Background: an optimization exercise with open tools, aiming at small area and a short achievable clock period. Do not read the settings as production practice. RTL that was checked went through simulation tests only; none was proved equivalent to the original. The series may have gaps, and a smaller design here may also do less where the tests do not look. For run 4, only the layout was checked, not whether the RTL still works.

**Run 1: wiring by layer**

(1.5 px per um)
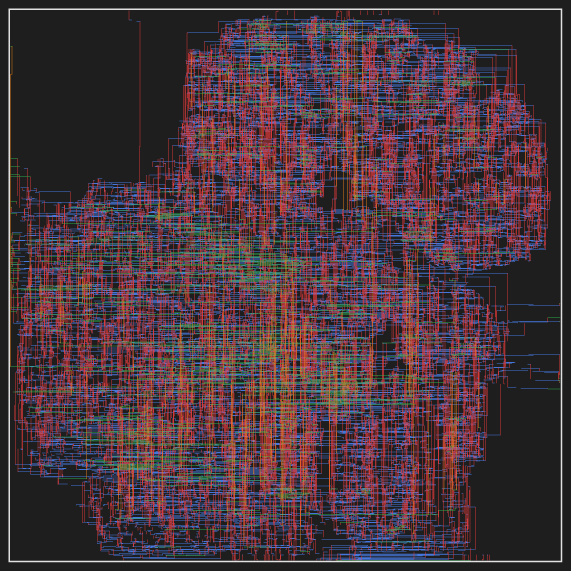
**Run 1: power grid**

(1 px per um) Pins as bars on the die edge. Tap cells in gray.
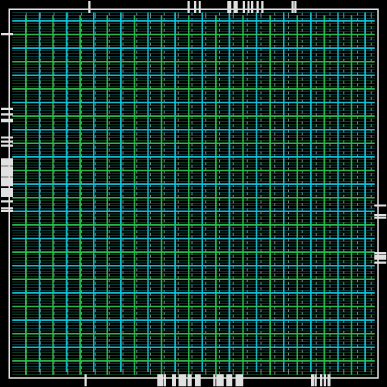
**Run 1: nets reached from selected ports**

(1 px per um)
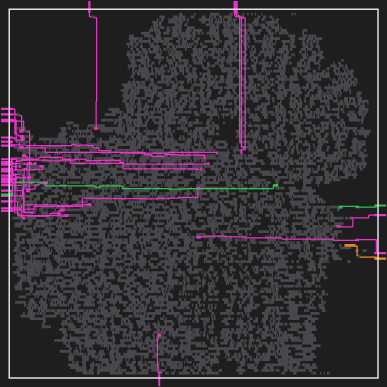
==> flow/design.v <==
module FPU_normalize (
    input [24:0] src,
    output [22:0] result,
    output [4:0] shifted
);
wire [24:0] layer_0 = src;
wire [24:0] layer_1 = layer_0[24:9]  == 0 ? { layer_0[8:0], 16'd0 } : layer_0;
wire [24:0] layer_2 = layer_1[24:17] == 0 ? { layer_1[16:0], 8'd0 } : layer_1;
wire [24:0] layer_3 = layer_2[24:21] == 0 ? { layer_2[20:0], 4'd0 } : layer_2;
wire [24:0] layer_4 = layer_3[24:23] == 0 ? { layer_3[22:0], 2'd0 } : layer_3;
wire [22:0] layer_5 = layer_4[24]    == 0 ? layer_4[22:0] : layer_4[23:1]; 
assign result = layer_5;
assign shifted = { layer_0[24:9] == 0, layer_1[24:17] == 0, layer_2[24:21] == 0, layer_3[24:23] == 0, layer_4[24] == 0 };
endmodule
module FPU_CAL (clk, start, A, B, sel, round_mode, error, over_flow, Y);
input clk, start;
input [31:0] A, B;
input [1:0] sel;
input round_mode;
output reg error,over_flow;
output reg [31:0] Y;
reg error_n, over_flow_n;
reg [31:0] Y_n;
wire S1, S2;
wire [7:0] E1, E2;
wire [22:0] M1, M2;
wire [22:0] result;
wire [4:0] shifted;
reg [24:0] M1_t, M2_t,M_sum;
reg S;
reg [8:0] E;
reg [47:0] M1M2;
reg [47:0] div;
reg [23:0] divider;
reg [24:0] quotient;
FPU_normalize fpu_normalize(M_sum, result, shifted);	 
assign S1 = A[31];
assign E1 = A[30:23];
assign M1 = A[22:0];
assign S2 = B[31];
assign E2 = B[30:23];
assign M2 = B[22:0];
parameter NaN = 32'b0_11111111_10000000000000000000000,
	  INF = 31'b11111111_00000000000000000000000;
parameter STATE1 = 0,	 
	  STATE2 = 1,	 
	  STATE3 = 2,	 
	  STATE4 = 3;	 
reg [2:0] next_state;
always @(posedge clk) begin
	error_n = error;
	over_flow_n = over_flow;
	Y_n = Y;
        if(start) begin
		error_n=0;
		over_flow_n=0;
 		next_state=STATE1;
	end
	else if(next_state==STATE1) begin
		next_state=STATE2;
		case (sel)
		2'b00, 2'b01 : begin
			if ((A[30:0]==INF && B[30:0]==INF) && (A[31]^B[31]^sel[0])) begin
				Y_n = NaN;
				error_n = 1;
				next_state=STATE4;
			end	
			else begin
				M1_t={2'b01,M1};
				M2_t={2'b01,M2};
				if (E1 > E2) begin
					M2_t = M2_t >> E1-E2;
					E = {1'b0,E1};
				end
				else begin
					M1_t = M1_t >> E2-E1;
					E = {1'b0,E2};
				end
				if (M1_t>M2_t) begin
					S=S1;
					if (S1^S2^sel[0])
						M_sum = M1_t-M2_t;
					else
						M_sum = M1_t+M2_t;
				end
				else begin
					if (S1^S2^sel[0]) begin
						M_sum = M2_t-M1_t;
						S = 1-S1;
					end
					else begin
						M_sum = M2_t+M1_t;
						S = S1;
					end
				end
			end
		end		
		2'b10 : begin
			if ((A[30:23] == 8'b0 && B[30:0]==INF) || (A[30:0] == INF && B[30:23]==8'b0)) begin
				Y_n = NaN;
				error_n = 1;
				next_state=STATE4;
				end	
			else if ((A[30:0] == INF) || (B[30:0] == INF)) begin
				Y_n={S1^S2,INF};
				over_flow_n=1;
				next_state=STATE4;
				end				
			else if ((A[30:23] == 8'b0) || (B[30:23] == 8'b0)) begin
				Y_n={S1^S2,31'b0};
				next_state=STATE4;
				end
			else if (E1+E2<9'b0_0111_1111) begin
				Y_n={S1^S2,31'b0};
				next_state=STATE4;
				end
			else begin
				E=E1+E2-8'b0111_1111;
				M1M2={1'b1,M1}*{1'b1,M2};
			end
		end
		2'b11 : begin
			if ((A[30:0]==INF) && (B[30:0]==INF)) begin
				error_n = 1;
				Y_n=NaN;
				next_state=STATE4;
				end
			else if ((A[30:23]==8'b0) && (B[30:23]==8'b0)) begin
				error_n = 1;
				Y_n=NaN;
				next_state=STATE4;
				end
			else if (B[30:23]==8'b0) begin
				Y_n={S1^S2,INF};
				over_flow_n=1;
				next_state=STATE4;
				end
			else if (E1<=E2-8'b0111_1111) begin 
				Y_n={S1^S2,31'b0};
				next_state=STATE4;
				end
			else begin
				div={1'b1,M1,24'b0};
				divider = {1'b1,M2};
				E=E1-E2+8'b0111_1111;
			end
		  end
	endcase
	end
	else if(next_state==STATE2) begin
	next_state=STATE3;
	case (sel)
		2'b00, 2'b01 : begin
			if (M_sum == 25'b0) begin
				Y_n=0;
				next_state = STATE4;
				end
			else if (E < shifted) begin
				Y_n=0;
				next_state = STATE4;
				end
			else begin
				E = E - shifted + 1; 
			end				
		end		
		2'b10 : begin
			if (M1M2[47]==1) begin
				E=E+1'b1;
			end
			else begin
				M1M2=M1M2 << 1;
			end
		end
		2'b11 : begin
			if (M2>M1)begin
				E=E-1'b1;
				quotient={div/divider,1'b0};
				end				
			else begin
				E=E;
				quotient=div/divider;
			end
		end
	endcase
	end
	else if(next_state==STATE3) begin
	case (sel)
		2'b00, 2'b01 : begin
				if (E >= 9'b0_1111_1111 ) begin	 
					over_flow_n=1;
					Y_n = (S==0) ? {1'b0,INF} : {1'b1,INF};
				end
				else if ({M_sum[15:14],round_mode}==3'b110) 
					Y_n={S,E[7:0],result[22:15]+1'b1,15'b0};
				else
					Y_n={S,E[7:0],result[22:15],15'b0};
		end		
		2'b10 : begin
				if (E >= 9'b0_1111_1111) begin
					Y_n={S1^S2,8'b1111_1111,23'b0};
					over_flow_n = 1;
					end
				else if (E == 9'b0) begin
					Y_n={S1^S2,31'b0};
					end
				else if ({M1M2[39:38],round_mode}==3'b110) begin
					Y_n={S1^S2,E[7:0],M1M2[46:39]+1'b1,15'b0};
					end
				else 
					Y_n={S1^S2,E[7:0],M1M2[46:39],15'b0};
		end
		2'b11 : begin
				if (E >= 9'b0_1111_1111) begin
					Y_n={S1^S2,8'b1111_1111,23'b0};
					over_flow_n = 1;
					end
				else if (E == 9'b0) begin
					Y_n={S1^S2,31'b0};
					end
				else if ({quotient[16:15],round_mode}==3'b110)
					Y_n={S1^S2,E[7:0],quotient[23:16]+1'b1,15'b0};
				else 
					Y_n={S1^S2,E[7:0],quotient[23:16],15'b0};
		end
	endcase
	end
	else begin
		Y_n = Y_n;
	end
	Y <= Y_n;
	error <= error_n;
	over_flow <= over_flow_n;
end
endmodule
module FPU(clk, reset, A, B, sel, round_mode, start, error, over_flow, Y);
input clk, reset;
input [31:0] A, B;
input [1:0] sel;
input round_mode, start;
output reg error, over_flow;
output reg [31:0] Y;
reg [31:0] A_fpu, B_fpu;
reg [1:0] sel_fpu;
reg round_fpu;
wire error_fpu, over_flow_fpu;
wire [31:0] Y_fpu;
FPU_CAL fpu_cal(clk, start, A_fpu, B_fpu, sel_fpu, round_fpu, error_fpu, over_flow_fpu, Y_fpu);
always @(posedge clk, negedge reset) begin
	if(~reset) begin
		A_fpu <=0;
		B_fpu <=0;
		sel_fpu <=0;
		round_fpu <=0;
		Y<=0;
	 end
	else begin
		if(start) begin
			A_fpu <=A;
			B_fpu <=B;
			sel_fpu <=sel;
			round_fpu <=round_mode;
		end
		else begin
			A_fpu <=A_fpu;
			B_fpu <=B_fpu;
			sel_fpu <=sel_fpu;
			round_fpu <=round_fpu;
			Y <= Y_fpu;
		end
	end
end
always @(posedge clk) begin
	if(reset && !start) begin
		over_flow <= over_flow_fpu;
		error <= error_fpu;
	end
end
endmodule
==> flow/run.sh <==
#!/bin/bash
# synth_recipe.tcl (not shown) runs the flow's synth.tcl, then flattens the netlist and writes it again
# the make line also repeats each setting of config.mk as NAME=value (left out here)
make -C /OpenROAD-flow-scripts/flow DESIGN_CONFIG=/design/flow/config.mk WORK_HOME=/design/flow/orfs CLKGATE_MAP_FILE= SYNTH_SCRIPT=/design/flow/synth_recipe.tcl finish
==> flow/config.mk <==
export PLATFORM = sky130hd
export DESIGN_NAME = FPU
export DESIGN_NICKNAME = FPU
export VERILOG_FILES = /design/flow/design.v
export SDC_FILE = /design/flow/constraint.sdc
export NUM_CORES = 4
export LEC_CHECK = 0
export CAP_MARGIN = 20
export CORE_MARGIN = 2
export CORE_UTILIZATION = 40
export SLEW_MARGIN = 20
==> flow/constraint.sdc <==
create_clock -name core_clock -period 37.0 [get_ports {clk}]
set_input_delay 7.4000 -clock core_clock [delete_from_list [all_inputs] [get_ports {clk}]]
set_output_delay 7.4000 -clock core_clock [all_outputs]
set_load 0.01 [all_outputs]
==> results.py, run 1 <==
metrics = {
    "critical_path": {
        "path_delay_family": "compound AO/OA/AOI/OAI gates",
        "r2r-start": "fpu_cal.divider[1]",
        "critPathRequiredTime_ns": 37.34,
        "r2r-end": "fpu_cal.quotient[15]",
        "endpoint": "fpu_cal.quotient[15]",
        "slowest_delay_ns": 0.54,
        "crit_top_cell": "a21o_1",
        "crit_path_max_fanout": 11,
        "crit_path_start_kind": "flop",
        "cp_num_buf_inv": 11,
        "critPathSlowestCell": "or4b_4",
    },
    "placed_design": {
        "dpl.cell_count": 8202,
        "dp_hpwl_um": 139000,
        "place.gp.congestion": 0.944,
    },
    "route": {
        "drt_iter0_markers": 3838,
        "met3WireLength_um": 14800,
        "top_layer_used": "met4",
        "viasPerCell": 5.77,
    },
    "clock_network": {
        "cts_sinks": 245,
        "cts_max_level": 1,
        "path_clk_slew_ns": 0.07,
        "hold_buffers": 0,
        "post_cts.repair.setup_buffers": 2,
        "cts-root-buf": "clkbuf_16",
        "cts_tree": "built",
        "cts_repair_resize_count": 9,
    },
    "synthesis": {
        "synth_compound_area_frac": 0.188,
        "synth_top_family_by_area": "adder cells",
        "yosysWarnings": 2,
        "ys_seq_elements": 245,
        "synth_cells": 6466,
        "synthXorXnorAreaFrac": 0.0542,
        "async_reset_ff_frac": 0.343,
        "synthAdderAreaFrac": 0.333,
        "synth_area_um2": 52800,
        "synthMuxAreaShare": 0.0409,
        "syn_avg_cell_area_um2": 8.16,
    },
    "worst_hold_path": {
        "hold_end": "over_flow",
        "hp-class": "reg2reg",
        "hold_start": "fpu_cal.over_flow",
        "hold_depth": 0,
    },
    "layout": {
        "final_common_cell": "nand2_1",
        "multi_input_cells": 5184,
        "multi_input_area_share": 0.727,
        "clock_cell_area_share": 0.0185,
        "finalNonFillerCells": 8338,
        "largest_class": "multi-input combinational cells",
        "final-nonclk-buf-share": 0.0537,
        "diodes": 2,
        "multi_input_area_um2": 42800,
        "seq_cells": 245,
        "design_area_um2": 58900,
        "syn2layout_area_growth_pct": 11.7,
        "drive_gt1_frac": 0.0986,
    },
    "timing": {
        "hold_viol": 0,
        "tightest_slew_ns": 1.10,
        "finClkSkew_ns": 0.0338,
        "period_needed_ns": 35.71,
        "holdWs_ns": 0.466,
        "drv_slew": 0,
        "timing.final.crit_share": 0.965,
    },
    "global_routing": {
        "use_met1": 0.365,
        "grt.met3_usage": 0.0426,
        "grt_pass1_vias": 47106,
        "grt.busiest_layer": "met2",
    },
    "flow_run": {
        "cap_violations": 0,
    },
    "outcome": {
        "outcome": "no timing/DRC/antenna violations",
    },
}
About 'wiring by layer':
orange -> M4  # wire length 7760 um
red -> M2  # wire length 84.4 mm
green -> M3  # wire length 14800 um
blue -> M1  # wire length 79.8 mm

About 'power grid':
green -> VSS
cyan -> VDD
met5 straps = 26
rows = 133
met1 rails = 134
Die Y: 367 um
Die Wd: 367 um
Core Region: 131000 um^2

About 'nets reached from selected ports':
green -> `sel`  # direction input, edge 1 left, 1 right, end cells 2, buffers 2, wire 329 um
magenta -> `B`  # direction input, edge 25 left, 4 top, 2 right, 1 bottom, end cells 32, buffers 32, wire 2720 um
orange -> `over_flow`  # direction output, edge right, end cells 1, buffers 1, wire 29.8 um
IO Pins: 104
port bufs: 88

[run 1: Yosys cell counts (18+ instances only)]
cell type | n | area share
nand2_1 | 806 | 0.057
inv_1 | 729 | 0.052
ha_1 | 604 | 0.14
fa_1 | 499 | 0.19
nor2_1 | 460 | 0.033
a21oi_1 | 425 | 0.040
o21ai_0 | 413 | 0.039
clkbuf_1 | 261 | 0.019
xnor2_1 | 220 | 0.037
and2_1 | 177 | 0.021
edfxtp_1 | 157 | 0.089
a21o_1 | 151 | 0.021
o21bai_1 | 119 | 0.017
xor2_1 | 105 | 0.017
nand3_1 | 93 | 0.0088
mux2_2 | 87 | 0.019
dfrtp_1 | 84 | 0.040
nor3_1 | 77 | 0.0073
mux2i_1 | 63 | 0.012
nand2b_1 | 56 | 0.0066
nand3b_1 | 51 | 0.0073
o31ai_1 | 50 | 0.0071
nand4_1 | 48 | 0.0057
a211oi_1 | 46 | 0.0065
nor2b_1 | 43 | 0.0051
and3_1 | 42 | 0.0050
a31oi_1 | 40 | 0.0047
o21a_1 | 36 | 0.0051
nor4_1 | 34 | 0.0040
o211ai_1 | 34 | 0.0048
or2_2 | 29 | 0.0034
buf_1 | 25 | 0.0018
or3_1 | 24 | 0.0028
a21boi_0 | 23 | 0.0033
mux4_2 | 21 | 0.0090
a22oi_1 | 20 | 0.0028
o22ai_1 | 20 | 0.0024
buf_4 | 18 | 0.0026
[run 1: flip-flops by register name (all words and copies together) (netlist names), 9 cells and up]
| name | flops |
|---|---|
| A_fpu | 32 |
| fpu_cal.divider | 23 |
| fpu_cal.E | 9 |
| fpu_cal.quotient | 9 |
| fpu_cal.M1M2 | 48 |
| fpu_cal.M_sum | 25 |
| fpu_cal.Y | 17 |
| fpu_cal.div | 23 |
| Y | 17 |
| B_fpu | 32 |
[run 1: through the flow]
| step | TNS (ns) | setup WS (ns) |
|---|---|---|
| final | 0 | 1.29 |
| after CTS | 0 | 0.00832 |
| after global placement | -0.0185 | -0.0185 |
| after global routing | -0.404 | -0.404 |
| after detailed placement | -0.503 | -0.503 |
| after floorplan | 0 | 0.0238 |
## Run 2: files that changed since run 1, shown whole
==> flow/design.v <==
module FPU_normalize (
    input [24:0] src,
    output [22:0] result,
    output [4:0] shifted
);
wire [24:0] layer_0 = src;
wire [24:0] layer_1 = layer_0[24:9]  == 0 ? { layer_0[8:0], 16'd0 } : layer_0;
wire [24:0] layer_2 = layer_1[24:17] == 0 ? { layer_1[16:0], 8'd0 } : layer_1;
wire [24:0] layer_3 = layer_2[24:21] == 0 ? { layer_2[20:0], 4'd0 } : layer_2;
wire [24:0] layer_4 = layer_3[24:23] == 0 ? { layer_3[22:0], 2'd0 } : layer_3;
wire [22:0] layer_5 = layer_4[24]    == 0 ? layer_4[22:0] : layer_4[23:1];
assign result = layer_5;
assign shifted = { layer_0[24:9] == 0, layer_1[24:17] == 0, layer_2[24:21] == 0, layer_3[24:23] == 0, layer_4[24] == 0 };
endmodule
module FPU_CAL (clk, s1, s2, s3, A, B, sel, round_mode, error, over_flow, Y);
input clk, s1, s2, s3;
input [31:0] A, B;
input [1:0] sel;
input round_mode;
output error, over_flow;
output [31:15] Y;
localparam [30:0] INF = 31'b11111111_00000000000000000000000;
wire is_add = ~sel[1];
wire is_mul = sel == 2'b10;
wire is_div = sel == 2'b11;
wire S1 = A[31], S2 = B[31];
wire [7:0] E1 = A[30:23], E2 = B[30:23];
wire [22:0] M1 = A[22:0], M2 = B[22:0];
wire [23:0] X = {1'b1, M1};
wire [23:0] Yb = {1'b1, M2};
reg [26:0] SR, CR;	 
reg cin_r;		 
reg [8:0] QP, QN;	 
reg abig_r;
function [31:0] csa_s(input [31:0] a, input [31:0] b, input [31:0] c);
	csa_s = a ^ b ^ c;
endfunction
function [31:0] csa_c(input [31:0] a, input [31:0] b, input [31:0] c);
	csa_c = {(a[30:0] & b[30:0]) | (a[30:0] & c[30:0]) | (b[30:0] & c[30:0]), 1'b0};
endfunction
wire [5:0] chunk = s1 ? Yb[5:0] : s2 ? Yb[11:6] : s3 ? Yb[17:12] : Yb[23:18];
wire [5:0] mb = chunk & {6{is_mul}};
wire [31:0] pp0 = mb[0] ? {8'b0, X}      : 32'b0;
wire [31:0] pp1 = mb[1] ? {7'b0, X, 1'b0} : 32'b0;
wire [31:0] pp2 = mb[2] ? {6'b0, X, 2'b0} : 32'b0;
wire [31:0] pp3 = mb[3] ? {5'b0, X, 3'b0} : 32'b0;
wire [31:0] pp4 = mb[4] ? {4'b0, X, 4'b0} : 32'b0;
wire [31:0] pp5 = mb[5] ? {3'b0, X, 5'b0} : 32'b0;
wire [31:0] TS = s1 ? 32'b0 : {7'b0, SR[24:0]};
wire [31:0] TC = s1 ? 32'b0 : {7'b0, CR[24:0]};
wire tcin = ~s1 & cin_r;
wire [31:0] sa = csa_s(pp0, pp1, pp2);
wire [31:0] ca = csa_c(pp0, pp1, pp2) | {31'b0, tcin};
wire [31:0] sb = csa_s(pp3, pp4, pp5);
wire [31:0] cb = csa_c(pp3, pp4, pp5);
wire [31:0] sc = csa_s(TS, TC, sa);
wire [31:0] cc = csa_c(TS, TC, sa);
wire [31:0] sd = csa_s(ca, sb, cb);
wire [31:0] cd = csa_c(ca, sb, cb);
wire [31:0] se = csa_s(sc, cc, sd);
wire [31:0] ce = csa_c(sc, cc, sd);
wire [31:0] MS = csa_s(se, ce, cd);
wire [31:0] MC = csa_c(se, ce, cd);
wire [6:0] low = MS[5:0] + MC[5:0];
wire [30:0] R = MS[30:0] + MC[30:0];
wire [24:0] D2 = {Yb, 1'b0};
wire [26:0] dS0 = s1 ? {2'b00, X, 1'b1} : SR;
wire [26:0] dC0 = s1 ? ~{2'b00, D2} : CR;
function [55:0] srt_step(input [26:0] S, input [26:0] C, input [24:0] D);
	reg [3:0] e;
	reg qp, qn;
	reg [26:0] ad, S2, C2, Sn, Cn;
	begin
		e = S[26:23] + C[26:23];
		qp = ~e[3];
		qn = e[3] & ~(&e);
		ad = qp ? ~{2'b00, D} : (qn ? {2'b00, D} : 27'b0);
		S2 = {S[25:0], 1'b0};
		C2 = {C[25:0], 1'b0};
		Sn = S2 ^ C2 ^ ad;
		Cn = {(S2[25:0] & C2[25:0]) | (S2[25:0] & ad[25:0]) | (C2[25:0] & ad[25:0]), qp};
		srt_step = {qp, qn, Sn, Cn};
	end
endfunction
wire [55:0] st1 = srt_step(dS0, dC0, D2);
wire [55:0] st2 = srt_step(st1[53:27], st1[26:0], D2);
wire [55:0] st3 = srt_step(st2[53:27], st2[26:0], D2);
wire abig = A[30:0] > B[30:0];
wire [7:0] Eb = abig ? E1 : E2;
wire [7:0] Es = abig ? E2 : E1;
wire [22:0] Mb = abig ? M1 : M2;
wire [22:0] Ms = abig ? M2 : M1;
wire [7:0] shamt = Eb - Es;
wire [24:0] sml = {2'b01, Ms} >> shamt;
wire eff_sub = S1 ^ S2 ^ sel[0];
always @(posedge clk) begin
	if (is_mul) begin
		SR <= {2'b00, MS[30:6]};
		CR <= {2'b00, MC[30:6]};
		cin_r <= low[6];
	end
	else if (is_div) begin
		SR <= st3[53:27];
		CR <= st3[26:0];
		cin_r <= 1'b0;
	end
	else if (s1) begin
		SR <= {4'b0001, Mb};
		CR <= {2'b00, eff_sub ? ~sml : sml};
		cin_r <= eff_sub;
	end
	else begin
		SR <= {2'b00, R[24:0]};
		CR <= 27'b0;
		cin_r <= 1'b0;
	end
	QP <= {QP[5:0], st1[55], st2[55], st3[55]};
	QN <= {QN[5:0], st1[54], st2[54], st3[54]};
	if (s1) abig_r <= abig;
end
wire [24:0] M_sum = SR[24:0];
wire [22:0] nres;
wire [4:0] shifted;
FPU_normalize fpu_normalize(M_sum, nres, shifted);
wire [7:0] Emax = abig_r ? E1 : E2;
wire S_add = S1 ^ (~abig_r & eff_sub);
wire [8:0] E_add = {1'b0, Emax} - shifted + 1'b1;
wire add_zero = (M_sum == 25'b0) || ({1'b0, Emax} < {4'b0, shifted});
wire add_nan = (A[30:0] == INF) && (B[30:0] == INF) && eff_sub;
wire P47 = R[29];
wire [8:0] E_mul = {1'b0, E1} + {1'b0, E2} - 9'd127 + P47;
wire [7:0] m_mul = P47 ? R[28:21] : R[27:20];
wire [1:0] r_mul = P47 ? R[21:20] : R[20:19];
wire mul_nan = ((E1 == 8'b0) && (B[30:0] == INF)) || ((A[30:0] == INF) && (E2 == 8'b0));
wire mul_inf = (A[30:0] == INF) || (B[30:0] == INF);
wire mul_zero = (E1 == 8'b0) || (E2 == 8'b0) || ({1'b0, E1} + {1'b0, E2} < 9'd127);
wire [55:0] st4 = srt_step(SR, CR, D2);
wire [26:0] wsum = st4[53:27] + st4[26:0];
wire neg = wsum[26];
wire [10:0] Q10 = {1'b1, QP, st4[55]} - {1'b0, QN, st4[54]} - neg;
wire [8:0] E_div0 = {1'b0, E1} - {1'b0, E2} + 9'd127;
wire [8:0] E_div = E_div0 - {8'b0, ~Q10[10]};
wire [7:0] m_div = Q10[10] ? Q10[9:2] : Q10[8:1];
wire [1:0] r_div = Q10[10] ? Q10[2:1] : Q10[1:0];
wire div_nan = ((A[30:0] == INF) && (B[30:0] == INF)) || ((E1 == 8'b0) && (E2 == 8'b0));
wire div_inf = (E2 == 8'b0);
wire div_zero = (E1 <= E2 - 8'b0111_1111);
wire S_md = S1 ^ S2;
reg [31:15] Yo;
reg err_o, ovf_o;
wire [7:0] mant = is_add ? nres[22:15] : is_mul ? m_mul : m_div;
wire [1:0] rbits = is_add ? M_sum[15:14] : is_mul ? r_mul : r_div;
wire [8:0] Ef = is_add ? E_add : is_mul ? E_mul : E_div;
wire sgn = is_add ? S_add : S_md;
wire [7:0] mant_r = mant + {7'b0, (rbits == 2'b11) & ~round_mode};
always @(*) begin
	err_o = 1'b0;
	ovf_o = 1'b0;
	Yo = {sgn, Ef[7:0], mant_r};
	if (is_add) begin
		if (add_nan) begin
			Yo = 17'h0ff80; err_o = 1'b1;
		end else if (add_zero) begin
			Yo = 17'b0;
		end else if (Ef >= 9'd255) begin
			Yo = {sgn, 8'hff, 8'h00}; ovf_o = 1'b1;
		end
	end else begin
		if (is_mul ? mul_nan : div_nan) begin
			Yo = 17'h0ff80; err_o = 1'b1;
		end else if (is_mul ? mul_inf : div_inf) begin
			Yo = {sgn, 8'hff, 8'h00}; ovf_o = 1'b1;
		end else if (is_mul ? mul_zero : div_zero) begin
			Yo = {sgn, 16'b0};
		end else if (Ef >= 9'd255) begin
			Yo = {sgn, 8'hff, 8'h00}; ovf_o = 1'b1;
		end else if (Ef == 9'd0) begin
			Yo = {sgn, 16'b0};
		end
	end
end
assign Y = Yo;
assign error = err_o;
assign over_flow = ovf_o;
endmodule
module FPU(clk, reset, A, B, sel, round_mode, start, error, over_flow, Y);
input clk, reset;
input [31:0] A, B;
input [1:0] sel;
input round_mode, start;
output reg error, over_flow;
output [31:0] Y;
reg s1, s2, s3, s4;
always @(posedge clk, negedge reset) begin
	if (~reset) {s1, s2, s3, s4} <= 4'b0;
	else        {s1, s2, s3, s4} <= {start, s1, s2, s3};
end
wire busy = s1 | s2 | s3;
reg [31:0] A_r, B_r;
reg [1:0] sel_r;
reg rnd_r;
always @(posedge clk) begin
	if (~busy) begin
		A_r <= A;
		B_r <= B;
		sel_r <= sel;
		rnd_r <= round_mode;
	end
end
wire [31:15] Y_n;
wire error_n, over_flow_n;
FPU_CAL fpu_cal(clk, s1, s2, s3, A_r, B_r, sel_r, rnd_r, error_n, over_flow_n, Y_n);
reg [31:15] Y_r;
always @(posedge clk) begin
	if (s4) begin
		Y_r <= Y_n;
		error <= error_n;
		over_flow <= over_flow_n;
	end
end
assign Y = {Y_r, 15'b0};
endmodule
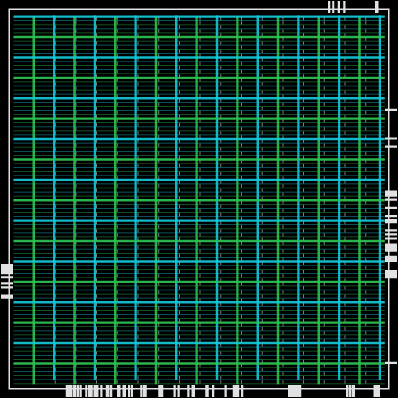
**Above:** run 2 (power grid).
(1.5 px per um) Pins as bars on the die edge. Tap cells in gray.
green -> VSS
cyan -> VDD
met5 straps = 18
signal pins = 104
tap cells = 782
met1 rails = 91
Die Wd: 252 um
Die Y: 252 um
Core Region: 60600 um^2

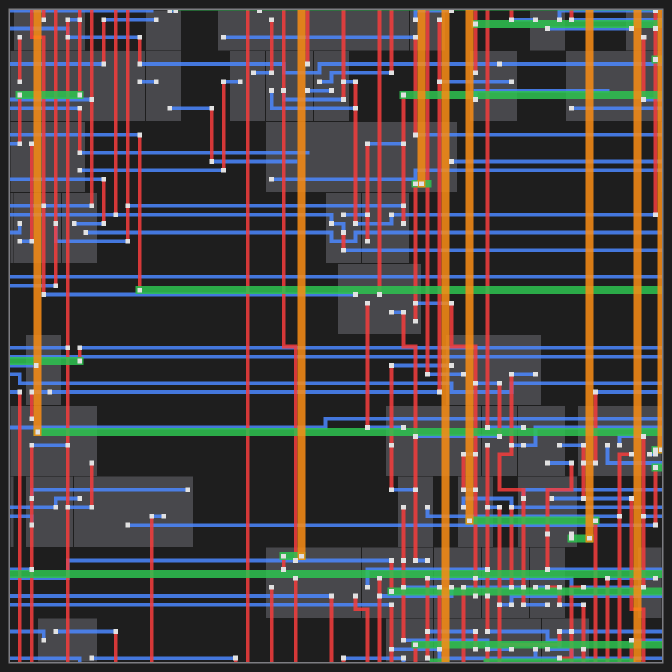
**Above:** run 2 (layout detail).
Region (50, 50) to (75, 75) um. Cells in gray, sequential cells in the stronger gray; small squares are vias.
green -> M3
blue -> M1
orange -> M4
red -> M2
cells with their middle in the window = 41
sequential cells in the window = 0
most frequent = a21oi_1 (8), inv_1 (5)

==> run 2 against run 1 <==
Net effect: global-route usage increased by 4.3 points; area after synthesis down 53%; highest routed layer is now met5.
==> results.py, run 2 <==
metrics = {
    "outcome": {
        "outcome": "no timing/DRC/antenna violations",
    },
    "clock_network": {
        "cts_max_level": 4,
        "cts_tree": "built",
        "path_clk_slew_ns": 0.08,
        "cts-root-buf": "clkbuf_16",
        "cts_sinks": 164,
        "post_cts.repair.setup_buffers": 0,
        "hold_buffers": 0,
        "cts_repair_resize_count": 0,
    },
    "route": {
        "drt_iter0_markers": 2710,
        "drt-total-wl_um": 98900,
        "dr.pass1.iters": 6,
        "viasPerCell": 6.10,
    },
    "timing": {
        "holdWs_ns": 0.346,
        "drv_slew": 0,
        "finClkSkew_ns": 0.0182,
        "tightest_slew_ns": 1.20,
        "finalSetupViolations": 0,
        "period_needed_ns": 11.90,
        "fmax_ghz": 0.0841,
        "rsz0062_at_grt": "no",
        "hold_viol": 0,
        "fin_ws_ns": 25.10,
        "timing.final.crit_share": 0.322,
        "fin_setup_tns_ns": 0,
    },
    "synthesis": {
        "synthDominantCellAreaShare": 0.200,
        "synth_cells": 2923,
        "yosysSeqAreaShare": 0.170,
        "ys_top_cells_by_area": "fa_1 20%, edfxtp_1 11%, ha_1 9.6%",
        "synth_compound_area_frac": 0.180,
        "synthAdderAreaFrac": 0.296,
        "syn_avg_cell_area_um2": 8.41,
        "synth_top_family_by_area": "adder cells",
        "synthMuxAreaShare": 0.0722,
        "async_reset_ff_frac": 0.0244,
        "synth_edf_count": 87,
        "ys_seq_elements": 164,
        "synth_common_cells": "431 x inv_1, 256 x nand2_1, 246 x fa_1",
        "synthXorXnorAreaFrac": 0.0249,
        "yosysMostFrequentCell": "inv_1",
        "synth_area_leader_cell": "fa_1",
        "synth_area_um2": 24600,
        "yosysWarnings": 2,
    },
    "critical_path": {
        "r2r-start": "fpu_cal.SR[24]",
        "crit_path_max_fanout": 27,
        "ff2ff_path_depth": 49,
        "critPathRequiredTime_ns": 37.25,
        "critPathCaptureType": "flop",
        "r2r_slack_ns": 25.10,
        "critPathSlowestCell": "xor2_1",
        "crit_path_start_kind": "flop",
        "r2r-end": "Y_r[22]",
        "arrival_ns": 12.15,
        "slowest_delay_ns": 0.66,
    },
    "worst_hold_path": {
        "hp-class": "reg2reg",
        "hold_depth": 0,
        "hold_end": "fpu_cal.QP[8]",
        "hold_start": "fpu_cal.QP[5]",
    },
    "placed_design": {
        "place_ws_ns": 25.35,
        "place.gp.congestion": 1.08,
        "dpl.cell_count": 3693,
        "dp_hpwl_um": 77400,
        "port_buffers": 88,
    },
    "layout": {
        "syn2layout_area_growth_pct": 9.49,
        "fin_nets": 3435,
        "drive_gt1_frac": 0.0642,
        "finalNonFillerCells": 3725,
        "multi_input_area_um2": 18200,
        "diodes": 0,
        "final_common_cell": "inv_1",
    },
    "global_routing": {
        "grt_pass1_vias": 22369,
    },
    "die": {
        "ios": 104,
        "dieArea_um2": 63500,
    },
    "flow_run": {
        "cap_violations": 0,
    },
}
[run 2: cell types whose count changed after synthesis, sizes merged, moves of 85 or more]
cell    delta
a21o     -101
a21oi    -214
and2      -90
clkbuf   -139
fa       -253
ha       -415
inv      -292
nand2    -551
nor2     -249
o21ai    -265
o21bai   -110
xnor2    -172
xor2      -85
[run 2: area by class of cell]
class / instances / area share
Timing Repair Buffer: 150 / 0.0500
Multi-Input combinational cell: 2156 / 0.675
Inverter: 441 / 0.0615
Sequential cell: 164 / 0.155
Clock inverter: 15 / 0.00665
Clock buffer: 17 / 0.0158
Tap cell: 782 / 0.0363
[run 2: worst max-delay path by stage]
stage	start	end	slack (ns)	cells after the start
floorplan	fpu_cal.SR[24]	Y_r[22]	26.99	48
global placement	s1	fpu_cal.SR[5]	25.58	41
detailed placement	s1	fpu_cal.SR[5]	25.35	41
CTS	fpu_cal.SR[24]	Y_r[22]	25.28	49
global route	fpu_cal.SR[24]	Y_r[22]	24.25	51
finish	fpu_cal.SR[24]	Y_r[22]	25.10	49
[run 2: critical path, delay by kind of cell (launching register included)]
kind | cells | cell delay, ns
compound gates | 22 | 4.40
fa+ha+maj | 9 | 3.28
simple gates | 10 | 1.46
xor+xnor | 3 | 0.95
buf+inv | 4 | 0.84
flops | 1 | 0.54
mux | 1 | 0.15
[run 2: kinds of logic (layout without fill, tap and decap cells)]
kind of cell / count (synthesis) / after routing
and+or+nand+nor: 813 / 813
buffers and inverters: 617 / 623
xor gates and xnor gates: 69 / 69
AOI/OAI and AO/OA: 692 / 692
adders and majority gates: 435 / 435
muxes: 132 / 132
DFF: 164 / 164
other: 1 / 15
[run 2: per-layer routing]
layer	wire length, um	global-route usage
met5	13	0
met4	6380	0.177
met3	9350	0.0611
met2	42600	0.476
met1	40500	0.416
[run 2: metrics by stage]
stage | util | instance area [um^2]
after global routing | 0.444 | 26900
final | 0.444 | 26900
after CTS | 0.444 | 26900
after detailed placement | 0.434 | 26300
after floorplan | - | 24600
after global placement | 0.434 | 26300
--- run 3 (diff from run 2) ---
--- a/flow/config.mk
+++ b/flow/config.mk
@@ -5,6 +5,7 @@
 export SDC_FILE = /design/flow/constraint.sdc
 export NUM_CORES = 4
 export LEC_CHECK = 0
+export ABC_AREA = 1
 export CAP_MARGIN = 20
 export CORE_MARGIN = 2
 export CORE_UTILIZATION = 40
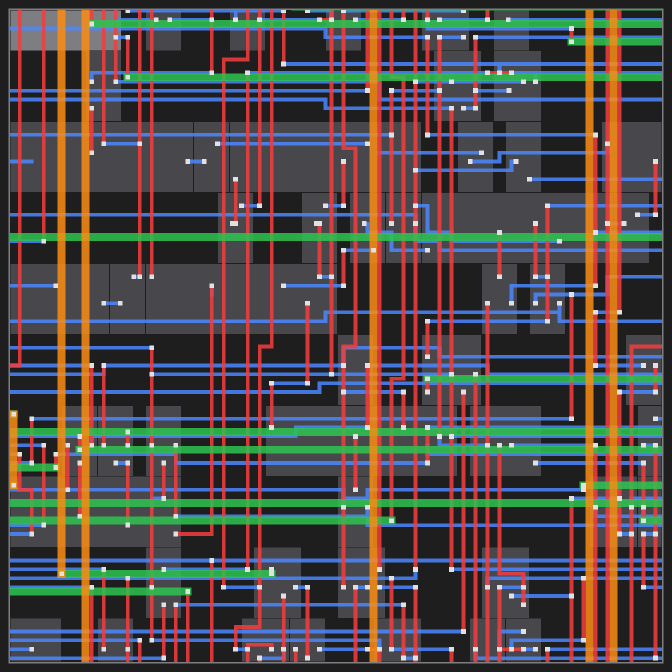
**Above:** run 3 (layout detail).
Region (50, 50) to (75, 75) um. Cells in gray, sequential cells in the stronger gray; small squares are vias.
green -> M3
blue -> M1
orange -> M4
red -> M2
sequential cells in the window = 1
netlist names of flops here include = `fpu_cal.CR` (1)
cells with their middle in the window = 48
most frequent = inv_1 (10), nand2_1 (10)

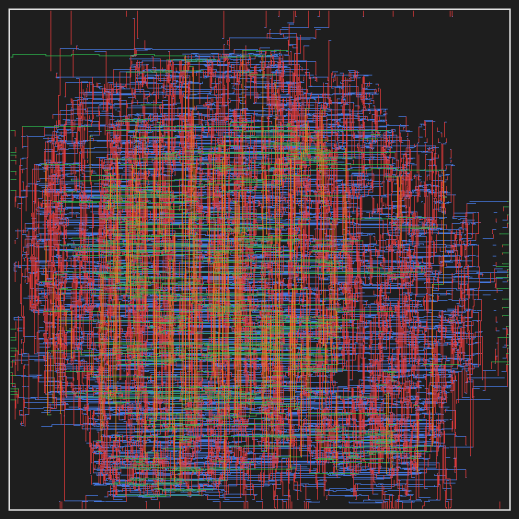
**Above:** run 3 (wiring by layer).
(2 px per um)
orange -> M4  # wire length 6020 um
green -> M3  # wire length 8750 um
blue -> M1  # wire length 39.3 mm
red -> M2  # wire length 41.3 mm

==> run 3 against run 2 <==
Net effect: still clean on timing, DRC and antenna; register-to-register slack better by 0.46 ns; routed wire length is 3.5% lower; core utilization is 0.63 points lower; synthesized cell count is 15% higher; clock skew is 0.0026 ns higher; critical path type unchanged; highest routed layer is now met4.
==> results.py, run 3 <==
metrics = {
    "synthesis": {
        "ys_seq_elements": 164,
        "synth-main-ff-cell": "edfxtp_1",
        "async_reset_ff_frac": 0.0244,
        "synth_area_leader_cell": "fa_1",
        "yosysMostFrequentCell": "nand2_1",
        "synth_cells": 3351,
        "synth_area_um2": 24100,
        "synth_edf_count": 87,
        "syn_avg_cell_area_um2": 7.20,
        "ys_top_cells_by_area": "fa_1 20%, edfxtp_1 11%, nand2_1 11%",
        "yosysWarnings": 2,
        "synth_common_cells": "687 x nand2_1, 579 x inv_1, 284 x o21ai_0",
    },
    "outcome": {
        "outcome": "no timing/DRC/antenna violations",
    },
    "layout": {
        "drive_gt1_frac": 0.0486,
        "fin_nets": 3868,
        "syn2layout_area_growth_pct": 8.92,
        "fin_util": 0.438,
    },
    "timing": {
        "finClkSkew_ns": 0.0208,
        "timing.final.crit_share": 0.309,
        "rsz0062_at_grt": "no",
        "period_needed_ns": 11.44,
        "tightest_slew_ns": 1.08,
        "fmax_ghz": 0.0874,
        "drv_slew": 0,
        "finalSetupViolations": 0,
        "fin_setup_tns_ns": 0,
    },
    "route": {
        "drt-total-wl_um": 95400,
        "drt_iter0_markers": 2559,
        "viasPerCell": 5.62,
        "dr.pass1.iters": 8,
        "antenna_left": 0,
    },
    "placed_design": {
        "dp_hpwl_um": 76100,
        "place.gp.congestion": 1.05,
        "port_buffers": 88,
    },
    "global_routing": {
        "grt_pass1_vias": 22816,
    },
    "critical_path": {
        "critPathSlowestCell": "nor2_2",
        "r2r-start": "fpu_cal.SR[24]",
        "critPathRequiredTime_ns": 37.26,
        "critPathCaptureType": "flop",
        "path_delay_family": "simple AND/OR/NAND/NOR gates",
        "crit_path_max_fanout": 26,
        "crit_top_cell": "nand2_1",
        "crit_path_start_kind": "flop",
        "slowest_delay_ns": 0.87,
        "arrival_ns": 11.70,
    },
    "worst_hold_path": {
        "hp-class": "reg2reg",
        "hold_start": "fpu_cal.QP[3]",
    },
    "die": {
        "core_area_um2": 60000,
        "placementRows": 90,
        "initial_core_util": 0.402,
        "chipHeight_um": 250,
        "ios": 104,
        "die_x_um": 250,
        "dieArea_um2": 62300,
    },
    "clock_network": {
        "cts_max_level": 4,
        "cts_sinks": 164,
        "hold_buffers": 0,
        "cts_tree": "built",
        "cts-root-buf": "clkbuf_16",
        "post_cts.repair.setup_buffers": 0,
        "cts_repair_resize_count": 0,
        "path_clk_slew_ns": 0.09,
    },
    "flow_run": {
        "cap_violations": 0,
    },
}
==> run 3: changes by cell type after synthesis, moves of 64 or more <==
cell and delta:
a21oi_1 -74, inv_1 +148, o21ai_0 +126, nor2_1 +64, and2_1 -84, mux2i_1 -84
nand3_1 +188, nand2_1 +431
==> run 3: final timing paths <==
path / slack, ns / depth (start not counted) / endpoint
max: 25.56 / 58 / Y_r[20]
min: 0.35 / 0 / fpu_cal.QP[6]
max reg2reg: 25.56 / 58 / Y_r[20]
min reg2reg: 0.35 / 0 / fpu_cal.QP[6]
max in group asynchronous: 29.70 / 1 / s1
min in group asynchronous: 7.10 / 1 / s2
==> run 3: routing by layer <==
metal,up-vias,GRT usage,part of all wire
li1,10733,-,-
met1,11191,0.412,0.41
met2,1204,0.468,0.43
met3,260,0.0605,0.092
met4,0,0.172,0.063
met5,-,0,0
==> run 3: cell families (layout without fill, tap and decap cells) <==
logic type,count (synthesis),count (layout),share of synthesized area
other cells,1,16,0.000155
buf+inv,760,771,0.124
simple gates,1373,1373,0.249
flops,164,164,0.173
fa+ha+maj,435,435,0.302
xor+xnor,61,61,0.0229
compound gates,557,557,0.129
==> run 3: stage by stage <==
stage                     hold WS, ns  setup WS, ns  instance area (um^2)  instances
final                           0.351         25.56                 26300       4159
after global routing            0.360         24.53                 26300       4158
after CTS                       0.350         25.61                 26300       4158
after detailed placement        0.335         25.67                 25700       4126
after global placement          0.337         25.77                 25700       4126
after floorplan                 0.331         27.63                 24200       3365
==> run 3: area by class of cell <==
class / count / area [um^2]
fill: 6311 / 33700
multi-input combinational: 2441 / 17100
sequential: 164 / 4180
inverter: 617 / 2320
timing repair buffer: 122 / 1140
tap: 782 / 978
clock buffer: 18 / 450
clock inverter: 14 / 153
antenna: 1 / 2.50
## Run 4: files that changed since run 3, shown whole
removed: flow/run.sh
==> flow/design.v <==
module FPU_normalize (
    input [24:0] src,
    output [22:0] result,
    output [4:0] shifted
);
wire [24:0] layer_0 = src;
wire [24:0] layer_1 = layer_0[24:9]  == 0 ? { layer_0[8:0], 16'd0 } : layer_0;
wire [24:0] layer_2 = layer_1[24:17] == 0 ? { layer_1[16:0], 8'd0 } : layer_1;
wire [24:0] layer_3 = layer_2[24:21] == 0 ? { layer_2[20:0], 4'd0 } : layer_2;
wire [24:0] layer_4 = layer_3[24:23] == 0 ? { layer_3[22:0], 2'd0 } : layer_3;
wire [22:0] layer_5 = layer_4[24]    == 0 ? layer_4[22:0] : layer_4[23:1];
assign result = layer_5;
assign shifted = { layer_0[24:9] == 0, layer_1[24:17] == 0, layer_2[24:21] == 0, layer_3[24:23] == 0, layer_4[24] == 0 };
endmodule
module FPU_CAL (clk, s1, s2, s3, A, B, sel, round_mode, error, over_flow, Y);
input clk, s1, s2, s3;
input [31:0] A, B;
input [1:0] sel;
input round_mode;
output error, over_flow;
output [31:15] Y;
localparam [30:0] INF = 31'b11111111_00000000000000000000000;
wire is_add = ~sel[1];
wire is_mul = sel == 2'b10;
wire is_div = sel == 2'b11;
wire S1 = A[31], S2 = B[31];
wire [7:0] E1 = A[30:23], E2 = B[30:23];
wire [22:0] M1 = A[22:0], M2 = B[22:0];
wire [23:0] X = {1'b1, M1};
wire [23:0] Yb = {1'b1, M2};
reg [26:0] SR, CR;	 
reg cin_r;		 
reg [10:0] QV, QM;	 
reg abig_r;
function [31:0] csa_s(input [31:0] a, input [31:0] b, input [31:0] c);
	csa_s = a ^ b ^ c;
endfunction
function [31:0] csa_c(input [31:0] a, input [31:0] b, input [31:0] c);
	csa_c = {(a[30:0] & b[30:0]) | (a[30:0] & c[30:0]) | (b[30:0] & c[30:0]), 1'b0};
endfunction
wire [5:0] chunk = s1 ? Yb[5:0] : s2 ? Yb[11:6] : s3 ? Yb[17:12] : Yb[23:18];
wire [5:0] mb = chunk & {6{is_mul}};
wire [31:0] pp0 = mb[0] ? {8'b0, X}      : 32'b0;
wire [31:0] pp1 = mb[1] ? {7'b0, X, 1'b0} : 32'b0;
wire [31:0] pp2 = mb[2] ? {6'b0, X, 2'b0} : 32'b0;
wire [31:0] pp3 = mb[3] ? {5'b0, X, 3'b0} : 32'b0;
wire [31:0] pp4 = mb[4] ? {4'b0, X, 4'b0} : 32'b0;
wire [31:0] pp5 = mb[5] ? {3'b0, X, 5'b0} : 32'b0;
wire [31:0] TS = {7'b0, SR[24:0]};
wire [31:0] TC = {7'b0, CR[24:0]};
wire tcin = cin_r;
wire [31:0] sa = csa_s(pp0, pp1, pp2);
wire [31:0] ca = csa_c(pp0, pp1, pp2) | {31'b0, tcin};
wire [31:0] sb = csa_s(pp3, pp4, pp5);
wire [31:0] cb = csa_c(pp3, pp4, pp5);
wire [31:0] sc = csa_s(TS, TC, sa);
wire [31:0] cc = csa_c(TS, TC, sa);
wire [31:0] sd = csa_s(ca, sb, cb);
wire [31:0] cd = csa_c(ca, sb, cb);
wire [31:0] se = csa_s(sc, cc, sd);
wire [31:0] ce = csa_c(sc, cc, sd);
wire [31:0] MS = csa_s(se, ce, cd);
wire [31:0] MC = csa_c(se, ce, cd);
wire [6:0] low = MS[5:0] + MC[5:0];
wire [30:0] R = MS[30:0] + MC[30:0];
localparam [55:0] T2  = {7'd23, 7'd21, 7'd19, 7'd18, 7'd16, 7'd15, 7'd14, 7'd12};
localparam [55:0] T1  = {7'd7, 7'd6, 7'd6, 7'd6, 7'd5, 7'd4, 7'd4, 7'd3};
localparam [55:0] T0  = {7'd119, 7'd120, 7'd121, 7'd121, 7'd122, 7'd122, 7'd122, 7'd123};
localparam [55:0] TN1 = {7'd104, 7'd106, 7'd107, 7'd108, 7'd110, 7'd112, 7'd113, 7'd115};
function [2:0] srt4_sel(input [6:0] est, input [2:0] di);
	reg signed [6:0] e;
	reg signed [6:0] m2, m1, m0, mn1;
	begin
		e = est;
		m2  = T2[di*7 +: 7];
		m1  = T1[di*7 +: 7];
		m0  = T0[di*7 +: 7];
		mn1 = TN1[di*7 +: 7];
		if (e >= m2)       srt4_sel = 3'b011;
		else if (e >= m1)  srt4_sel = 3'b001;
		else if (e >= m0)  srt4_sel = 3'b000;
		else if (e >= mn1) srt4_sel = 3'b101;
		else               srt4_sel = 3'b111;
	end
endfunction
function [52:0] srt4_row(input [26:0] S4, input [26:0] C4, input [23:0] D);
	reg [6:0] est;
	reg [2:0] q;
	reg [26:0] mlt, ad;
	reg [24:0] Sn, Cn;
	begin
		est = S4[26:20] + C4[26:20];
		q = srt4_sel(est, D[22:20]);
		mlt = q[1] ? {2'b00, D, 1'b0} : {3'b000, D};
		ad = ~q[0] ? 27'b0 : (q[2] ? mlt : ~mlt);
		Sn = S4[24:0] ^ C4[24:0] ^ ad[24:0];
		Cn = {(S4[23:0] & C4[23:0]) | (S4[23:0] & ad[23:0]) | (C4[23:0] & ad[23:0]), q[0] & ~q[2]};
		srt4_row = {q, Sn, Cn};
	end
endfunction
wire [26:0] dS0 = {SR[24:0], 2'b00} | {3'b000, X & {24{s1}}};
wire [26:0] dC0 = {CR[24:0], 2'b00};
wire [52:0] st1 = srt4_row(dS0, dC0, Yb);
wire [52:0] st2 = srt4_row({st1[49:25], 2'b00}, {st1[24:0], 2'b00}, Yb);
wire [4:0] qa = ~st1[50] ? 5'd0 : st1[52] ? (st1[51] ? 5'd24 : 5'd28) : (st1[51] ? 5'd8 : 5'd4);
wire [4:0] qb = ~st2[50] ? 5'd0 : st2[52] ? (st2[51] ? 5'd30 : 5'd31) : (st2[51] ? 5'd2 : 5'd1);
wire [4:0] v = qa + qb;
wire [4:0] vm1 = v - 5'd1;
wire qsel0 = ~v[4];			 
wire qsel1 = ~v[4] & (v != 5'd0);	 
wire [6:0] qv0 = s1 ? 7'd0 : QV[6:0];
wire [6:0] qm0 = s1 ? 7'h7f : QM[6:0];
wire abig = A[30:0] > B[30:0];
wire [7:0] Eb = abig ? E1 : E2;
wire [7:0] Es = abig ? E2 : E1;
wire [22:0] Mb = abig ? M1 : M2;
wire [22:0] Ms = abig ? M2 : M1;
wire [7:0] shamt = Eb - Es;
wire [24:0] sml = {2'b01, Ms} >> shamt;
wire eff_sub = S1 ^ S2 ^ sel[0];
always @(posedge clk) begin
	if (~(s1 | s2 | s3)) begin
		SR <= 27'b0;
		CR <= 27'b0;
		cin_r <= 1'b0;
	end
	else if (is_mul) begin
		SR <= {2'b00, MS[30:6]};
		CR <= {2'b00, MC[30:6]};
		cin_r <= low[6];
	end
	else if (is_div) begin
		SR <= {2'b00, st2[49:25]};
		CR <= {2'b00, st2[24:0]};
		cin_r <= 1'b0;
	end
	else if (s1) begin
		SR <= {4'b0001, Mb};
		CR <= {2'b00, eff_sub ? ~sml : sml};
		cin_r <= eff_sub;
	end
	else begin
		SR <= {2'b00, R[24:0]};
		CR <= 27'b0;
		cin_r <= 1'b0;
	end
	QV <= {qsel0 ? qv0 : qm0, v[3:0]};
	QM <= {qsel1 ? qv0 : qm0, vm1[3:0]};
	if (s1) abig_r <= abig;
end
wire [24:0] M_sum = SR[24:0];
wire [22:0] nres;
wire [4:0] shifted;
FPU_normalize fpu_normalize(M_sum, nres, shifted);
wire [7:0] Emax = abig_r ? E1 : E2;
wire S_add = S1 ^ (~abig_r & eff_sub);
wire [8:0] E_add = {1'b0, Emax} - shifted + 1'b1;
wire add_zero = (M_sum == 25'b0) || ({1'b0, Emax} < {4'b0, shifted});
wire add_nan = (A[30:0] == INF) && (B[30:0] == INF) && eff_sub;
wire P47 = R[29];
wire [9:0] Em = {2'b0, E1} + {2'b0, E2} - 10'd127;
wire [8:0] Em0 = Em[8:0];
wire [8:0] Em1 = Em0 + 9'd1;
wire [7:0] m_mul = P47 ? R[28:21] : R[27:20];
wire [1:0] r_mul = P47 ? R[21:20] : R[20:19];
wire mul_nan = ((E1 == 8'b0) && (B[30:0] == INF)) || ((A[30:0] == INF) && (E2 == 8'b0));
wire mul_inf = (A[30:0] == INF) || (B[30:0] == INF);
wire mul_zero = (E1 == 8'b0) || (E2 == 8'b0) || Em[9];
wire [24:0] wsum = SR[24:0] + CR[24:0];
wire neg = wsum[24];
wire [10:0] Q10 = neg ? QM : QV;
wire [8:0] Ed1 = {1'b0, E1} - {1'b0, E2} + 9'd127;	 
wire [8:0] Ed0 = Ed1 - 9'd1;				 
wire [7:0] m_div = Q10[10] ? Q10[9:2] : Q10[8:1];
wire [1:0] r_div = Q10[10] ? Q10[2:1] : Q10[1:0];
wire div_nan = ((A[30:0] == INF) && (B[30:0] == INF)) || ((E1 == 8'b0) && (E2 == 8'b0));
wire div_inf = (E2 == 8'b0);
wire div_zero = (E1 <= E2 - 8'b0111_1111);
wire sp_nan  = is_add ? add_nan : is_mul ? mul_nan : div_nan;
wire sp_inf  = ~is_add & (is_mul ? mul_inf : div_inf);
wire sp_zero = is_add ? add_zero : (is_mul ? mul_zero : div_zero);
wire [8:0] Ec0 = is_add ? E_add : is_mul ? Em0 : Ed0;
wire [8:0] Ec1 = is_add ? E_add : is_mul ? Em1 : Ed1;
wire ovf0 = Ec0 >= 9'd255, ovf1 = Ec1 >= 9'd255;
wire zr0 = ~is_add & (Ec0 == 9'd0), zr1 = ~is_add & (Ec1 == 9'd0);
wire late = is_mul ? P47 : Q10[10];
wire [7:0] Ef = late ? Ec1[7:0] : Ec0[7:0];
wire e_ovf = late ? ovf1 : ovf0;
wire e_zero = late ? zr1 : zr0;
wire S_md = S1 ^ S2;
wire sgn = is_add ? S_add : S_md;
wire [7:0] mant = is_add ? nres[22:15] : is_mul ? m_mul : m_div;
wire [1:0] rbits = is_add ? M_sum[15:14] : is_mul ? r_mul : r_div;
wire rnd = (rbits == 2'b11) & ~round_mode;
wire [7:0] mant_i = {mant[7] ^ (&mant[6:0]), mant[6] ^ (&mant[5:0]), mant[5] ^ (&mant[4:0]),
		mant[4] ^ (&mant[3:0]), mant[3] ^ (&mant[2:0]), mant[2] ^ (&mant[1:0]),
		mant[1] ^ mant[0], ~mant[0]};
wire [7:0] mant_r = rnd ? mant_i : mant;
reg [31:15] Yo;
reg err_o, ovf_o;
always @(*) begin
	err_o = 1'b0;
	ovf_o = 1'b0;
	Yo = {sgn, Ef, mant_r};
	if (sp_nan) begin
		Yo = 17'h0ff80; err_o = 1'b1;
	end else if (sp_inf) begin
		Yo = {sgn, 8'hff, 8'h00}; ovf_o = 1'b1;
	end else if (sp_zero) begin
		Yo = {sgn & ~is_add, 16'b0};
	end else if (e_ovf) begin
		Yo = {sgn, 8'hff, 8'h00}; ovf_o = 1'b1;
	end else if (e_zero) begin
		Yo = {sgn, 16'b0};
	end
end
assign Y = Yo;
assign error = err_o;
assign over_flow = ovf_o;
endmodule
module FPU(clk, reset, A, B, sel, round_mode, start, error, over_flow, Y);
input clk, reset;
input [31:0] A, B;
input [1:0] sel;
input round_mode, start;
output error, over_flow;
output [31:0] Y;
reg s1, s2, s3, s4;
always @(posedge clk, negedge reset) begin
	if (~reset) {s1, s2, s3, s4} <= 4'b0;
	else        {s1, s2, s3, s4} <= {start, s1, s2, s3};
end
reg [31:0] A_r, B_r;
reg [1:0] sel_r;
reg rnd_r;
wire [31:15] Y_n;
wire error_n, over_flow_n;
always @(posedge clk) begin
	if (start) begin
		A_r <= A;
		B_r <= B;
		sel_r <= sel;
		rnd_r <= round_mode;
	end
	else if (s4) begin
		A_r[31:15] <= Y_n;
		B_r[1:0] <= {error_n, over_flow_n};
	end
end
FPU_CAL fpu_cal(clk, s1, s2, s3, A_r, B_r, sel_r, rnd_r, error_n, over_flow_n, Y_n);
assign Y = {A_r[31:15], 15'b0};
assign error = B_r[1];
assign over_flow = B_r[0];
endmodule
==> flow/flow/run.sh <==
#!/bin/bash
# standard layout; timing repair aims for 9 ns paths (setup margin 28 ns at the 37 ns clock)
bash standard.sh SETUP_SLACK_MARGIN=28 TNS_END_PERCENT=100 finish > standard.log 2>&1
==> flow/standard.sh <==
#!/bin/bash
# synth_recipe.tcl (not shown) runs the flow's synth.tcl, then flattens the netlist and writes it again
# the make line also repeats each setting of config.mk as NAME=value (left out here)
make -C /OpenROAD-flow-scripts/flow DESIGN_CONFIG=/design/flow/config.mk WORK_HOME=/design/flow/orfs CLKGATE_MAP_FILE= SYNTH_SCRIPT=/design/flow/synth_recipe.tcl "${@:-finish}"
==> flow/config.mk <==
export PLATFORM = sky130hd
export DESIGN_NAME = FPU
export DESIGN_NICKNAME = FPU
export VERILOG_FILES = /design/flow/design.v
export SDC_FILE = /design/flow/constraint.sdc
export NUM_CORES = 4
export LEC_CHECK = 0
export CAP_MARGIN = 20
export CORE_MARGIN = 2
export CORE_UTILIZATION = 40
export SLEW_MARGIN = 20
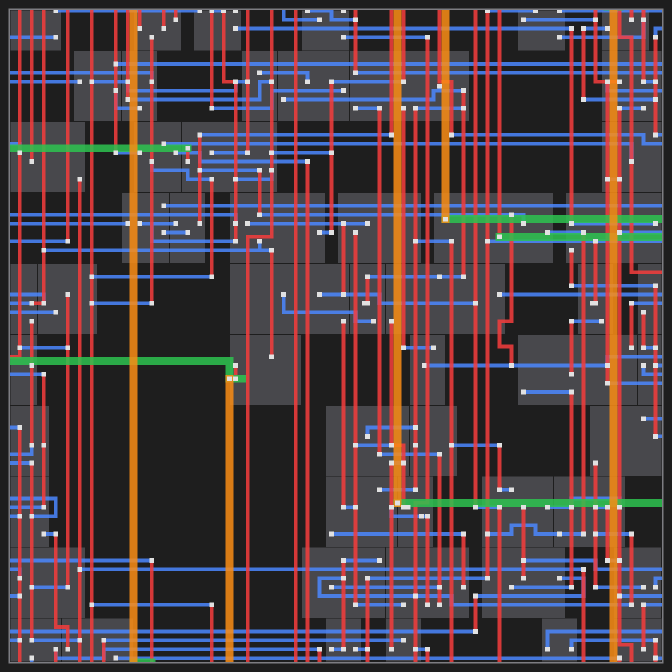
**Above:** run 4 (layout detail).
Region (50, 50) to (75, 75) um. Cells in gray, sequential cells in the stronger gray; small squares are vias.
blue -> M1
red -> M2
green -> M3
orange -> M4
most frequent = ha_1 (7), o21ai_0 (6), xnor2_1 (5)
cells with their middle in the window = 51
sequential cells in the window = 0

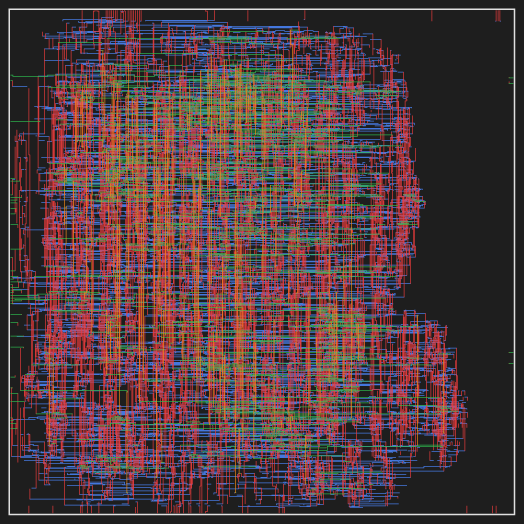
**Above:** run 4 (wiring by layer).
(2 px per um)
green -> M3  # wire length 12100 um
blue -> M1  # wire length 41.4 mm
orange -> M4  # wire length 6070 um
red -> M2  # wire length 45.2 mm

==> run 4 against run 3 <==
Net effect: cell count is 9.8% lower; synthesized cell count shrank 12%; worst hold slack better by 0.15 ns; cell area up 3.4%; sequential share of layout area decreased by 2.6 points; fmax grew 28%; die area grew 1.8%.
==> results.py, run 4 <==
metrics = {
    "layout": {
        "drive_gt1_frac": 0.0923,
        "finalNonFillerCells": 3753,
        "mostFrequentLayoutCells": "334 x inv_1, 237 x nand2_1, 205 x ha_1, 203 x nor2_1, 198 x a21oi_1",
        "final_common_cell": "inv_1",
        "fin_util": 0.449,
        "syn2layout_area_growth_pct": 10.7,
        "fill_cells": 5936,
        "design_area_um2": 27200,
        "fin_nets": 3427,
    },
    "critical_path": {
        "ff2ff_path_depth": 27,
        "startpoint": "A_r[16]",
        "critPathCaptureType": "output pin",
        "critPathRequiredTime_ns": 29.60,
        "r2r-start": "B_r[6]",
        "r2r-end": "A_r[22]",
        "critPathKind": "reg2out",
        "crit_path_max_fanout": 2,
        "r2r_slack_ns": 28.14,
        "endpoint": "Y[16]",
        "crit_path_start_kind": "flop",
        "arrival_ns": 1.55,
    },
    "synthesis": {
        "async_reset_ff_frac": 0.0276,
        "synth_area_um2": 24600,
        "yosysSeqAreaShare": 0.147,
        "synth_cell_types": 107,
        "synth_edf_count": 68,
        "ys_seq_elements": 145,
        "yosysWarnings": 2,
        "ys_top_cells_by_area": "fa_1 16%, ha_1 10%, edfxtp_1 8.3%",
        "yosysMostFrequentCell": "inv_1",
        "synthDominantCellAreaShare": 0.158,
        "synth_common_cells": "337 x inv_1, 238 x nand2_1, 207 x nor2_1",
        "synth_area_leader_cell": "fa_1",
        "synth_cells": 2941,
        "synth-main-ff-cell": "dfxtp_1",
        "syn_avg_cell_area_um2": 8.36,
    },
    "clock_network": {
        "clk_latency_ns": 0.51,
        "hold_buffers": 0,
        "cts_sinks": 145,
        "numCtsBuffers": 17,
        "path_clk_slew_ns": 0.07,
        "cts_max_level": 4,
        "cts_max_path_buffers": 2,
        "cts_tree": "built",
        "cts-root-buf": "clkbuf_16",
    },
    "worst_hold_path": {
        "hold_depth": 2,
        "hp-class": "reg2reg",
    },
    "timing": {
        "finClkSkew_ns": 0.0171,
        "period_needed_ns": 8.95,
        "timing.final.crit_share": 0.242,
        "finalSetupViolations": 0,
        "fmax_ghz": 0.112,
        "tightest_slew_ns": 1.05,
        "rsz0062_at_grt": "no",
        "hold_viol": 0,
        "fin_setup_tns_ns": 0,
        "relSlewSlack": 0.296,
        "holdWs_ns": 0.503,
        "fin_ws_ns": 28.05,
        "drv_slew": 0,
    },
    "route": {
        "num_vias": 23824,
        "viasPerCell": 6.35,
        "antenna_left": 0,
        "drc": 0,
        "drt_iter0_markers": 3047,
        "drt-total-wl_um": 105000,
        "dr.pass1.iters": 6,
        "detail_route.wl_per_cell_um": 27.9,
    },
    "die": {
        "ios": 104,
        "placementRows": 90,
        "die_x_um": 252,
        "core_area_um2": 60600,
        "dieArea_um2": 63400,
        "chipHeight_um": 252,
        "initial_core_util": 0.406,
    },
    "flow_run": {
        "cap_violations": 0,
    },
    "outcome": {
        "outcome": "no timing/DRC/antenna violations",
    },
    "global_routing": {
        "grt_pass1_vias": 23095,
        "antenna_found_initial": 0,
        "overflow": 0,
        "grt_usage": 0.327,
        "grt_max_degree": 60,
        "grt_pass1_wl_um": 153000,
    },
    "placed_design": {
        "place_ws_ns": 27.02,
        "place.gp.congestion": 1.05,
        "placed_area_um2": 26000,
        "port_buffers": 88,
        "dp_hpwl_um": 80300,
        "dpl.cell_count": 3682,
    },
}
-- run 4: cell types whose count changed in the layout (fill, tap and decap cells not counted), moves of 69 or more --
cell     change
nand3_1    -178
nor2_1      -69
and2_1      +96
nand2_1    -450
mux2i_1    +144
o21ai_0    -152
inv_1      -245
-- run 4: cells by family after synthesis --
group | after synthesis | share of synthesized area
simple gates | 829 | 0.167
compound gates | 728 | 0.200
buf+inv | 549 | 0.0912
fa+ha+maj | 400 | 0.263
mux | 200 | 0.0985
flops | 145 | 0.147
xor+xnor | 89 | 0.0329
other cells | 1 | 0.000153
-- run 4: worst min path at each step --
stage | start | to | slack (ns)
floorplan | s3 | s4 | 0.41
global placement | fpu_cal.QV[5] | fpu_cal.QM[9] | 0.50
detailed placement | fpu_cal.QV[0] | fpu_cal.QM[4] | 0.50
CTS | fpu_cal.QV[0] | fpu_cal.QM[4] | 0.51
global route | fpu_cal.QV[0] | fpu_cal.QM[4] | 0.54
finish | fpu_cal.QV[0] | fpu_cal.QM[4] | 0.50
-- run 4: layout make-up --
class	instances	area [um^2]	area share
multi-input combinational	2262	19000	0.698
sequential	145	3610	0.133
timing repair buffer	181	1720	0.0634
inverter	350	1330	0.0487
tap	782	978	0.0360
clock buffer	18	429	0.0158
clock inverter	14	144	0.00529
antenna	1	2.50	0.0000920
-- run 4: worst max-delay path, stage by stage (launching register included) --
cell	delay (ns)
edfxtp_1	0.42
buf_12	0.16
clkdlybuf4s50_1	0.47
-- run 4: timing repair --
action	4_1_cts	5_1_grt
gates cloned	1	0
setup endpoints to repair	76	76
setup buffers	28	8
gates resized for setup	34	36
pin swaps	2	4
-- run 4: layer usage --
layer | up-vias | wire length (um) | share of wire | GRT usage
met5 | - | 0 | 0 | 0
met4 | 0 | 6070 | 0.058 | 0.167
met3 | 332 | 12100 | 0.12 | 0.0967
met2 | 1529 | 45200 | 0.43 | 0.498
met1 | 11643 | 41400 | 0.40 | 0.420
li1 | 10320 | - | - | -
--- run 5 (diff from run 4) ---
--- a/flow/design.v
+++ b/flow/design.v
@@ -158,14 +158,13 @@
 wire add_zero = (M_sum == 25'b0) || ({1'b0, Emax} < {4'b0, shifted});
 wire add_nan = (A[30:0] == INF) && (B[30:0] == INF) && eff_sub;
 wire P47 = R[29];
-wire [9:0] Em = {2'b0, E1} + {2'b0, E2} - 10'd127;
-wire [8:0] Em0 = Em[8:0];
+wire [8:0] Em0 = {1'b0, E1} + {1'b0, E2} - 9'd127;
 wire [8:0] Em1 = Em0 + 9'd1;
 wire [7:0] m_mul = P47 ? R[28:21] : R[27:20];
 wire [1:0] r_mul = P47 ? R[21:20] : R[20:19];
 wire mul_nan = ((E1 == 8'b0) && (B[30:0] == INF)) || ((A[30:0] == INF) && (E2 == 8'b0));
 wire mul_inf = (A[30:0] == INF) || (B[30:0] == INF);
-wire mul_zero = (E1 == 8'b0) || (E2 == 8'b0) || Em[9];
+wire mul_zero = (E1 == 8'b0) || (E2 == 8'b0) || ({1'b0, E1} + {1'b0, E2} < 9'd127);
 wire [24:0] wsum = SR[24:0] + CR[24:0];
 wire neg = wsum[24];
 wire [10:0] Q10 = neg ? QM : QV;
@@ -223,32 +222,35 @@
 input [31:0] A, B;
 input [1:0] sel;
 input round_mode, start;
-output error, over_flow;
+output reg error, over_flow;
 output [31:0] Y;
 reg s1, s2, s3, s4;
 always @(posedge clk, negedge reset) begin
 	if (~reset) {s1, s2, s3, s4} <= 4'b0;
 	else        {s1, s2, s3, s4} <= {start, s1, s2, s3};
 end
+wire busy = s1 | s2 | s3;
 reg [31:0] A_r, B_r;
 reg [1:0] sel_r;
 reg rnd_r;
-wire [31:15] Y_n;
-wire error_n, over_flow_n;
 always @(posedge clk) begin
-	if (start) begin
+	if (~busy) begin
 		A_r <= A;
 		B_r <= B;
 		sel_r <= sel;
 		rnd_r <= round_mode;
 	end
-	else if (s4) begin
-		A_r[31:15] <= Y_n;
-		B_r[1:0] <= {error_n, over_flow_n};
-	end
-end
+end
+wire [31:15] Y_n;
+wire error_n, over_flow_n;
 FPU_CAL fpu_cal(clk, s1, s2, s3, A_r, B_r, sel_r, rnd_r, error_n, over_flow_n, Y_n);
-assign Y = {A_r[31:15], 15'b0};
-assign error = B_r[1];
-assign over_flow = B_r[0];
+reg [31:15] Y_r;
+always @(posedge clk) begin
+	if (s4) begin
+		Y_r <= Y_n;
+		error <= error_n;
+		over_flow <= over_flow_n;
+	end
+end
+assign Y = {Y_r, 15'b0};
 endmodule
==> flow/run.sh (new file) <==
#!/bin/bash
# synth_recipe.tcl (not shown) runs the flow's synth.tcl, then flattens the netlist and writes it again
# the make line also repeats each setting of config.mk as NAME=value (left out here)
make -C /OpenROAD-flow-scripts/flow DESIGN_CONFIG=/design/flow/config.mk WORK_HOME=/design/flow/orfs CLKGATE_MAP_FILE= SYNTH_SCRIPT=/design/flow/synth_recipe.tcl finish
removed: flow/flow/run.sh
removed: flow/standard.sh
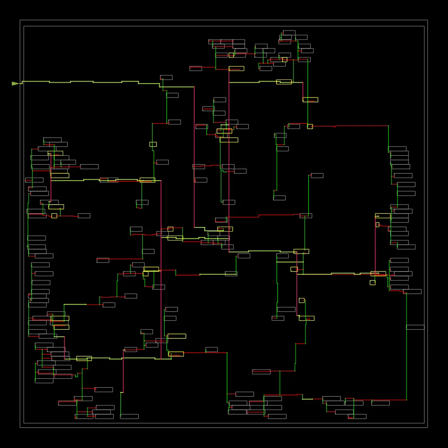
**Above:** run 5 (clock wiring as the flow saved it).
skew final: 0.0223 ns
Layout clock buffers: 17
sequential cells: 164

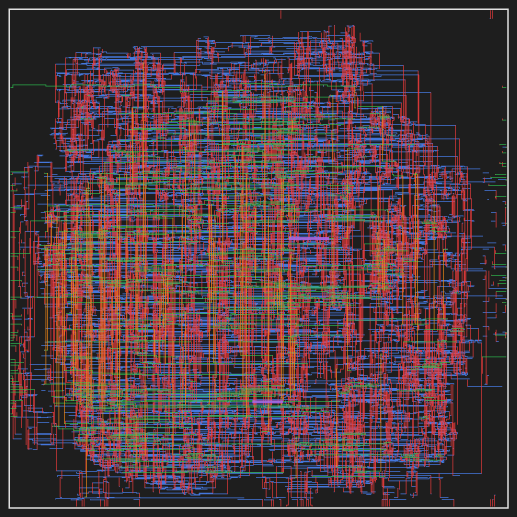
**Above:** run 5 (wiring by layer).
(2 px per um)
green -> M3  # wire length 8910 um
blue -> M1  # wire length 39.6 mm
orange -> M4  # wire length 5310 um
purple -> M5  # wire length 32.2 um
red -> M2  # wire length 40.6 mm

==> run 5 against run 4 <==
Net effect: sequential share of layout area grew 2.7 points; critical endpoint is now fpu_cal.QM[9]; cell area shrank 3.9%; clock skew grew 0.0052 ns; still clean; register-to-register slack lost 1.1 ns; count of clock-buffer cells in the layout shrank 1; worst hold slack gained 0.016 ns.
==> results.py, run 5 <==
metrics = {
    "layout": {
        "drive_gt1_frac": 0.0562,
        "mostFrequentLayoutCells": "328 x inv_1, 279 x nand2_1, 206 x ha_1, 203 x nor2_1, 194 x fa_1",
        "final_common_cell": "inv_1",
        "fill_cells": 5813,
        "fin_nets": 3339,
        "finalNonFillerCells": 3657,
        "syn2layout_area_growth_pct": 9.26,
    },
    "clock_network": {
        "cts-root-buf": "clkbuf_16",
        "path_clk_slew_ns": 0.07,
        "cts_repair_resize_count": 0,
        "cts_sinks": 164,
        "numCtsBuffers": 17,
        "cts_max_path_buffers": 2,
        "clk_latency_ns": 0.51,
        "cts_tree": "built",
        "hold_buffers": 0,
        "cts_max_level": 4,
        "post_cts.repair.setup_buffers": 0,
    },
    "global_routing": {
        "overflow": 0,
        "grt_pass1_wl_um": 139000,
        "antenna_found_initial": 5,
        "grt_pass1_vias": 21640,
        "grt_usage": 0.301,
        "grt_max_degree": 63,
    },
    "critical_path": {
        "ff2ff_path_depth": 34,
        "crit_path_max_fanout": 48,
        "path_delay_family": "adder cells",
        "crit_path_start_kind": "flop",
        "path_depth": 34,
        "arrival_ns": 10.35,
        "critPathCaptureType": "flop",
        "critPathRequiredTime_ns": 37.42,
        "critPathSlowestCell": "mux2_2",
        "cp_num_buf_inv": 4,
        "slowest_delay_ns": 0.79,
        "critPathKind": "reg2reg",
    },
    "synthesis": {
        "synth-main-ff-cell": "edfxtp_1",
        "synthDominantCellAreaShare": 0.162,
        "yosysSeqAreaShare": 0.174,
        "synth_area_leader_cell": "fa_1",
        "ys_top_cells_by_area": "fa_1 16%, edfxtp_1 11%, ha_1 11%",
        "synth_cells": 2865,
        "ys_seq_elements": 164,
        "syn_avg_cell_area_um2": 8.35,
        "yosysWarnings": 2,
        "yosysMostFrequentCell": "inv_1",
        "synth_cell_types": 105,
        "synth_common_cells": "328 x inv_1, 279 x nand2_1, 207 x nor2_1",
        "async_reset_ff_frac": 0.0244,
        "synth_area_um2": 23900,
        "synth_edf_count": 87,
    },
    "route": {
        "detail_route.wl_per_cell_um": 25.8,
        "drt_iter0_markers": 2278,
        "num_vias": 22145,
        "dr.pass1.iters": 21,
        "viasPerCell": 6.06,
        "drt-total-wl_um": 94500,
        "antenna_left": 0,
        "drc": 0,
    },
    "timing": {
        "timing.final.crit_share": 0.268,
        "finalSetupViolations": 0,
        "relSlewSlack": 0.277,
        "fin_setup_tns_ns": 0,
        "period_needed_ns": 9.93,
        "tightest_slew_ns": 1.08,
        "hold_viol": 0,
        "fmax_ghz": 0.101,
        "rsz0062_at_grt": "no",
        "drv_slew": 0,
    },
    "die": {
        "initial_core_util": 0.405,
        "ios": 104,
        "dieArea_um2": 61800,
        "chipHeight_um": 249,
        "core_area_um2": 59100,
        "die_x_um": 249,
        "placementRows": 89,
    },
    "placed_design": {
        "dp_hpwl_um": 73700,
        "place.gp.congestion": 0.983,
        "dpl.cell_count": 3623,
        "port_buffers": 88,
    },
    "worst_hold_path": {
        "hp-class": "reg2reg",
        "hold_depth": 1,
    },
    "outcome": {
        "outcome": "no timing/DRC/antenna violations",
    },
    "flow_run": {
        "cap_violations": 0,
    },
}
-- run 5: cell families after synthesis --
logic type	share of synthesized area
and+or+nand+nor	0.164
AOI/OAI and AO/OA	0.190
buffers and inverters	0.0823
adders and majority gates	0.270
muxes	0.0835
DFF	0.174
xor gates and xnor gates	0.0356
other	0.000157
-- run 5: per-layer routing --
layer | vias up | share of wire | global-route usage
li1 | 9916 | - | -
met5 | - | 0.00034 | 0
met3 | 217 | 0.094 | 0.0642
met4 | 4 | 0.056 | 0.163
met2 | 1179 | 0.43 | 0.456
met1 | 10829 | 0.42 | 0.402
-- run 5: final cells by class --
class / count / area [um^2] / share of cell area
diodes: 2 / 5.00 / 0.000191
well taps: 773 / 967 / 0.0370
multi-input cells: 2218 / 17900 / 0.684
clock buffers: 17 / 425 / 0.0163
inverters: 335 / 1260 / 0.0482
clock inverters: 15 / 215 / 0.00823
repair buffers: 133 / 1220 / 0.0466
flip-flops and latches: 164 / 4180 / 0.160
-- run 5: per-stage QoR --
step           setup slack [ns]  utilization  hold slack, ns  instance area (um^2)
2_1_floorplan             27.80            -           0.387                 24000
5_1_grt                   26.21        0.442           0.547                 26100
3_3_place_gp              27.44        0.431           0.501                 25500
4_1_cts                   27.15        0.442           0.514                 26100
6_report                  27.07        0.442           0.519                 26100
3_5_place_dp              27.16        0.431           0.502                 25500
-- run 5: worst paths after layout --
kind                                from       endpoint  slack, ns
max                                   s1  fpu_cal.QM[9]      27.07
min                        fpu_cal.QV[0]  fpu_cal.QM[4]       0.52
max reg2reg                           s1  fpu_cal.QM[9]      27.07
min reg2reg                fpu_cal.QV[0]  fpu_cal.QM[4]       0.52
max in group asynchronous          reset             s1      29.70
min in group asynchronous          reset             s1       7.11
--- run 6 (diff from run 5) ---
--- a/flow/config.mk
+++ b/flow/config.mk
@@ -5,6 +5,7 @@
 export SDC_FILE = /design/flow/constraint.sdc
 export NUM_CORES = 4
 export LEC_CHECK = 0
+export ABC_AREA = 1
 export CAP_MARGIN = 20
 export CORE_MARGIN = 2
 export CORE_UTILIZATION = 40
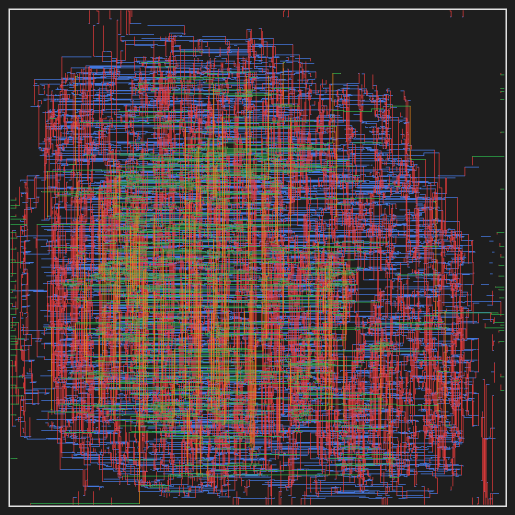
**Above:** run 6 (wiring by layer).
(2 px per um)
green -> M3  # wire length 11000 um
orange -> M4  # wire length 4790 um
red -> M2  # wire length 42.0 mm
blue -> M1  # wire length 39.4 mm

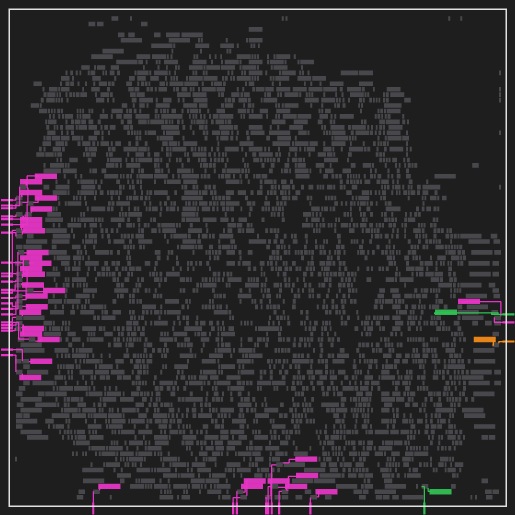
**Above:** run 6 (nets reached from selected ports).
(2 px per um)
magenta -> `B`  # direction input, edge 23 left, 8 bottom, 1 right, end cells 32, buffers 32, wire 487 um
orange -> `over_flow`  # direction output, edge right, end cells 1, buffers 1, wire 6.60 um
green -> `sel`  # direction input, edge 1 right, 1 bottom, end cells 2, buffers 2, wire 56.4 um

==> run 6 against run 5 <==
Net effect: critical path depth rose by 7; via count increased by 6.9%; synthesized cell count grew 17%; critical endpoint is now fpu_cal.QM[7]; die area fell by 0.70%; setup slack worse by 0.49 ns; fmax fell by 4.7%; worst hold slack worse by 0.015 ns; non-clock buffer count down 17; routed wire length rose by 2.9%; global-route usage rose by 1.9 points.
==> results.py, run 6 <==
metrics = {
    "route": {
        "detail_route.wl_per_cell_um": 23.3,
        "drt-total-wl_um": 97200,
        "drc": 0,
        "viasPerCell": 5.68,
        "drt_iter0_markers": 2931,
        "antenna_left": 0,
        "num_vias": 23674,
        "dr.pass1.iters": 6,
    },
    "clock_network": {
        "cts-root-buf": "clkbuf_16",
        "path_clk_slew_ns": 0.06,
        "hold_buffers": 0,
        "numCtsBuffers": 17,
        "cts_repair_resize_count": 0,
        "cts_max_level": 4,
        "post_cts.repair.setup_buffers": 0,
        "cts_tree": "built",
        "cts_max_path_buffers": 2,
        "clk_latency_ns": 0.52,
    },
    "layout": {
        "syn2layout_area_growth_pct": 9.04,
        "drive_gt1_frac": 0.0445,
        "fin_util": 0.440,
        "fin_nets": 3848,
        "design_area_um2": 25900,
        "final_common_cell": "nand2_1",
        "mostFrequentLayoutCells": "721 x nand2_1, 533 x inv_1, 265 x nor2_1, 262 x o21ai_0, 248 x nand3_1",
    },
    "placed_design": {
        "place.gp.congestion": 1.05,
        "port_buffers": 88,
        "placed_area_um2": 25300,
        "place_ws_ns": 26.86,
    },
    "global_routing": {
        "grt_max_degree": 89,
        "grt_pass1_vias": 22443,
        "antenna_found_initial": 1,
        "grt_pass1_wl_um": 144000,
        "grt_usage": 0.320,
        "overflow": 0,
    },
    "timing": {
        "finalSetupViolations": 0,
        "drv_slew": 0,
        "holdWs_ns": 0.504,
        "period_needed_ns": 10.41,
        "finClkSkew_ns": 0.0191,
        "timing.final.crit_share": 0.281,
        "hold_viol": 0,
        "fin_ws_ns": 26.59,
        "fmax_ghz": 0.0960,
        "tightest_slew_ns": 1.11,
        "rsz0062_at_grt": "no",
        "relSlewSlack": 0.259,
        "fin_setup_tns_ns": 0,
    },
    "synthesis": {
        "async_reset_ff_frac": 0.0244,
        "ys_seq_elements": 164,
        "synth_common_cells": "721 x nand2_1, 533 x inv_1, 267 x nor2_1",
        "yosysMostFrequentCell": "nand2_1",
        "synth_area_um2": 23800,
        "synth_cells": 3364,
        "synth_area_leader_cell": "fa_1",
        "synth_cell_types": 68,
        "syn_avg_cell_area_um2": 7.06,
        "yosysSeqAreaShare": 0.176,
        "yosysWarnings": 2,
        "synth-main-ff-cell": "edfxtp_1",
        "ys_top_cells_by_area": "fa_1 16%, nand2_1 11%, edfxtp_1 11%",
        "synthDominantCellAreaShare": 0.163,
    },
    "critical_path": {
        "slowest_delay_ns": 0.64,
        "arrival_ns": 10.79,
        "startpoint": "s1",
        "r2r-start": "s1",
        "critPathRequiredTime_ns": 37.38,
        "crit_path_max_fanout": 53,
        "critPathCaptureType": "flop",
        "critPathSlowestCell": "o21ai_0",
        "critPathKind": "reg2reg",
        "crit_path_start_kind": "flop",
        "crit_top_cell": "o21ai_0",
    },
    "die": {
        "initial_core_util": 0.403,
        "ios": 104,
        "chipHeight_um": 248,
        "dieArea_um2": 61400,
        "placementRows": 89,
        "core_area_um2": 58900,
        "die_x_um": 248,
    },
    "worst_hold_path": {
        "hold_start": "fpu_cal.QV[4]",
        "hp-class": "reg2reg",
    },
    "outcome": {
        "outcome": "no timing/DRC/antenna violations",
    },
    "flow_run": {
        "cap_violations": 0,
    },
}
-- run 6: final timing paths --
kind | endpoint | slack (ns) | cells past startpoint
min in group asynchronous | s4 | 7.08 | 1
worst min-delay path | fpu_cal.QV[8] | 0.50 | 2
worst max-delay path | fpu_cal.QM[7] | 26.59 | 41
max in group asynchronous | s1 | 29.72 | 1
worst min register to register | fpu_cal.QV[8] | 0.50 | 2
worst max register to register | fpu_cal.QM[7] | 26.59 | 41
-- run 6: layout make-up --
cell class,instances,area [um^2]
antenna,1,2.50
clock inverter,11,178
tap,773,967
sequential,164,4180
inverter,555,2090
fill,6176,33000
multi-input combinational,2524,16900
clock buffer,21,450
timing repair buffer,116,1090
-- run 6: per-stage QoR --
step           std cells
2_1_floorplan       3378
3_3_place_gp        4132
3_5_place_dp        4132
4_1_cts             4164
5_1_grt             4164
6_report            4165
-- run 6: layer usage --
metal,vias up,track usage,wire length (um)
met5,-,0,0
met4,0,0.144,4790
met3,243,0.0852,11000
met2,1403,0.493,42000
met1,11060,0.420,39400
li1,10968,-,-
-- run 6: cell families after synthesis --
group | after synthesis | synth area share
AOI/OAI and AO/OA | 602 | 0.144
DFF | 164 | 0.176
xor gates and xnor gates | 81 | 0.0305
other | 1 | 0.000158
adders and majority gates | 400 | 0.272
and+or+nand+nor | 1424 | 0.263
muxes | 2 | 0.000843
buffers and inverters | 690 | 0.114
-- run 6: worst max-delay path: cells and delay by family (launching register included) --
family | cells | cell delay (ns)
adder cells (fa/ha/maj) | 9 | 3.12
AO/OA/AOI/OAI | 14 | 2.46
buffers and inverters | 8 | 1.78
AND/OR/NAND/NOR | 8 | 1.71
XOR/XNOR | 2 | 0.75
flip-flops | 1 | 0.34
--- run 7 (diff from run 6) ---
--- a/flow/design.v
+++ b/flow/design.v
@@ -38,6 +38,25 @@
 function [31:0] csa_c(input [31:0] a, input [31:0] b, input [31:0] c);
 	csa_c = {(a[30:0] & b[30:0]) | (a[30:0] & c[30:0]) | (b[30:0] & c[30:0]), 1'b0};
 endfunction
+function [30:0] bk_gen31(input [30:0] g, input [30:0] p);
+	reg [30:0] G, P;
+	integer s, i;
+	begin
+		G = g;
+		P = p;
+		for (s = 1; s < 31; s = s * 2)
+			for (i = 2 * s - 1; i < 31; i = i + 2 * s) begin
+				G[i] = G[i] | (P[i] & G[i - s]);
+				P[i] = P[i] & P[i - s];
+			end
+		for (s = 8; s >= 1; s = s / 2)
+			for (i = 3 * s - 1; i < 31; i = i + 2 * s) begin
+				G[i] = G[i] | (P[i] & G[i - s]);
+				P[i] = P[i] & P[i - s];
+			end
+		bk_gen31 = G;
+	end
+endfunction
 wire [5:0] chunk = s1 ? Yb[5:0] : s2 ? Yb[11:6] : s3 ? Yb[17:12] : Yb[23:18];
 wire [5:0] mb = chunk & {6{is_mul}};
 wire [31:0] pp0 = mb[0] ? {8'b0, X}      : 32'b0;
@@ -62,7 +81,9 @@
 wire [31:0] MS = csa_s(se, ce, cd);
 wire [31:0] MC = csa_c(se, ce, cd);
 wire [6:0] low = MS[5:0] + MC[5:0];
-wire [30:0] R = MS[30:0] + MC[30:0];
+wire [30:0] Rp = MS[30:0] ^ MC[30:0];
+wire [30:0] Rg = bk_gen31(MS[30:0] & MC[30:0], Rp);
+wire [30:0] R = Rp ^ {Rg[29:0], 1'b0};
 localparam [55:0] T2  = {7'd23, 7'd21, 7'd19, 7'd18, 7'd16, 7'd15, 7'd14, 7'd12};
 localparam [55:0] T1  = {7'd7, 7'd6, 7'd6, 7'd6, 7'd5, 7'd4, 7'd4, 7'd3};
 localparam [55:0] T0  = {7'd119, 7'd120, 7'd121, 7'd121, 7'd122, 7'd122, 7'd122, 7'd123};
@@ -158,15 +179,17 @@
 wire add_zero = (M_sum == 25'b0) || ({1'b0, Emax} < {4'b0, shifted});
 wire add_nan = (A[30:0] == INF) && (B[30:0] == INF) && eff_sub;
 wire P47 = R[29];
-wire [8:0] Em0 = {1'b0, E1} + {1'b0, E2} - 9'd127;
+wire [9:0] Em = {2'b0, E1} + {2'b0, E2} - 10'd127;
+wire [8:0] Em0 = Em[8:0];
 wire [8:0] Em1 = Em0 + 9'd1;
 wire [7:0] m_mul = P47 ? R[28:21] : R[27:20];
 wire [1:0] r_mul = P47 ? R[21:20] : R[20:19];
 wire mul_nan = ((E1 == 8'b0) && (B[30:0] == INF)) || ((A[30:0] == INF) && (E2 == 8'b0));
 wire mul_inf = (A[30:0] == INF) || (B[30:0] == INF);
-wire mul_zero = (E1 == 8'b0) || (E2 == 8'b0) || ({1'b0, E1} + {1'b0, E2} < 9'd127);
-wire [24:0] wsum = SR[24:0] + CR[24:0];
-wire neg = wsum[24];
+wire mul_zero = (E1 == 8'b0) || (E2 == 8'b0) || Em[9];
+wire [30:0] Wp = {6'b0, SR[24:0] ^ CR[24:0]};
+wire [30:0] Wg = bk_gen31({6'b0, SR[24:0] & CR[24:0]}, Wp);
+wire neg = Wp[24] ^ Wg[23];
 wire [10:0] Q10 = neg ? QM : QV;
 wire [8:0] Ed1 = {1'b0, E1} - {1'b0, E2} + 9'd127;	 
 wire [8:0] Ed0 = Ed1 - 9'd1;				 
@@ -222,35 +245,32 @@
 input [31:0] A, B;
 input [1:0] sel;
 input round_mode, start;
-output reg error, over_flow;
+output error, over_flow;
 output [31:0] Y;
 reg s1, s2, s3, s4;
 always @(posedge clk, negedge reset) begin
 	if (~reset) {s1, s2, s3, s4} <= 4'b0;
 	else        {s1, s2, s3, s4} <= {start, s1, s2, s3};
 end
-wire busy = s1 | s2 | s3;
 reg [31:0] A_r, B_r;
 reg [1:0] sel_r;
 reg rnd_r;
+wire [31:15] Y_n;
+wire error_n, over_flow_n;
 always @(posedge clk) begin
-	if (~busy) begin
+	if (start) begin
 		A_r <= A;
 		B_r <= B;
 		sel_r <= sel;
 		rnd_r <= round_mode;
 	end
-end
-wire [31:15] Y_n;
-wire error_n, over_flow_n;
+	else if (s4) begin
+		A_r[31:15] <= Y_n;
+		B_r[1:0] <= {error_n, over_flow_n};
+	end
+end
 FPU_CAL fpu_cal(clk, s1, s2, s3, A_r, B_r, sel_r, rnd_r, error_n, over_flow_n, Y_n);
-reg [31:15] Y_r;
-always @(posedge clk) begin
-	if (s4) begin
-		Y_r <= Y_n;
-		error <= error_n;
-		over_flow <= over_flow_n;
-	end
-end
-assign Y = {Y_r, 15'b0};
+assign Y = {A_r[31:15], 15'b0};
+assign error = B_r[1];
+assign over_flow = B_r[0];
 endmodule
==> flow/flow/run.sh (new file) <==
#!/bin/bash
# Standard ORFS layout (standard.sh: standard synthesis, floorplan, place,
# CTS, route, finish) with the timing repair steps asked to leave a setup margin of
# 28.3 ns at the design's 37 ns clock, i.e. to shorten every register path to about
# 8.7 ns. The SDC and clock period are unchanged. ORFS writes each
# tool's log under orfs/logs; make's own output goes to standard.log.
bash standard.sh SETUP_SLACK_MARGIN=28.3 TNS_END_PERCENT=100 finish > standard.log 2>&1
==> flow/standard.sh (new file) <==
#!/bin/bash
# synth_recipe.tcl (not shown) runs the flow's synth.tcl, then flattens the netlist and writes it again
# the make line also repeats each setting of config.mk as NAME=value (left out here)
make -C /OpenROAD-flow-scripts/flow DESIGN_CONFIG=/design/flow/config.mk WORK_HOME=/design/flow/orfs CLKGATE_MAP_FILE= SYNTH_SCRIPT=/design/flow/synth_recipe.tcl "${@:-finish}"
--- a/flow/config.mk
+++ b/flow/config.mk
@@ -5,7 +5,6 @@
 export SDC_FILE = /design/flow/constraint.sdc
 export NUM_CORES = 4
 export LEC_CHECK = 0
-export ABC_AREA = 1
 export CAP_MARGIN = 20
 export CORE_MARGIN = 2
 export CORE_UTILIZATION = 40
removed: flow/run.sh
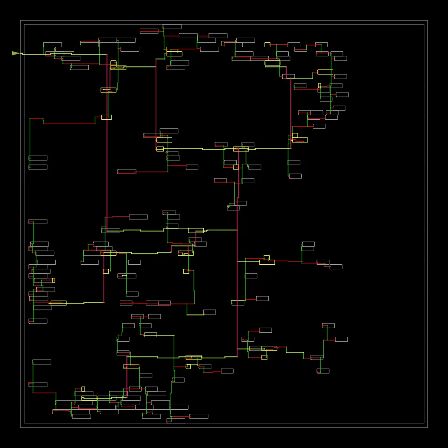
**Above:** run 7 (clock wiring as the flow saved it).
skew final: 0.0120 ns
Layout clock buffers: 18

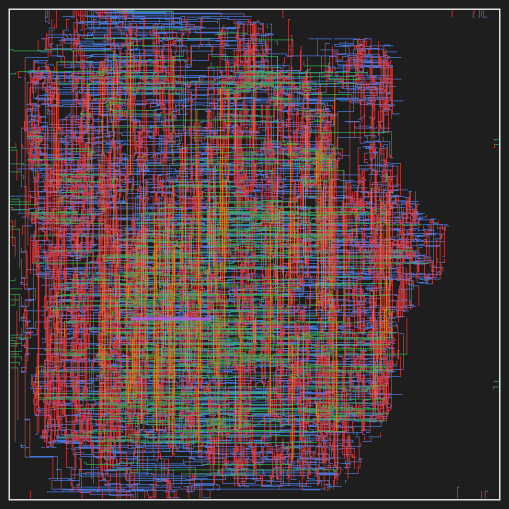
**Above:** run 7 (wiring by layer).
(2 px per um)
red -> M2  # wire length 41.5 mm
purple -> M5  # wire length 38.6 um
orange -> M4  # wire length 5830 um
blue -> M1  # wire length 37.6 mm
green -> M3  # wire length 12200 um

==> run 7 against run 6 <==
Net effect: sequential share of layout area down 2.7 points; largest cell class unchanged; cell count shrank 13%; via count down 6.6%; die area fell by 2.6%; clock skew is 0.0071 ns lower; area after synthesis shrank 2.6%; non-clock buffer count rose by 134; cell area is 3.7% higher; global-route usage fell by 0.29 points.
==> results.py, run 7 <==
metrics = {
    "outcome": {
        "outcome": "no timing/DRC/antenna violations",
    },
    "global_routing": {
        "overflow": 0,
        "grt.met3_usage": 0.102,
        "grt_pass1_vias": 21743,
        "grt_max_degree": 68,
        "use_met1": 0.406,
        "grt_pass1_wl_um": 140000,
        "grt_usage": 0.317,
        "antenna_found_initial": 2,
        "grt.busiest_layer": "met2",
    },
    "synthesis": {
        "ys_top_cells_by_area": "fa_1 18%, ha_1 11%, edfxtp_1 8.8%",
        "async_reset_ff_frac": 0.0276,
        "yosysMostFrequentCell": "inv_1",
        "synth_area_leader_cell": "fa_1",
        "synthDominantCellAreaShare": 0.179,
        "synth_cell_types": 98,
        "synth_edf_count": 68,
        "yosysWarnings": 2,
        "ys_seq_elements": 145,
        "synth_common_cells": "338 x inv_1, 238 x nand2_1, 207 x fa_1",
        "synth_area_um2": 23100,
        "yosysSeqAreaShare": 0.156,
        "syn_avg_cell_area_um2": 8.43,
    },
    "worst_hold_path": {
        "hold_depth": 1,
        "hold_start": "fpu_cal.QV[0]",
        "hp-class": "reg2reg",
        "hold_end": "fpu_cal.QM[4]",
    },
    "route": {
        "wl_met1_um": 37600,
        "drt_iter0_markers": 2519,
        "antenna_left": 0,
        "drc": 0,
        "dr.pass1.iters": 7,
        "wl_met2_um": 41500,
        "viasPerCell": 6.12,
        "met3WireLength_um": 12200,
        "num_vias": 22116,
        "detail_route.wl_per_cell_um": 26.9,
        "top_layer_used": "met5",
    },
    "critical_path": {
        "crit_path_start_kind": "flop",
        "r2r_slack_ns": 28.20,
        "r2r-end": "A_r[22]",
        "path_depth": 37,
        "critPathCaptureType": "flop",
        "critPathKind": "reg2reg",
        "cp_num_buf_inv": 8,
        "critPathRequiredTime_ns": 37.24,
        "critPathSlowestCell": "fa_2",
        "crit_top_cell": "buf_4",
        "startpoint": "s3",
        "slowest_delay_ns": 0.58,
        "crit_path_max_fanout": 14,
    },
    "placed_design": {
        "port_buffers": 88,
        "place.gp.congestion": 0.997,
        "dpl.cell_count": 3470,
        "dp_hpwl_um": 69900,
        "place_ws_ns": 26.41,
    },
    "die": {
        "initial_core_util": 0.403,
        "die_x_um": 245,
        "placementRows": 88,
        "dieArea_um2": 59800,
        "ios": 104,
        "chipHeight_um": 245,
    },
    "timing": {
        "finalSetupViolations": 0,
        "drv_slew": 0,
        "fmax_ghz": 0.114,
        "hold_viol": 0,
        "relSlewSlack": 0.195,
        "timing.final.crit_share": 0.238,
        "fin_ws_ns": 28.20,
        "tightest_slew_ns": 1.20,
        "fin_setup_tns_ns": 0,
    },
    "layout": {
        "final_common_cell": "inv_1",
        "design_area_um2": 26900,
        "drive_gt1_frac": 0.135,
        "syn2layout_area_growth_pct": 16.1,
        "mostFrequentLayoutCells": "329 x inv_1, 237 x nand2_1, 202 x fa_1, 198 x ha_1",
        "finalNonFillerCells": 3616,
    },
    "clock_network": {
        "cts_max_level": 4,
        "path_clk_slew_ns": 0.07,
        "clk_latency_ns": 0.51,
        "cts-root-buf": "clkbuf_16",
        "hold_buffers": 0,
        "numCtsBuffers": 17,
    },
    "flow_run": {
        "cap_violations": 0,
    },
}
==> run 7: changes by cell type in the layout (fill, tap and decap cells not counted), moves of 29 or more <==
cell / previous run / this run
inv_1: 533 / 329
a21o_1: 6 / 35
nand3_1: 248 / 30
nor2_1: 265 / 184
and2_1: 1 / 105
nor2b_1: 0 / 32
nand4_1: 72 / 30
mux2i_1: 2 / 131
o21ai_0: 262 / 113
buf_4: 28 / 127
nand2_1: 721 / 237
==> run 7: worst max path at each step <==
stage	endpoint
6_report	A_r[22]
3_3_place_gp	A_r[22]
5_1_grt	A_r[22]
4_1_cts	A_r[22]
3_5_place_dp	A_r[22]
2_1_floorplan	fpu_cal.QM[10]
==> run 7: final cells by class <==
class                           instances  area [um^2]
Multi-Input combinational cell       2081        18000
Timing Repair Buffer                  250         2410
Clock inverter                         14          123
Inverter                              341         1290
Tap cell                              765          957
Sequential cell                       145         3610
Fill cell                            5557        30600
Antenna cell                            2         5.00
Clock buffer                           18          429
==> run 7: logic make-up after synthesis <==
| group | share of synthesized area |
|---|---|
| multiplexers | 0.0898 |
| AO/OA/AOI/OAI | 0.172 |
| other | 0.000162 |
| AND/OR/NAND/NOR | 0.160 |
| adder cells (fa/ha/maj) | 0.289 |
| XOR/XNOR | 0.0405 |
| flip-flops | 0.156 |
| buffers and inverters | 0.0930 |
==> run 7: timing repair <==
action	in CTS	in global routing
buffers inserted	51	54
pin swaps	11	46
gates cloned	1	6
endpoints found under the setup margin	98	76
gates resized for setup	137	99
==> run 7: worst register-to-register path: cells and delay by family, from the launching register on <==
kind / cells / cell delay [ns]
flip-flops: 1 / 0.48
AO/OA/AOI/OAI: 13 / 2.62
XOR/XNOR: 2 / 0.44
adder cells (fa/ha/maj): 7 / 3.00
AND/OR/NAND/NOR: 7 / 0.97
buffers and inverters: 8 / 1.03
--- run 8 (diff from run 7) ---
==> flow/flow/run.sh (replaced) <==
#!/bin/bash
# Standard ORFS layout (standard.sh: standard synthesis, floorplan, place,
# CTS, route, finish) with the timing repair steps asked to leave a setup margin of
# 28.8 ns at the design's 37 ns clock, i.e. to shorten every register path to about
# 8.2 ns. The SDC and clock period are unchanged. ORFS writes each
# tool's log under orfs/logs; make's own output goes to standard.log.
bash standard.sh SETUP_SLACK_MARGIN=28.8 TNS_END_PERCENT=100 finish > standard.log 2>&1
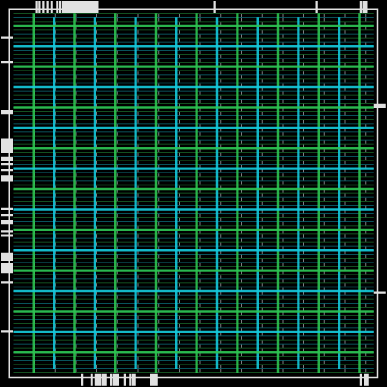
**Above:** run 8 (power grid).
(1.5 px per um) Pins as bars on the die edge. Tap cells in gray.
green -> VSS
cyan -> VDD
met5 straps = 17
rows = 88
met4 straps = 17
Die Y: 245 um
Die Wd: 245 um
Core Region: 57500 um^2

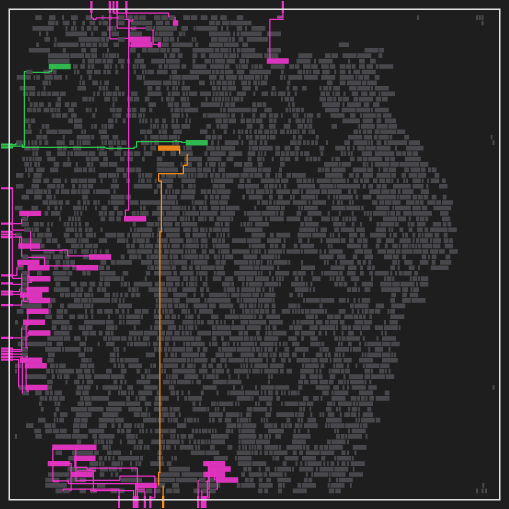
**Above:** run 8 (nets reached from selected ports).
(2 px per um)
orange -> `over_flow`  # direction output, edge bottom, end cells 1, buffers 2, wire 191 um
magenta -> `B`  # direction input, edge 16 left, 10 bottom, 6 top, end cells 32, buffers 32, wire 1030 um
green -> `sel`  # direction input, edge left, end cells 2, buffers 2, wire 152 um

==> run 8 against run 7 <==
Net effect: register-to-register slack improved by 0.14 ns; critical path depth is 3 lower; highest routed layer unchanged.
==> results.py, run 8 <==
metrics = {
    "synthesis": {
        "synthAdderAreaFrac": 0.289,
        "synth-simple-area-share": 0.160,
        "synthXorXnorAreaFrac": 0.0405,
        "syn_avg_cell_area_um2": 8.43,
        "synth_edf_count": 68,
        "synth_area_leader_cell": "fa_1",
        "synth_cells": 2743,
        "synthMuxAreaShare": 0.0898,
        "yosysWarnings": 2,
        "synth_area_um2": 23100,
        "synth_compound_area_frac": 0.172,
        "synth-main-ff-cell": "dfxtp_1",
        "synthDominantCellAreaShare": 0.179,
        "ys_top_cells_by_area": "fa_1 18%, ha_1 11%, edfxtp_1 8.8%",
        "async_reset_ff_frac": 0.0276,
        "synth_top_family_by_area": "adder cells",
        "synth_common_cells": "338 x inv_1, 238 x nand2_1, 207 x fa_1",
        "yosysSeqAreaShare": 0.156,
        "synth_cell_types": 98,
        "ys_seq_elements": 145,
        "yosysMostFrequentCell": "inv_1",
    },
    "route": {
        "met3WireLength_um": 12400,
        "num_vias": 22699,
        "drc": 0,
        "drt-total-wl_um": 100000,
        "drt_iter0_markers": 2758,
        "wl_met2_um": 42800,
        "antenna_left": 0,
        "viasPerCell": 6.16,
        "dr.pass1.iters": 7,
        "detail_route.wl_per_cell_um": 27.2,
        "top_layer_used": "met5",
        "wl_met1_um": 37900,
    },
    "timing": {
        "tightest_slew_ns": 1.03,
        "timing.final.crit_share": 0.234,
        "rsz0062_at_grt": "yes",
        "hold_viol": 0,
        "drv_slew": 0,
        "finClkSkew_ns": 0.0102,
        "holdWs_ns": 0.485,
        "relSlewSlack": 0.308,
        "fmax_ghz": 0.116,
        "fin_ws_ns": 28.34,
        "finalSetupViolations": 0,
        "period_needed_ns": 8.66,
        "fin_setup_tns_ns": 0,
    },
    "global_routing": {
        "grt_max_degree": 70,
        "grt_pass1_vias": 21929,
        "grt.met3_usage": 0.0891,
        "overflow": 0,
        "grt_usage": 0.329,
        "antenna_found_initial": 1,
        "grt.busiest_layer": "met2",
        "use_met1": 0.423,
        "grt_use_met2": 0.491,
        "grt_pass1_wl_um": 145000,
    },
    "worst_hold_path": {
        "hp-class": "reg2reg",
        "hold_start": "fpu_cal.QV[0]",
        "hold_end": "fpu_cal.QV[4]",
        "hold_depth": 1,
    },
    "die": {
        "dieArea_um2": 59800,
        "placementRows": 88,
        "ios": 104,
        "initial_core_util": 0.403,
    },
    "critical_path": {
        "r2r-start": "B_r[16]",
        "r2r_slack_ns": 28.34,
        "critPathSlowestCell": "edfxtp_1",
        "critPathCaptureType": "flop",
        "ff2ff_path_depth": 34,
        "slowest_delay_ns": 0.69,
        "critPathRequiredTime_ns": 37.21,
        "crit_path_start_kind": "flop",
        "arrival_ns": 8.86,
        "critPathKind": "reg2reg",
        "crit_path_max_fanout": 15,
        "r2r-end": "A_r[19]",
    },
    "clock_network": {
        "cts_tree": "built",
        "cts_max_level": 4,
        "numCtsBuffers": 17,
        "cts_max_path_buffers": 2,
        "hold_buffers": 0,
        "cts_sinks": 145,
        "clk_latency_ns": 0.47,
        "path_clk_slew_ns": 0.06,
        "cts-root-buf": "clkbuf_16",
    },
    "layout": {
        "final_common_cell": "inv_1",
        "syn2layout_area_growth_pct": 23.0,
        "diodes": 0,
        "mostFrequentLayoutCells": "320 x inv_1, 234 x nand2_1, 196 x fa_1, 191 x ha_1, 179 x nor2_1",
        "fin_nets": 3390,
        "drive_gt1_frac": 0.193,
    },
    "placed_design": {
        "port_buffers": 88,
        "dp_hpwl_um": 69800,
        "place_ws_ns": 26.69,
        "place.gp.congestion": 0.993,
    },
    "flow_run": {
        "cap_violations": 0,
    },
    "outcome": {
        "outcome": "no timing/DRC/antenna violations",
    },
}
-- run 8: cell count changes in the layout (fill, tap and decap cells not counted), moves of 14 or more --
cell	previous run	this run
buf_6	10	26
a21oi_2	11	34
a21oi_1	184	156
buf_4	127	169
buf_12	17	32
mux2i_1	131	117
-- run 8: worst max-delay path by stage --
stage / cells past startpoint / endpoint / startpoint / slack (ns)
after floorplan: 6 / A_r[23] / start / 28.76
after global placement: 39 / A_r[22] / sel_r[0] / 26.86
after detailed placement: 39 / A_r[22] / sel_r[0] / 26.69
after CTS: 1 / Y[27] / A_r[27] / 28.39
after global routing: 34 / A_r[19] / B_r[16] / 28.07
final: 34 / A_r[19] / B_r[16] / 28.34
-- run 8: kinds of logic after synthesis --
group / after synthesis
adder cells (fa/ha/maj): 411
multiplexers: 174
flip-flops: 145
other: 1
AO/OA/AOI/OAI: 614
AND/OR/NAND/NOR: 764
XOR/XNOR: 102
buffers and inverters: 532
-- run 8: what timing repair did --
| item | in CTS | in global routing |
|---|---|---|
| setup endpoints to repair | 127 | 98 |
| cloned | 12 | 3 |
| gates resized for setup | 279 | 154 |
| buffers inserted | 121 | 52 |
| pin swaps | 56 | 110 |
-- run 8: layout make-up --
cell class | count | area, um^2
Timing Repair Buffer | 321 | 3350
Tap cell | 765 | 957
Multi-Input combinational cell | 2083 | 18700
Fill cell | 5372 | 29000
Inverter | 341 | 1300
Clock inverter | 12 | 111
Clock buffer | 20 | 437
Sequential cell | 145 | 3610
-- run 8: per-stage QoR --
stage                     std cells  cell area [um^2]   util
after global routing           3687             28500  0.495
after CTS                      3632             27200  0.473
after global placement         3467             24700  0.430
after detailed placement       3467             24700  0.430
after floorplan                2757             23300      -
final                          3687             28500  0.495
-- run 8: worst max-delay path: cells and delay by family, from the launching register on --
family                   cells  cell delay (ns)
AO/OA/AOI/OAI               13             2.59
XOR/XNOR                     1             0.22
AND/OR/NAND/NOR              6             0.83
flip-flops                   1             0.69
buffers and inverters        5             0.59
multiplexers                 1             0.13
adder cells (fa/ha/maj)      8             3.33
--- run 9 (diff from run 8) ---
==> flow/flow/run.sh (replaced) <==
#!/bin/bash
# Layout flow: the standard synthesis, then a polarity pass over the mapped
# netlist (flow/polarity.py: full adders are self-dual, so their polarity is
# chosen to need as few inverters as possible; registers are untouched), then
# the standard ORFS floorplan/place/CTS/route/finish with the timing repair steps
# asked for a 28.3 ns setup margin at the design's 37 ns clock (paths of about
# 8.7 ns). The SDC and the clock period are unchanged.
set -euo pipefail
RES=$PWD/orfs/results/sky130hd/FPU/base
bash standard.sh $RES/1_2_yosys.v > synth.log 2>&1
cp $RES/1_2_yosys.v $RES/1_2_yosys_std.v
python3 flow/polarity.py $RES/1_2_yosys_std.v $RES/1_2_yosys.v > polarity.log 2>&1
bash standard.sh SETUP_SLACK_MARGIN=28.3 TNS_END_PERCENT=100 finish > layout.log 2>&1
==> flow/flow/polarity.py (new file) <==
#!/usr/bin/env python3
"""Re-assign the polarity of full-adder cells in a mapped sky130 netlist to remove
inverters. A full adder is self-dual (FA(~a,~b,~c) = ~FA(a,b,c) for SUM and COUT),
so a cell may take complemented inputs and give complemented outputs. All
inverters (except those driving module ports) are dissolved, each load is
traced to its true source and polarity, FA polarities are chosen greedily to
minimize the number of inverters that must be rebuilt, and inverters are
re-created only where needed. Registers and all other cells are unchanged.
usage: polarity.py in.v out.v"""
import re, sys
from collections import defaultdict

src = open(sys.argv[1]).read()
m = re.search(r'(module\s+\w+\s*\(.*?\);)(.*?)(endmodule)', src, re.S)
head, body = m.group(1), m.group(2)
cell_re = re.compile(r'^\s*(sky130_fd_sc_hd__\w+)\s+(\S+)\s*\((.*?)\);\s*$', re.S | re.M)
pin_re = re.compile(r'\.(\w+)\(\s*(.*?)\s*\)(?=\s*,|\s*$)', re.S)
decls = []
cells = []
pos = 0
first_cell = None
for cm in cell_re.finditer(body):
    if first_cell is None:
        first_cell = cm.start()
    typ, name, pins = cm.group(1), cm.group(2), cm.group(3)
    pl = [(p, n.strip()) for p, n in pin_re.findall(pins)]
    cells.append([typ, name, pl])
decl_text = body[:first_cell]
tail_text = body[cell_re.finditer(body).__iter__().__next__().start():]  # unused
OUTS = {'X', 'Y', 'Q', 'Q_N', 'SUM', 'COUT', 'HI', 'LO'}
ports_out = set()
for dm in re.finditer(r'^\s*output\s+(\[[^\]]*\]\s*)?(\S+);', decl_text, re.M):
    rng, nm = dm.group(1), dm.group(2)
    if rng:
        hi, lo = map(int, re.findall(r'-?\d+', rng))
        for i in range(min(hi, lo), max(hi, lo) + 1):
            ports_out.add(f'{nm}[{i}]')
    ports_out.add(nm)

def is_inv(t):
    return re.match(r'sky130_fd_sc_hd__(clk)?inv_\d+$', t) is not None
def is_fa(t):
    return re.match(r'sky130_fd_sc_hd__fa_\d+$', t) is not None

driver = {}
for ci, (t, n, pl) in enumerate(cells):
    for p, net in pl:
        if p in OUTS:
            driver[net] = (ci, p)
# inverters that are kept: those driving a module output port
fixed = set()
for ci, (t, n, pl) in enumerate(cells):
    if is_inv(t):
        y = dict(pl)['Y']
        if y in ports_out:
            fixed.add(ci)

def resolve(net):
    """true source net and inversion of a net, looking through removable inverters"""
    k = 0
    seen = 0
    while net in driver and is_inv(cells[driver[net][0]][0]) and driver[net][0] not in fixed:
        net = dict(cells[driver[net][0]][2])['A']
        k ^= 1
        seen += 1
        if seen > 100:
            raise SystemExit('inverter loop')
    return net, k

# loads: (cell index, pin) -> (source net, k)
loads = []
for ci, (t, n, pl) in enumerate(cells):
    if is_inv(t) and ci not in fixed:
        continue
    for p, net in pl:
        if p in OUTS or not net or net.startswith("1'") :
            continue
        s, k = resolve(net)
        loads.append((ci, p, s, k))
by_src = defaultdict(list)
for L in loads:
    by_src[L[2]].append(L)
fa_cells = [ci for ci, c in enumerate(cells) if is_fa(c[0])]
flip = defaultdict(int)
def src_flip(s):
    d = driver.get(s)
    return flip[d[0]] if d and is_fa(cells[d[0]][0]) else 0
def cost(s):
    fs = src_flip(s)
    for (ci, p, _, k) in by_src[s]:
        if k ^ (flip[ci] if is_fa(cells[ci][0]) else 0) ^ fs:
            return 1
    return 0
def touched(ci):
    ss = set()
    for p, net in cells[ci][2]:
        if p in OUTS:
            ss.add(net)
        else:
            ss.add(resolve(net)[0])
    return ss
before = sum(cost(s) for s in by_src)
improved = True
passes = 0
while improved and passes < 50:
    improved = False
    passes += 1
    for ci in fa_cells:
        ss = touched(ci)
        c0 = sum(cost(s) for s in ss)
        flip[ci] ^= 1
        c1 = sum(cost(s) for s in ss)
        if c1 < c0:
            improved = True
        else:
            flip[ci] ^= 1
after = sum(cost(s) for s in by_src)
n_inv_orig = sum(1 for c in cells if is_inv(c[0]))
sys.stderr.write(f'inverters: {n_inv_orig} originally ({len(fixed)} kept); needed {before} before flips, {after} after {passes} passes\n')

# rebuild
invnet = {}
new_cells = []
new_wires = []
cnt = [0]
def inv_of(s):
    if s not in invnet:
        cnt[0] += 1
        nn = f'_polinv{cnt[0]}_'
        invnet[s] = nn
        new_wires.append(nn)
        new_cells.append(['sky130_fd_sc_hd__inv_1', f'_polinvc{cnt[0]}_', [('A', s), ('Y', nn)]])
    return invnet[s]
out_cells = []
for ci, (t, n, pl) in enumerate(cells):
    if is_inv(t) and ci not in fixed:
        continue
    f = flip[ci] if is_fa(t) else 0
    npl = []
    for p, net in pl:
        if p in OUTS or not net or net.startswith("1'"):
            npl.append((p, net))
            continue
        s, k = resolve(net)
        need = k ^ f ^ src_flip(s)
        npl.append((p, inv_of(s) if need else s))
    out_cells.append([t, n, npl])
def fmt(c):
    t, n, pl = c
    esc = lambda x: x + ' ' if x.startswith('\\') else x
    return f'  {t} {esc(n)} (\n' + ',\n'.join(f'    .{p}({esc(net)})' for p, net in pl) + '\n  );\n'
out = head + decl_text + ''.join(f'  wire {w};\n' for w in new_wires) + ''.join(fmt(c) for c in out_cells + new_cells) + 'endmodule\n'
open(sys.argv[2], 'w').write(src[:m.start()] + out + src[m.end():])
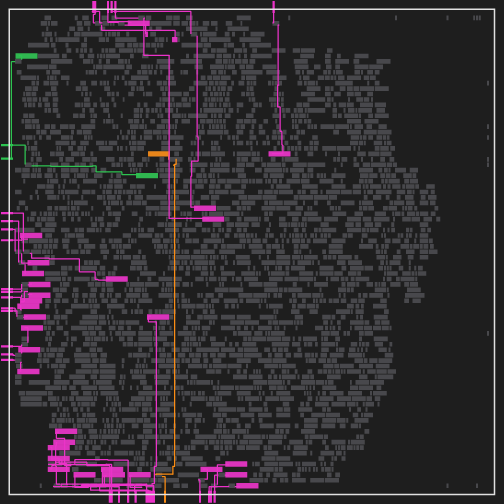
**Above:** run 9 (nets reached from selected ports).
(2 px per um)
magenta -> `B`  # direction input, edge 14 bottom, 12 left, 6 top, end cells 32, buffers 32, wire 1320 um
orange -> `over_flow`  # direction output, edge bottom, end cells 1, buffers 2, wire 181 um
green -> `sel`  # direction input, edge left, end cells 2, buffers 2, wire 131 um

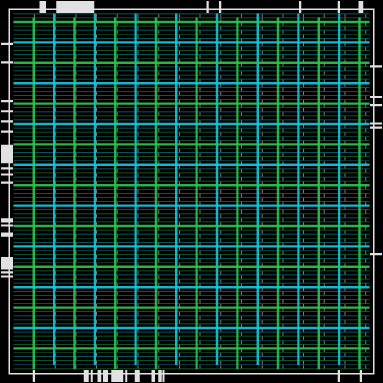
**Above:** run 9 (power grid).
(1.5 px per um) Pins as bars on the die edge. Tap cells in gray.
cyan -> VDD
green -> VSS
met4 straps = 17
rows = 87
met1 rails = 88
Die Y: 242 um
Core Region: 56200 um^2
Die Wd: 242 um

==> run 9 against run 8 <==
Net effect: still clean; fmax is 1.3% lower; critical path depth increased by 2; sequential share of layout area rose by 1.1 points; largest cell class unchanged.
==> results.py, run 9 <==
metrics = {
    "clock_network": {
        "cts_tree": "built",
        "cts_max_path_buffers": 2,
        "numCtsBuffers": 17,
        "cts_max_level": 4,
        "clk_latency_ns": 0.47,
        "cts_sinks": 145,
        "path_clk_slew_ns": 0.07,
        "hold_buffers": 0,
        "cts-root-buf": "clkbuf_16",
    },
    "global_routing": {
        "antenna_found_initial": 6,
        "grt.met3_usage": 0.0972,
        "grt_use_met2": 0.478,
        "overflow": 0,
        "grt_max_degree": 58,
        "grt_usage": 0.321,
        "use_met1": 0.414,
        "grt.busiest_layer": "met2",
        "grt_pass1_wl_um": 139000,
        "grt_pass1_vias": 21089,
    },
    "timing": {
        "relSlewSlack": 0.134,
        "timing.final.crit_share": 0.237,
        "period_needed_ns": 8.77,
        "finClkSkew_ns": 0.0121,
        "rsz0062_at_grt": "yes",
        "drv_slew": 0,
        "fin_ws_ns": 28.23,
        "finalSetupViolations": 0,
        "tightest_slew_ns": 1.30,
        "fin_setup_tns_ns": 0,
        "hold_viol": 0,
        "fmax_ghz": 0.114,
    },
    "critical_path": {
        "crit_top_cell": "fa_1",
        "crit_path_start_kind": "flop",
        "cp_num_buf_inv": 2,
        "critPathRequiredTime_ns": 37.21,
        "path_delay_family": "compound AO/OA/AOI/OAI gates",
        "arrival_ns": 8.98,
        "r2r_slack_ns": 28.23,
        "r2r-start": "B_r[12]",
        "crit_path_max_fanout": 7,
        "critPathCaptureType": "flop",
        "ff2ff_path_depth": 36,
        "slowest_delay_ns": 0.57,
        "critPathSlowestCell": "fa_1",
        "critPathKind": "reg2reg",
        "path_depth": 36,
        "r2r-end": "A_r[22]",
    },
    "placed_design": {
        "dp_hpwl_um": 69900,
        "place.gp.congestion": 0.985,
        "port_buffers": 88,
        "dpl.cell_count": 3337,
        "place_ws_ns": 26.82,
    },
    "outcome": {
        "outcome": "no timing/DRC/antenna violations",
    },
    "die": {
        "ios": 104,
        "placementRows": 87,
        "initial_core_util": 0.403,
        "dieArea_um2": 58500,
    },
    "route": {
        "viasPerCell": 6.26,
        "drt-total-wl_um": 96200,
        "dr.pass1.iters": 8,
        "drc": 0,
        "drt_iter0_markers": 2870,
        "detail_route.wl_per_cell_um": 27.8,
        "antenna_left": 0,
        "num_vias": 21698,
    },
    "layout": {
        "final_common_cell": "nand2_1",
        "fin_nets": 3176,
        "drive_gt1_frac": 0.132,
        "fill_cells": 5354,
        "multi_input_area_um2": 17900,
        "seq_area_um2": 3610,
        "mostFrequentLayoutCells": "236 x nand2_1, 203 x inv_1, 202 x fa_1, 202 x ha_1",
        "finalNonFillerCells": 3465,
        "syn2layout_area_growth_pct": 15.7,
        "fin_util": 0.466,
    },
    "synthesis": {
        "syn_avg_cell_area_um2": 8.67,
        "yosysWarnings": 2,
        "synth_area_um2": 22600,
        "synth_cells": 2613,
    },
    "worst_hold_path": {
        "hold_end": "fpu_cal.QV[4]",
        "hold_depth": 1,
        "hold_start": "fpu_cal.QV[0]",
        "hp-class": "reg2reg",
    },
    "flow_run": {
        "cap_violations": 0,
    },
}
[run 9: routing by layer]
metal	vias to the layer above	wire (um)
li1	9255	-
met1	10595	36600
met2	1491	40300
met3	353	13000
met4	4	6360
met5	-	21
[run 9: worst max-delay path by stage]
stage	from	end	slack [ns]
6_report	B_r[12]	A_r[22]	28.23
5_1_grt	B_r[20]	A_r[22]	28.01
4_1_cts	B_r[22]	A_r[22]	28.21
2_1_floorplan	s1	fpu_cal.QM[10]	28.42
3_3_place_gp	s3	A_r[22]	26.95
3_5_place_dp	s3	A_r[22]	26.82
[run 9: timing repair]
item / in CTS / in global routing
pin swaps: 12 / 46
cloned: 2 / 4
setup endpoints to repair: 97 / 78
gates resized for setup: 129 / 82
hold endpoints to repair: 0 / 0
buffers inserted: 48 / 41
[run 9: through the flow]
stage | instance area, um^2 | hold slack [ns]
final | 26200 | 0.499
after global routing | 26200 | 0.519
after CTS | 25600 | 0.502
after detailed placement | 24200 | 0.496
after global placement | 24200 | 0.480
after floorplan | 22700 | 0.407
[run 9: layout make-up]
cell class	instances	area share
Antenna cell	1	0.0000955
Multi-Input combinational cell	2081	0.685
Timing Repair Buffer	239	0.0881
Sequential cell	145	0.138
Inverter	211	0.0308
Tap cell	756	0.0361
Clock buffer	21	0.0192
Clock inverter	11	0.00325
[run 9: worst register-to-register path: cells and delay by family, from the launching register on]
family	cells	cell delay [ns]
buffers and inverters	2	0.29
AND/OR/NAND/NOR	8	1.02
adder cells (fa/ha/maj)	7	3.05
XOR/XNOR	2	0.46
flip-flops	1	0.55
AO/OA/AOI/OAI	17	3.14
--- run 10 (diff from run 9) ---
==> flow/flow/run.sh (replaced) <==
#!/bin/bash
# Layout flow: the standard synthesis, then a polarity pass over the mapped
# netlist (flow/polarity.py: full adders are self-dual, so their polarity is
# chosen to need as few inverters as possible; registers are untouched), then
# the standard ORFS floorplan/place/CTS/route/finish with the timing repair steps
# asked for a 28.3 ns setup margin at the design's 37 ns clock (ABC area mapping; paths of about
# 8.7 ns). The SDC and the clock period are unchanged.
set -euo pipefail
RES=$PWD/orfs/results/sky130hd/FPU/base
bash standard.sh ABC_AREA=1 $RES/1_2_yosys.v > synth.log 2>&1
cp $RES/1_2_yosys.v $RES/1_2_yosys_std.v
python3 flow/polarity.py $RES/1_2_yosys_std.v $RES/1_2_yosys.v > polarity.log 2>&1
bash standard.sh SETUP_SLACK_MARGIN=28.3 TNS_END_PERCENT=100 finish > layout.log 2>&1
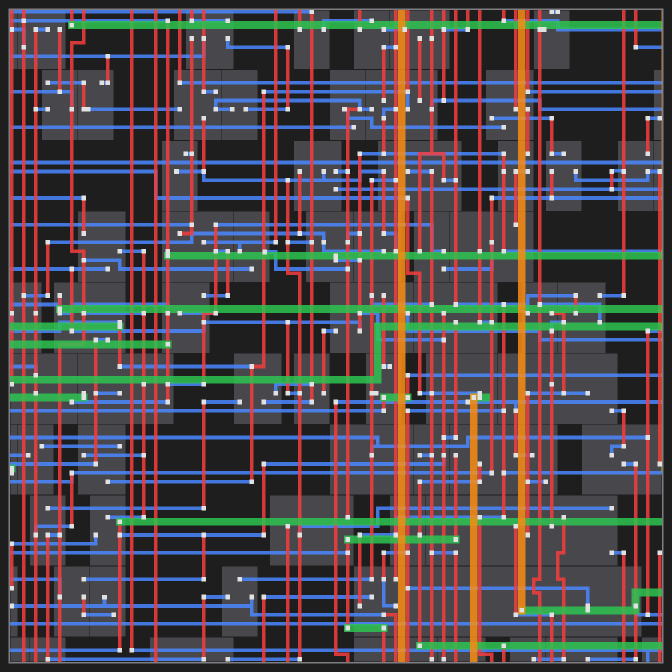
**Above:** run 10 (layout detail).
Region (48, 48) to (73, 73) um. Cells in gray, sequential cells in the stronger gray; small squares are vias.
green -> M3
blue -> M1
red -> M2
orange -> M4
sequential cells in the window = 0
most frequent = nand2_1 (14), inv_1 (9), nor2_1 (5)
cells with their middle in the window = 58

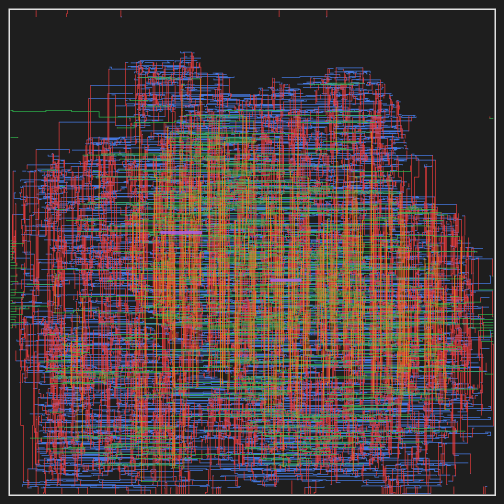
**Above:** run 10 (wiring by layer).
(2 px per um)
blue -> M1  # wire length 38.7 mm
red -> M2  # wire length 40.2 mm
orange -> M4  # wire length 7460 um
green -> M3  # wire length 13200 um
purple -> M5  # wire length 33.1 um

==> run 10 against run 9 <==
Net effect: sequential share of layout area is essentially flat; still clean on timing, DRC and antenna; critical path depth shrank 35; non-clock buffer count shrank 11; global-route usage grew 1.2 points; fmax rose by 0.80%.
==> results.py, run 10 <==
metrics = {
    "layout": {
        "final_common_cell": "nand2_1",
        "drive_gt1_frac": 0.104,
        "mostFrequentLayoutCells": "671 x nand2_1, 390 x inv_1, 262 x nor2_1, 246 x nand3_1, 236 x o21ai_0",
        "syn2layout_area_growth_pct": 14.8,
        "fin_nets": 3750,
        "finalNonFillerCells": 4040,
    },
    "clock_network": {
        "hold_buffers": 0,
        "cts_max_level": 4,
        "cts_sinks": 145,
        "clk_latency_ns": 0.52,
        "cts_max_path_buffers": 2,
        "cts-root-buf": "clkbuf_16",
        "cts_tree": "built",
        "path_clk_slew_ns": 0.07,
        "numCtsBuffers": 17,
    },
    "critical_path": {
        "critPathCaptureType": "output pin",
        "arrival_ns": 1.30,
        "critPathKind": "reg2out",
        "slowest_delay_ns": 0.51,
        "crit_path_start_kind": "flop",
        "cp_num_buf_inv": 1,
        "critPathRequiredTime_ns": 29.60,
        "cp_cell_sequence": "clkdlybuf4s15_1",
        "critPathSlowestCell": "edfxtp_1",
        "crit_path_max_fanout": 2,
        "path_delay_family": "flip-flops",
    },
    "timing": {
        "drv_slew": 0,
        "finalSetupViolations": 0,
        "rsz0062_at_grt": "yes",
        "period_needed_ns": 8.70,
        "fin_setup_tns_ns": 0,
        "relSlewSlack": 0.231,
        "fmax_ghz": 0.115,
        "timing.final.crit_share": 0.235,
        "finClkSkew_ns": 0.0225,
        "tightest_slew_ns": 1.15,
        "fin_ws_ns": 28.30,
        "hold_viol": 0,
    },
    "synthesis": {
        "synth_area_um2": 22700,
        "syn_avg_cell_area_um2": 7.18,
        "synth_cells": 3161,
        "yosysWarnings": 2,
    },
    "worst_hold_path": {
        "hp-class": "reg2reg",
    },
    "placed_design": {
        "port_buffers": 88,
        "place.gp.congestion": 1.05,
        "dpl.cell_count": 3897,
        "dp_hpwl_um": 72200,
        "place_ws_ns": 26.11,
    },
    "route": {
        "viasPerCell": 5.84,
        "detail_route.wl_per_cell_um": 24.6,
        "num_vias": 23591,
        "drc": 0,
        "antenna_left": 0,
        "dr.pass1.iters": 10,
        "drt_iter0_markers": 2993,
        "drt-total-wl_um": 99500,
    },
    "die": {
        "initial_core_util": 0.403,
        "die_x_um": 242,
        "dieArea_um2": 58700,
        "placementRows": 87,
        "chipHeight_um": 242,
        "core_area_um2": 56300,
        "ios": 104,
    },
    "global_routing": {
        "overflow": 0,
        "use_met1": 0.435,
        "grt_usage": 0.333,
        "grt.met3_usage": 0.108,
        "grt_pass1_wl_um": 144000,
        "grt_pass1_vias": 21928,
        "grt_use_met2": 0.479,
        "antenna_found_initial": 3,
        "grt.busiest_layer": "met2",
        "grt_max_degree": 95,
    },
    "outcome": {
        "outcome": "no timing/DRC/antenna violations",
    },
    "flow_run": {
        "cap_violations": 0,
    },
}
## run 10: area by class of cell
type	count	area, um^2
inverter	405	1570
clock inverter	13	130
antenna	2	5.00
timing repair inverter	2	13.8
multi-input combinational	2470	17100
fill	5784	30200
tap	756	946
timing repair buffer	228	2220
clock buffer	19	433
sequential	145	3600
## run 10: final timing paths
kind | startpoint | end | slack, ns | depth (start not counted)
setup / recovery | A_r[29] | Y[29] | 28.30 | 1
hold / removal | fpu_cal.QV[5] | fpu_cal.QM[9] | 0.52 | 2
setup reg to reg | s1 | A_r[19] | 28.64 | 52
hold reg to reg | fpu_cal.QV[5] | fpu_cal.QM[9] | 0.52 | 2
max in group asynchronous | reset | s1 | 29.58 | 1
min in group asynchronous | reset | s4 | 7.15 | 1
## run 10: timing repair
item                       4_1_cts  5_1_grt
setup buffers                   51       45
hold endpoints to repair         0        0
resized for setup              113       66
setup endpoints to repair      121      101
gates cloned                    10        3
pin swaps                        9       30
## run 10: through the flow
step                hold WS (ns)  area [um^2]   util
detailed placement         0.512        24000  0.427
CTS                        0.527        25400  0.452
floorplan                  0.389        22800      -
finish                     0.518        26100  0.463
global placement           0.504        24000  0.427
global route               0.552        26100  0.463
## run 10: metal layers
metal  up-vias  wire (um)  part of all wire
li1      10599          -                 -
met1     11022      38700              0.39
met2      1583      40200              0.40
met3       383      13200              0.13
met4         4       7460             0.075
met5         -         33           0.00033

-- separate check: timing with driven ports --
No port has a modelled driver above. Below, the same layouts with a new extraction and two added sets of constraints.
Step 1 (the two cells are an assumption about what drives the block):
set clk [get_ports {clk}]
set_driving_cell -lib_cell sky130_fd_sc_hd__clkbuf_16 $clk
set_driving_cell -lib_cell sky130_fd_sc_hd__buf_2 [delete_from_list [all_inputs] $clk]
Step 2 times the ports against the registers' clock, not the clock port: input delays grow and output delays shrink by t, the midpoint of the rising clock arrivals with the driver on.
a / b / c = no drivers / after step 1 / after step 2; a / b = the first two.
run | shift t [ns] | setup slack, ns | worst register clock-pin slew, ns
run 1 | 0.719 | 1.285 / 1.285 / 1.285 | 0.08 / 0.08
run 2 | 0.569 | 25.103 / 25.103 / 25.103 | 0.09 / 0.09
run 3 | 0.573 | 25.559 / 25.559 / 25.559 | 0.09 / 0.09
run 4 | 0.560 | 28.047 / 27.984 / 27.804 | 0.08 / 0.08
run 5 | 0.566 | 27.074 / 27.074 / 27.074 | 0.09 / 0.09
run 6 | 0.579 | 26.588 / 26.588 / 26.588 | 0.08 / 0.08
run 7 | 0.563 | 28.201 / 28.201 / 28.046 | 0.08 / 0.08
run 8 | 0.521 | 28.344 / 28.344 / 28.148 | 0.07 / 0.07
run 9 | 0.528 | 28.234 / 28.234 / 27.886 | 0.07 / 0.07
run 10 | 0.561 | 28.303 / 28.247 / 28.000 | 0.09 / 0.09
After both steps every run listed still meets setup and hold. The setup slack of run 9, which loses most, moves by 0.000 ns with the drivers and by -0.348 ns with both steps.
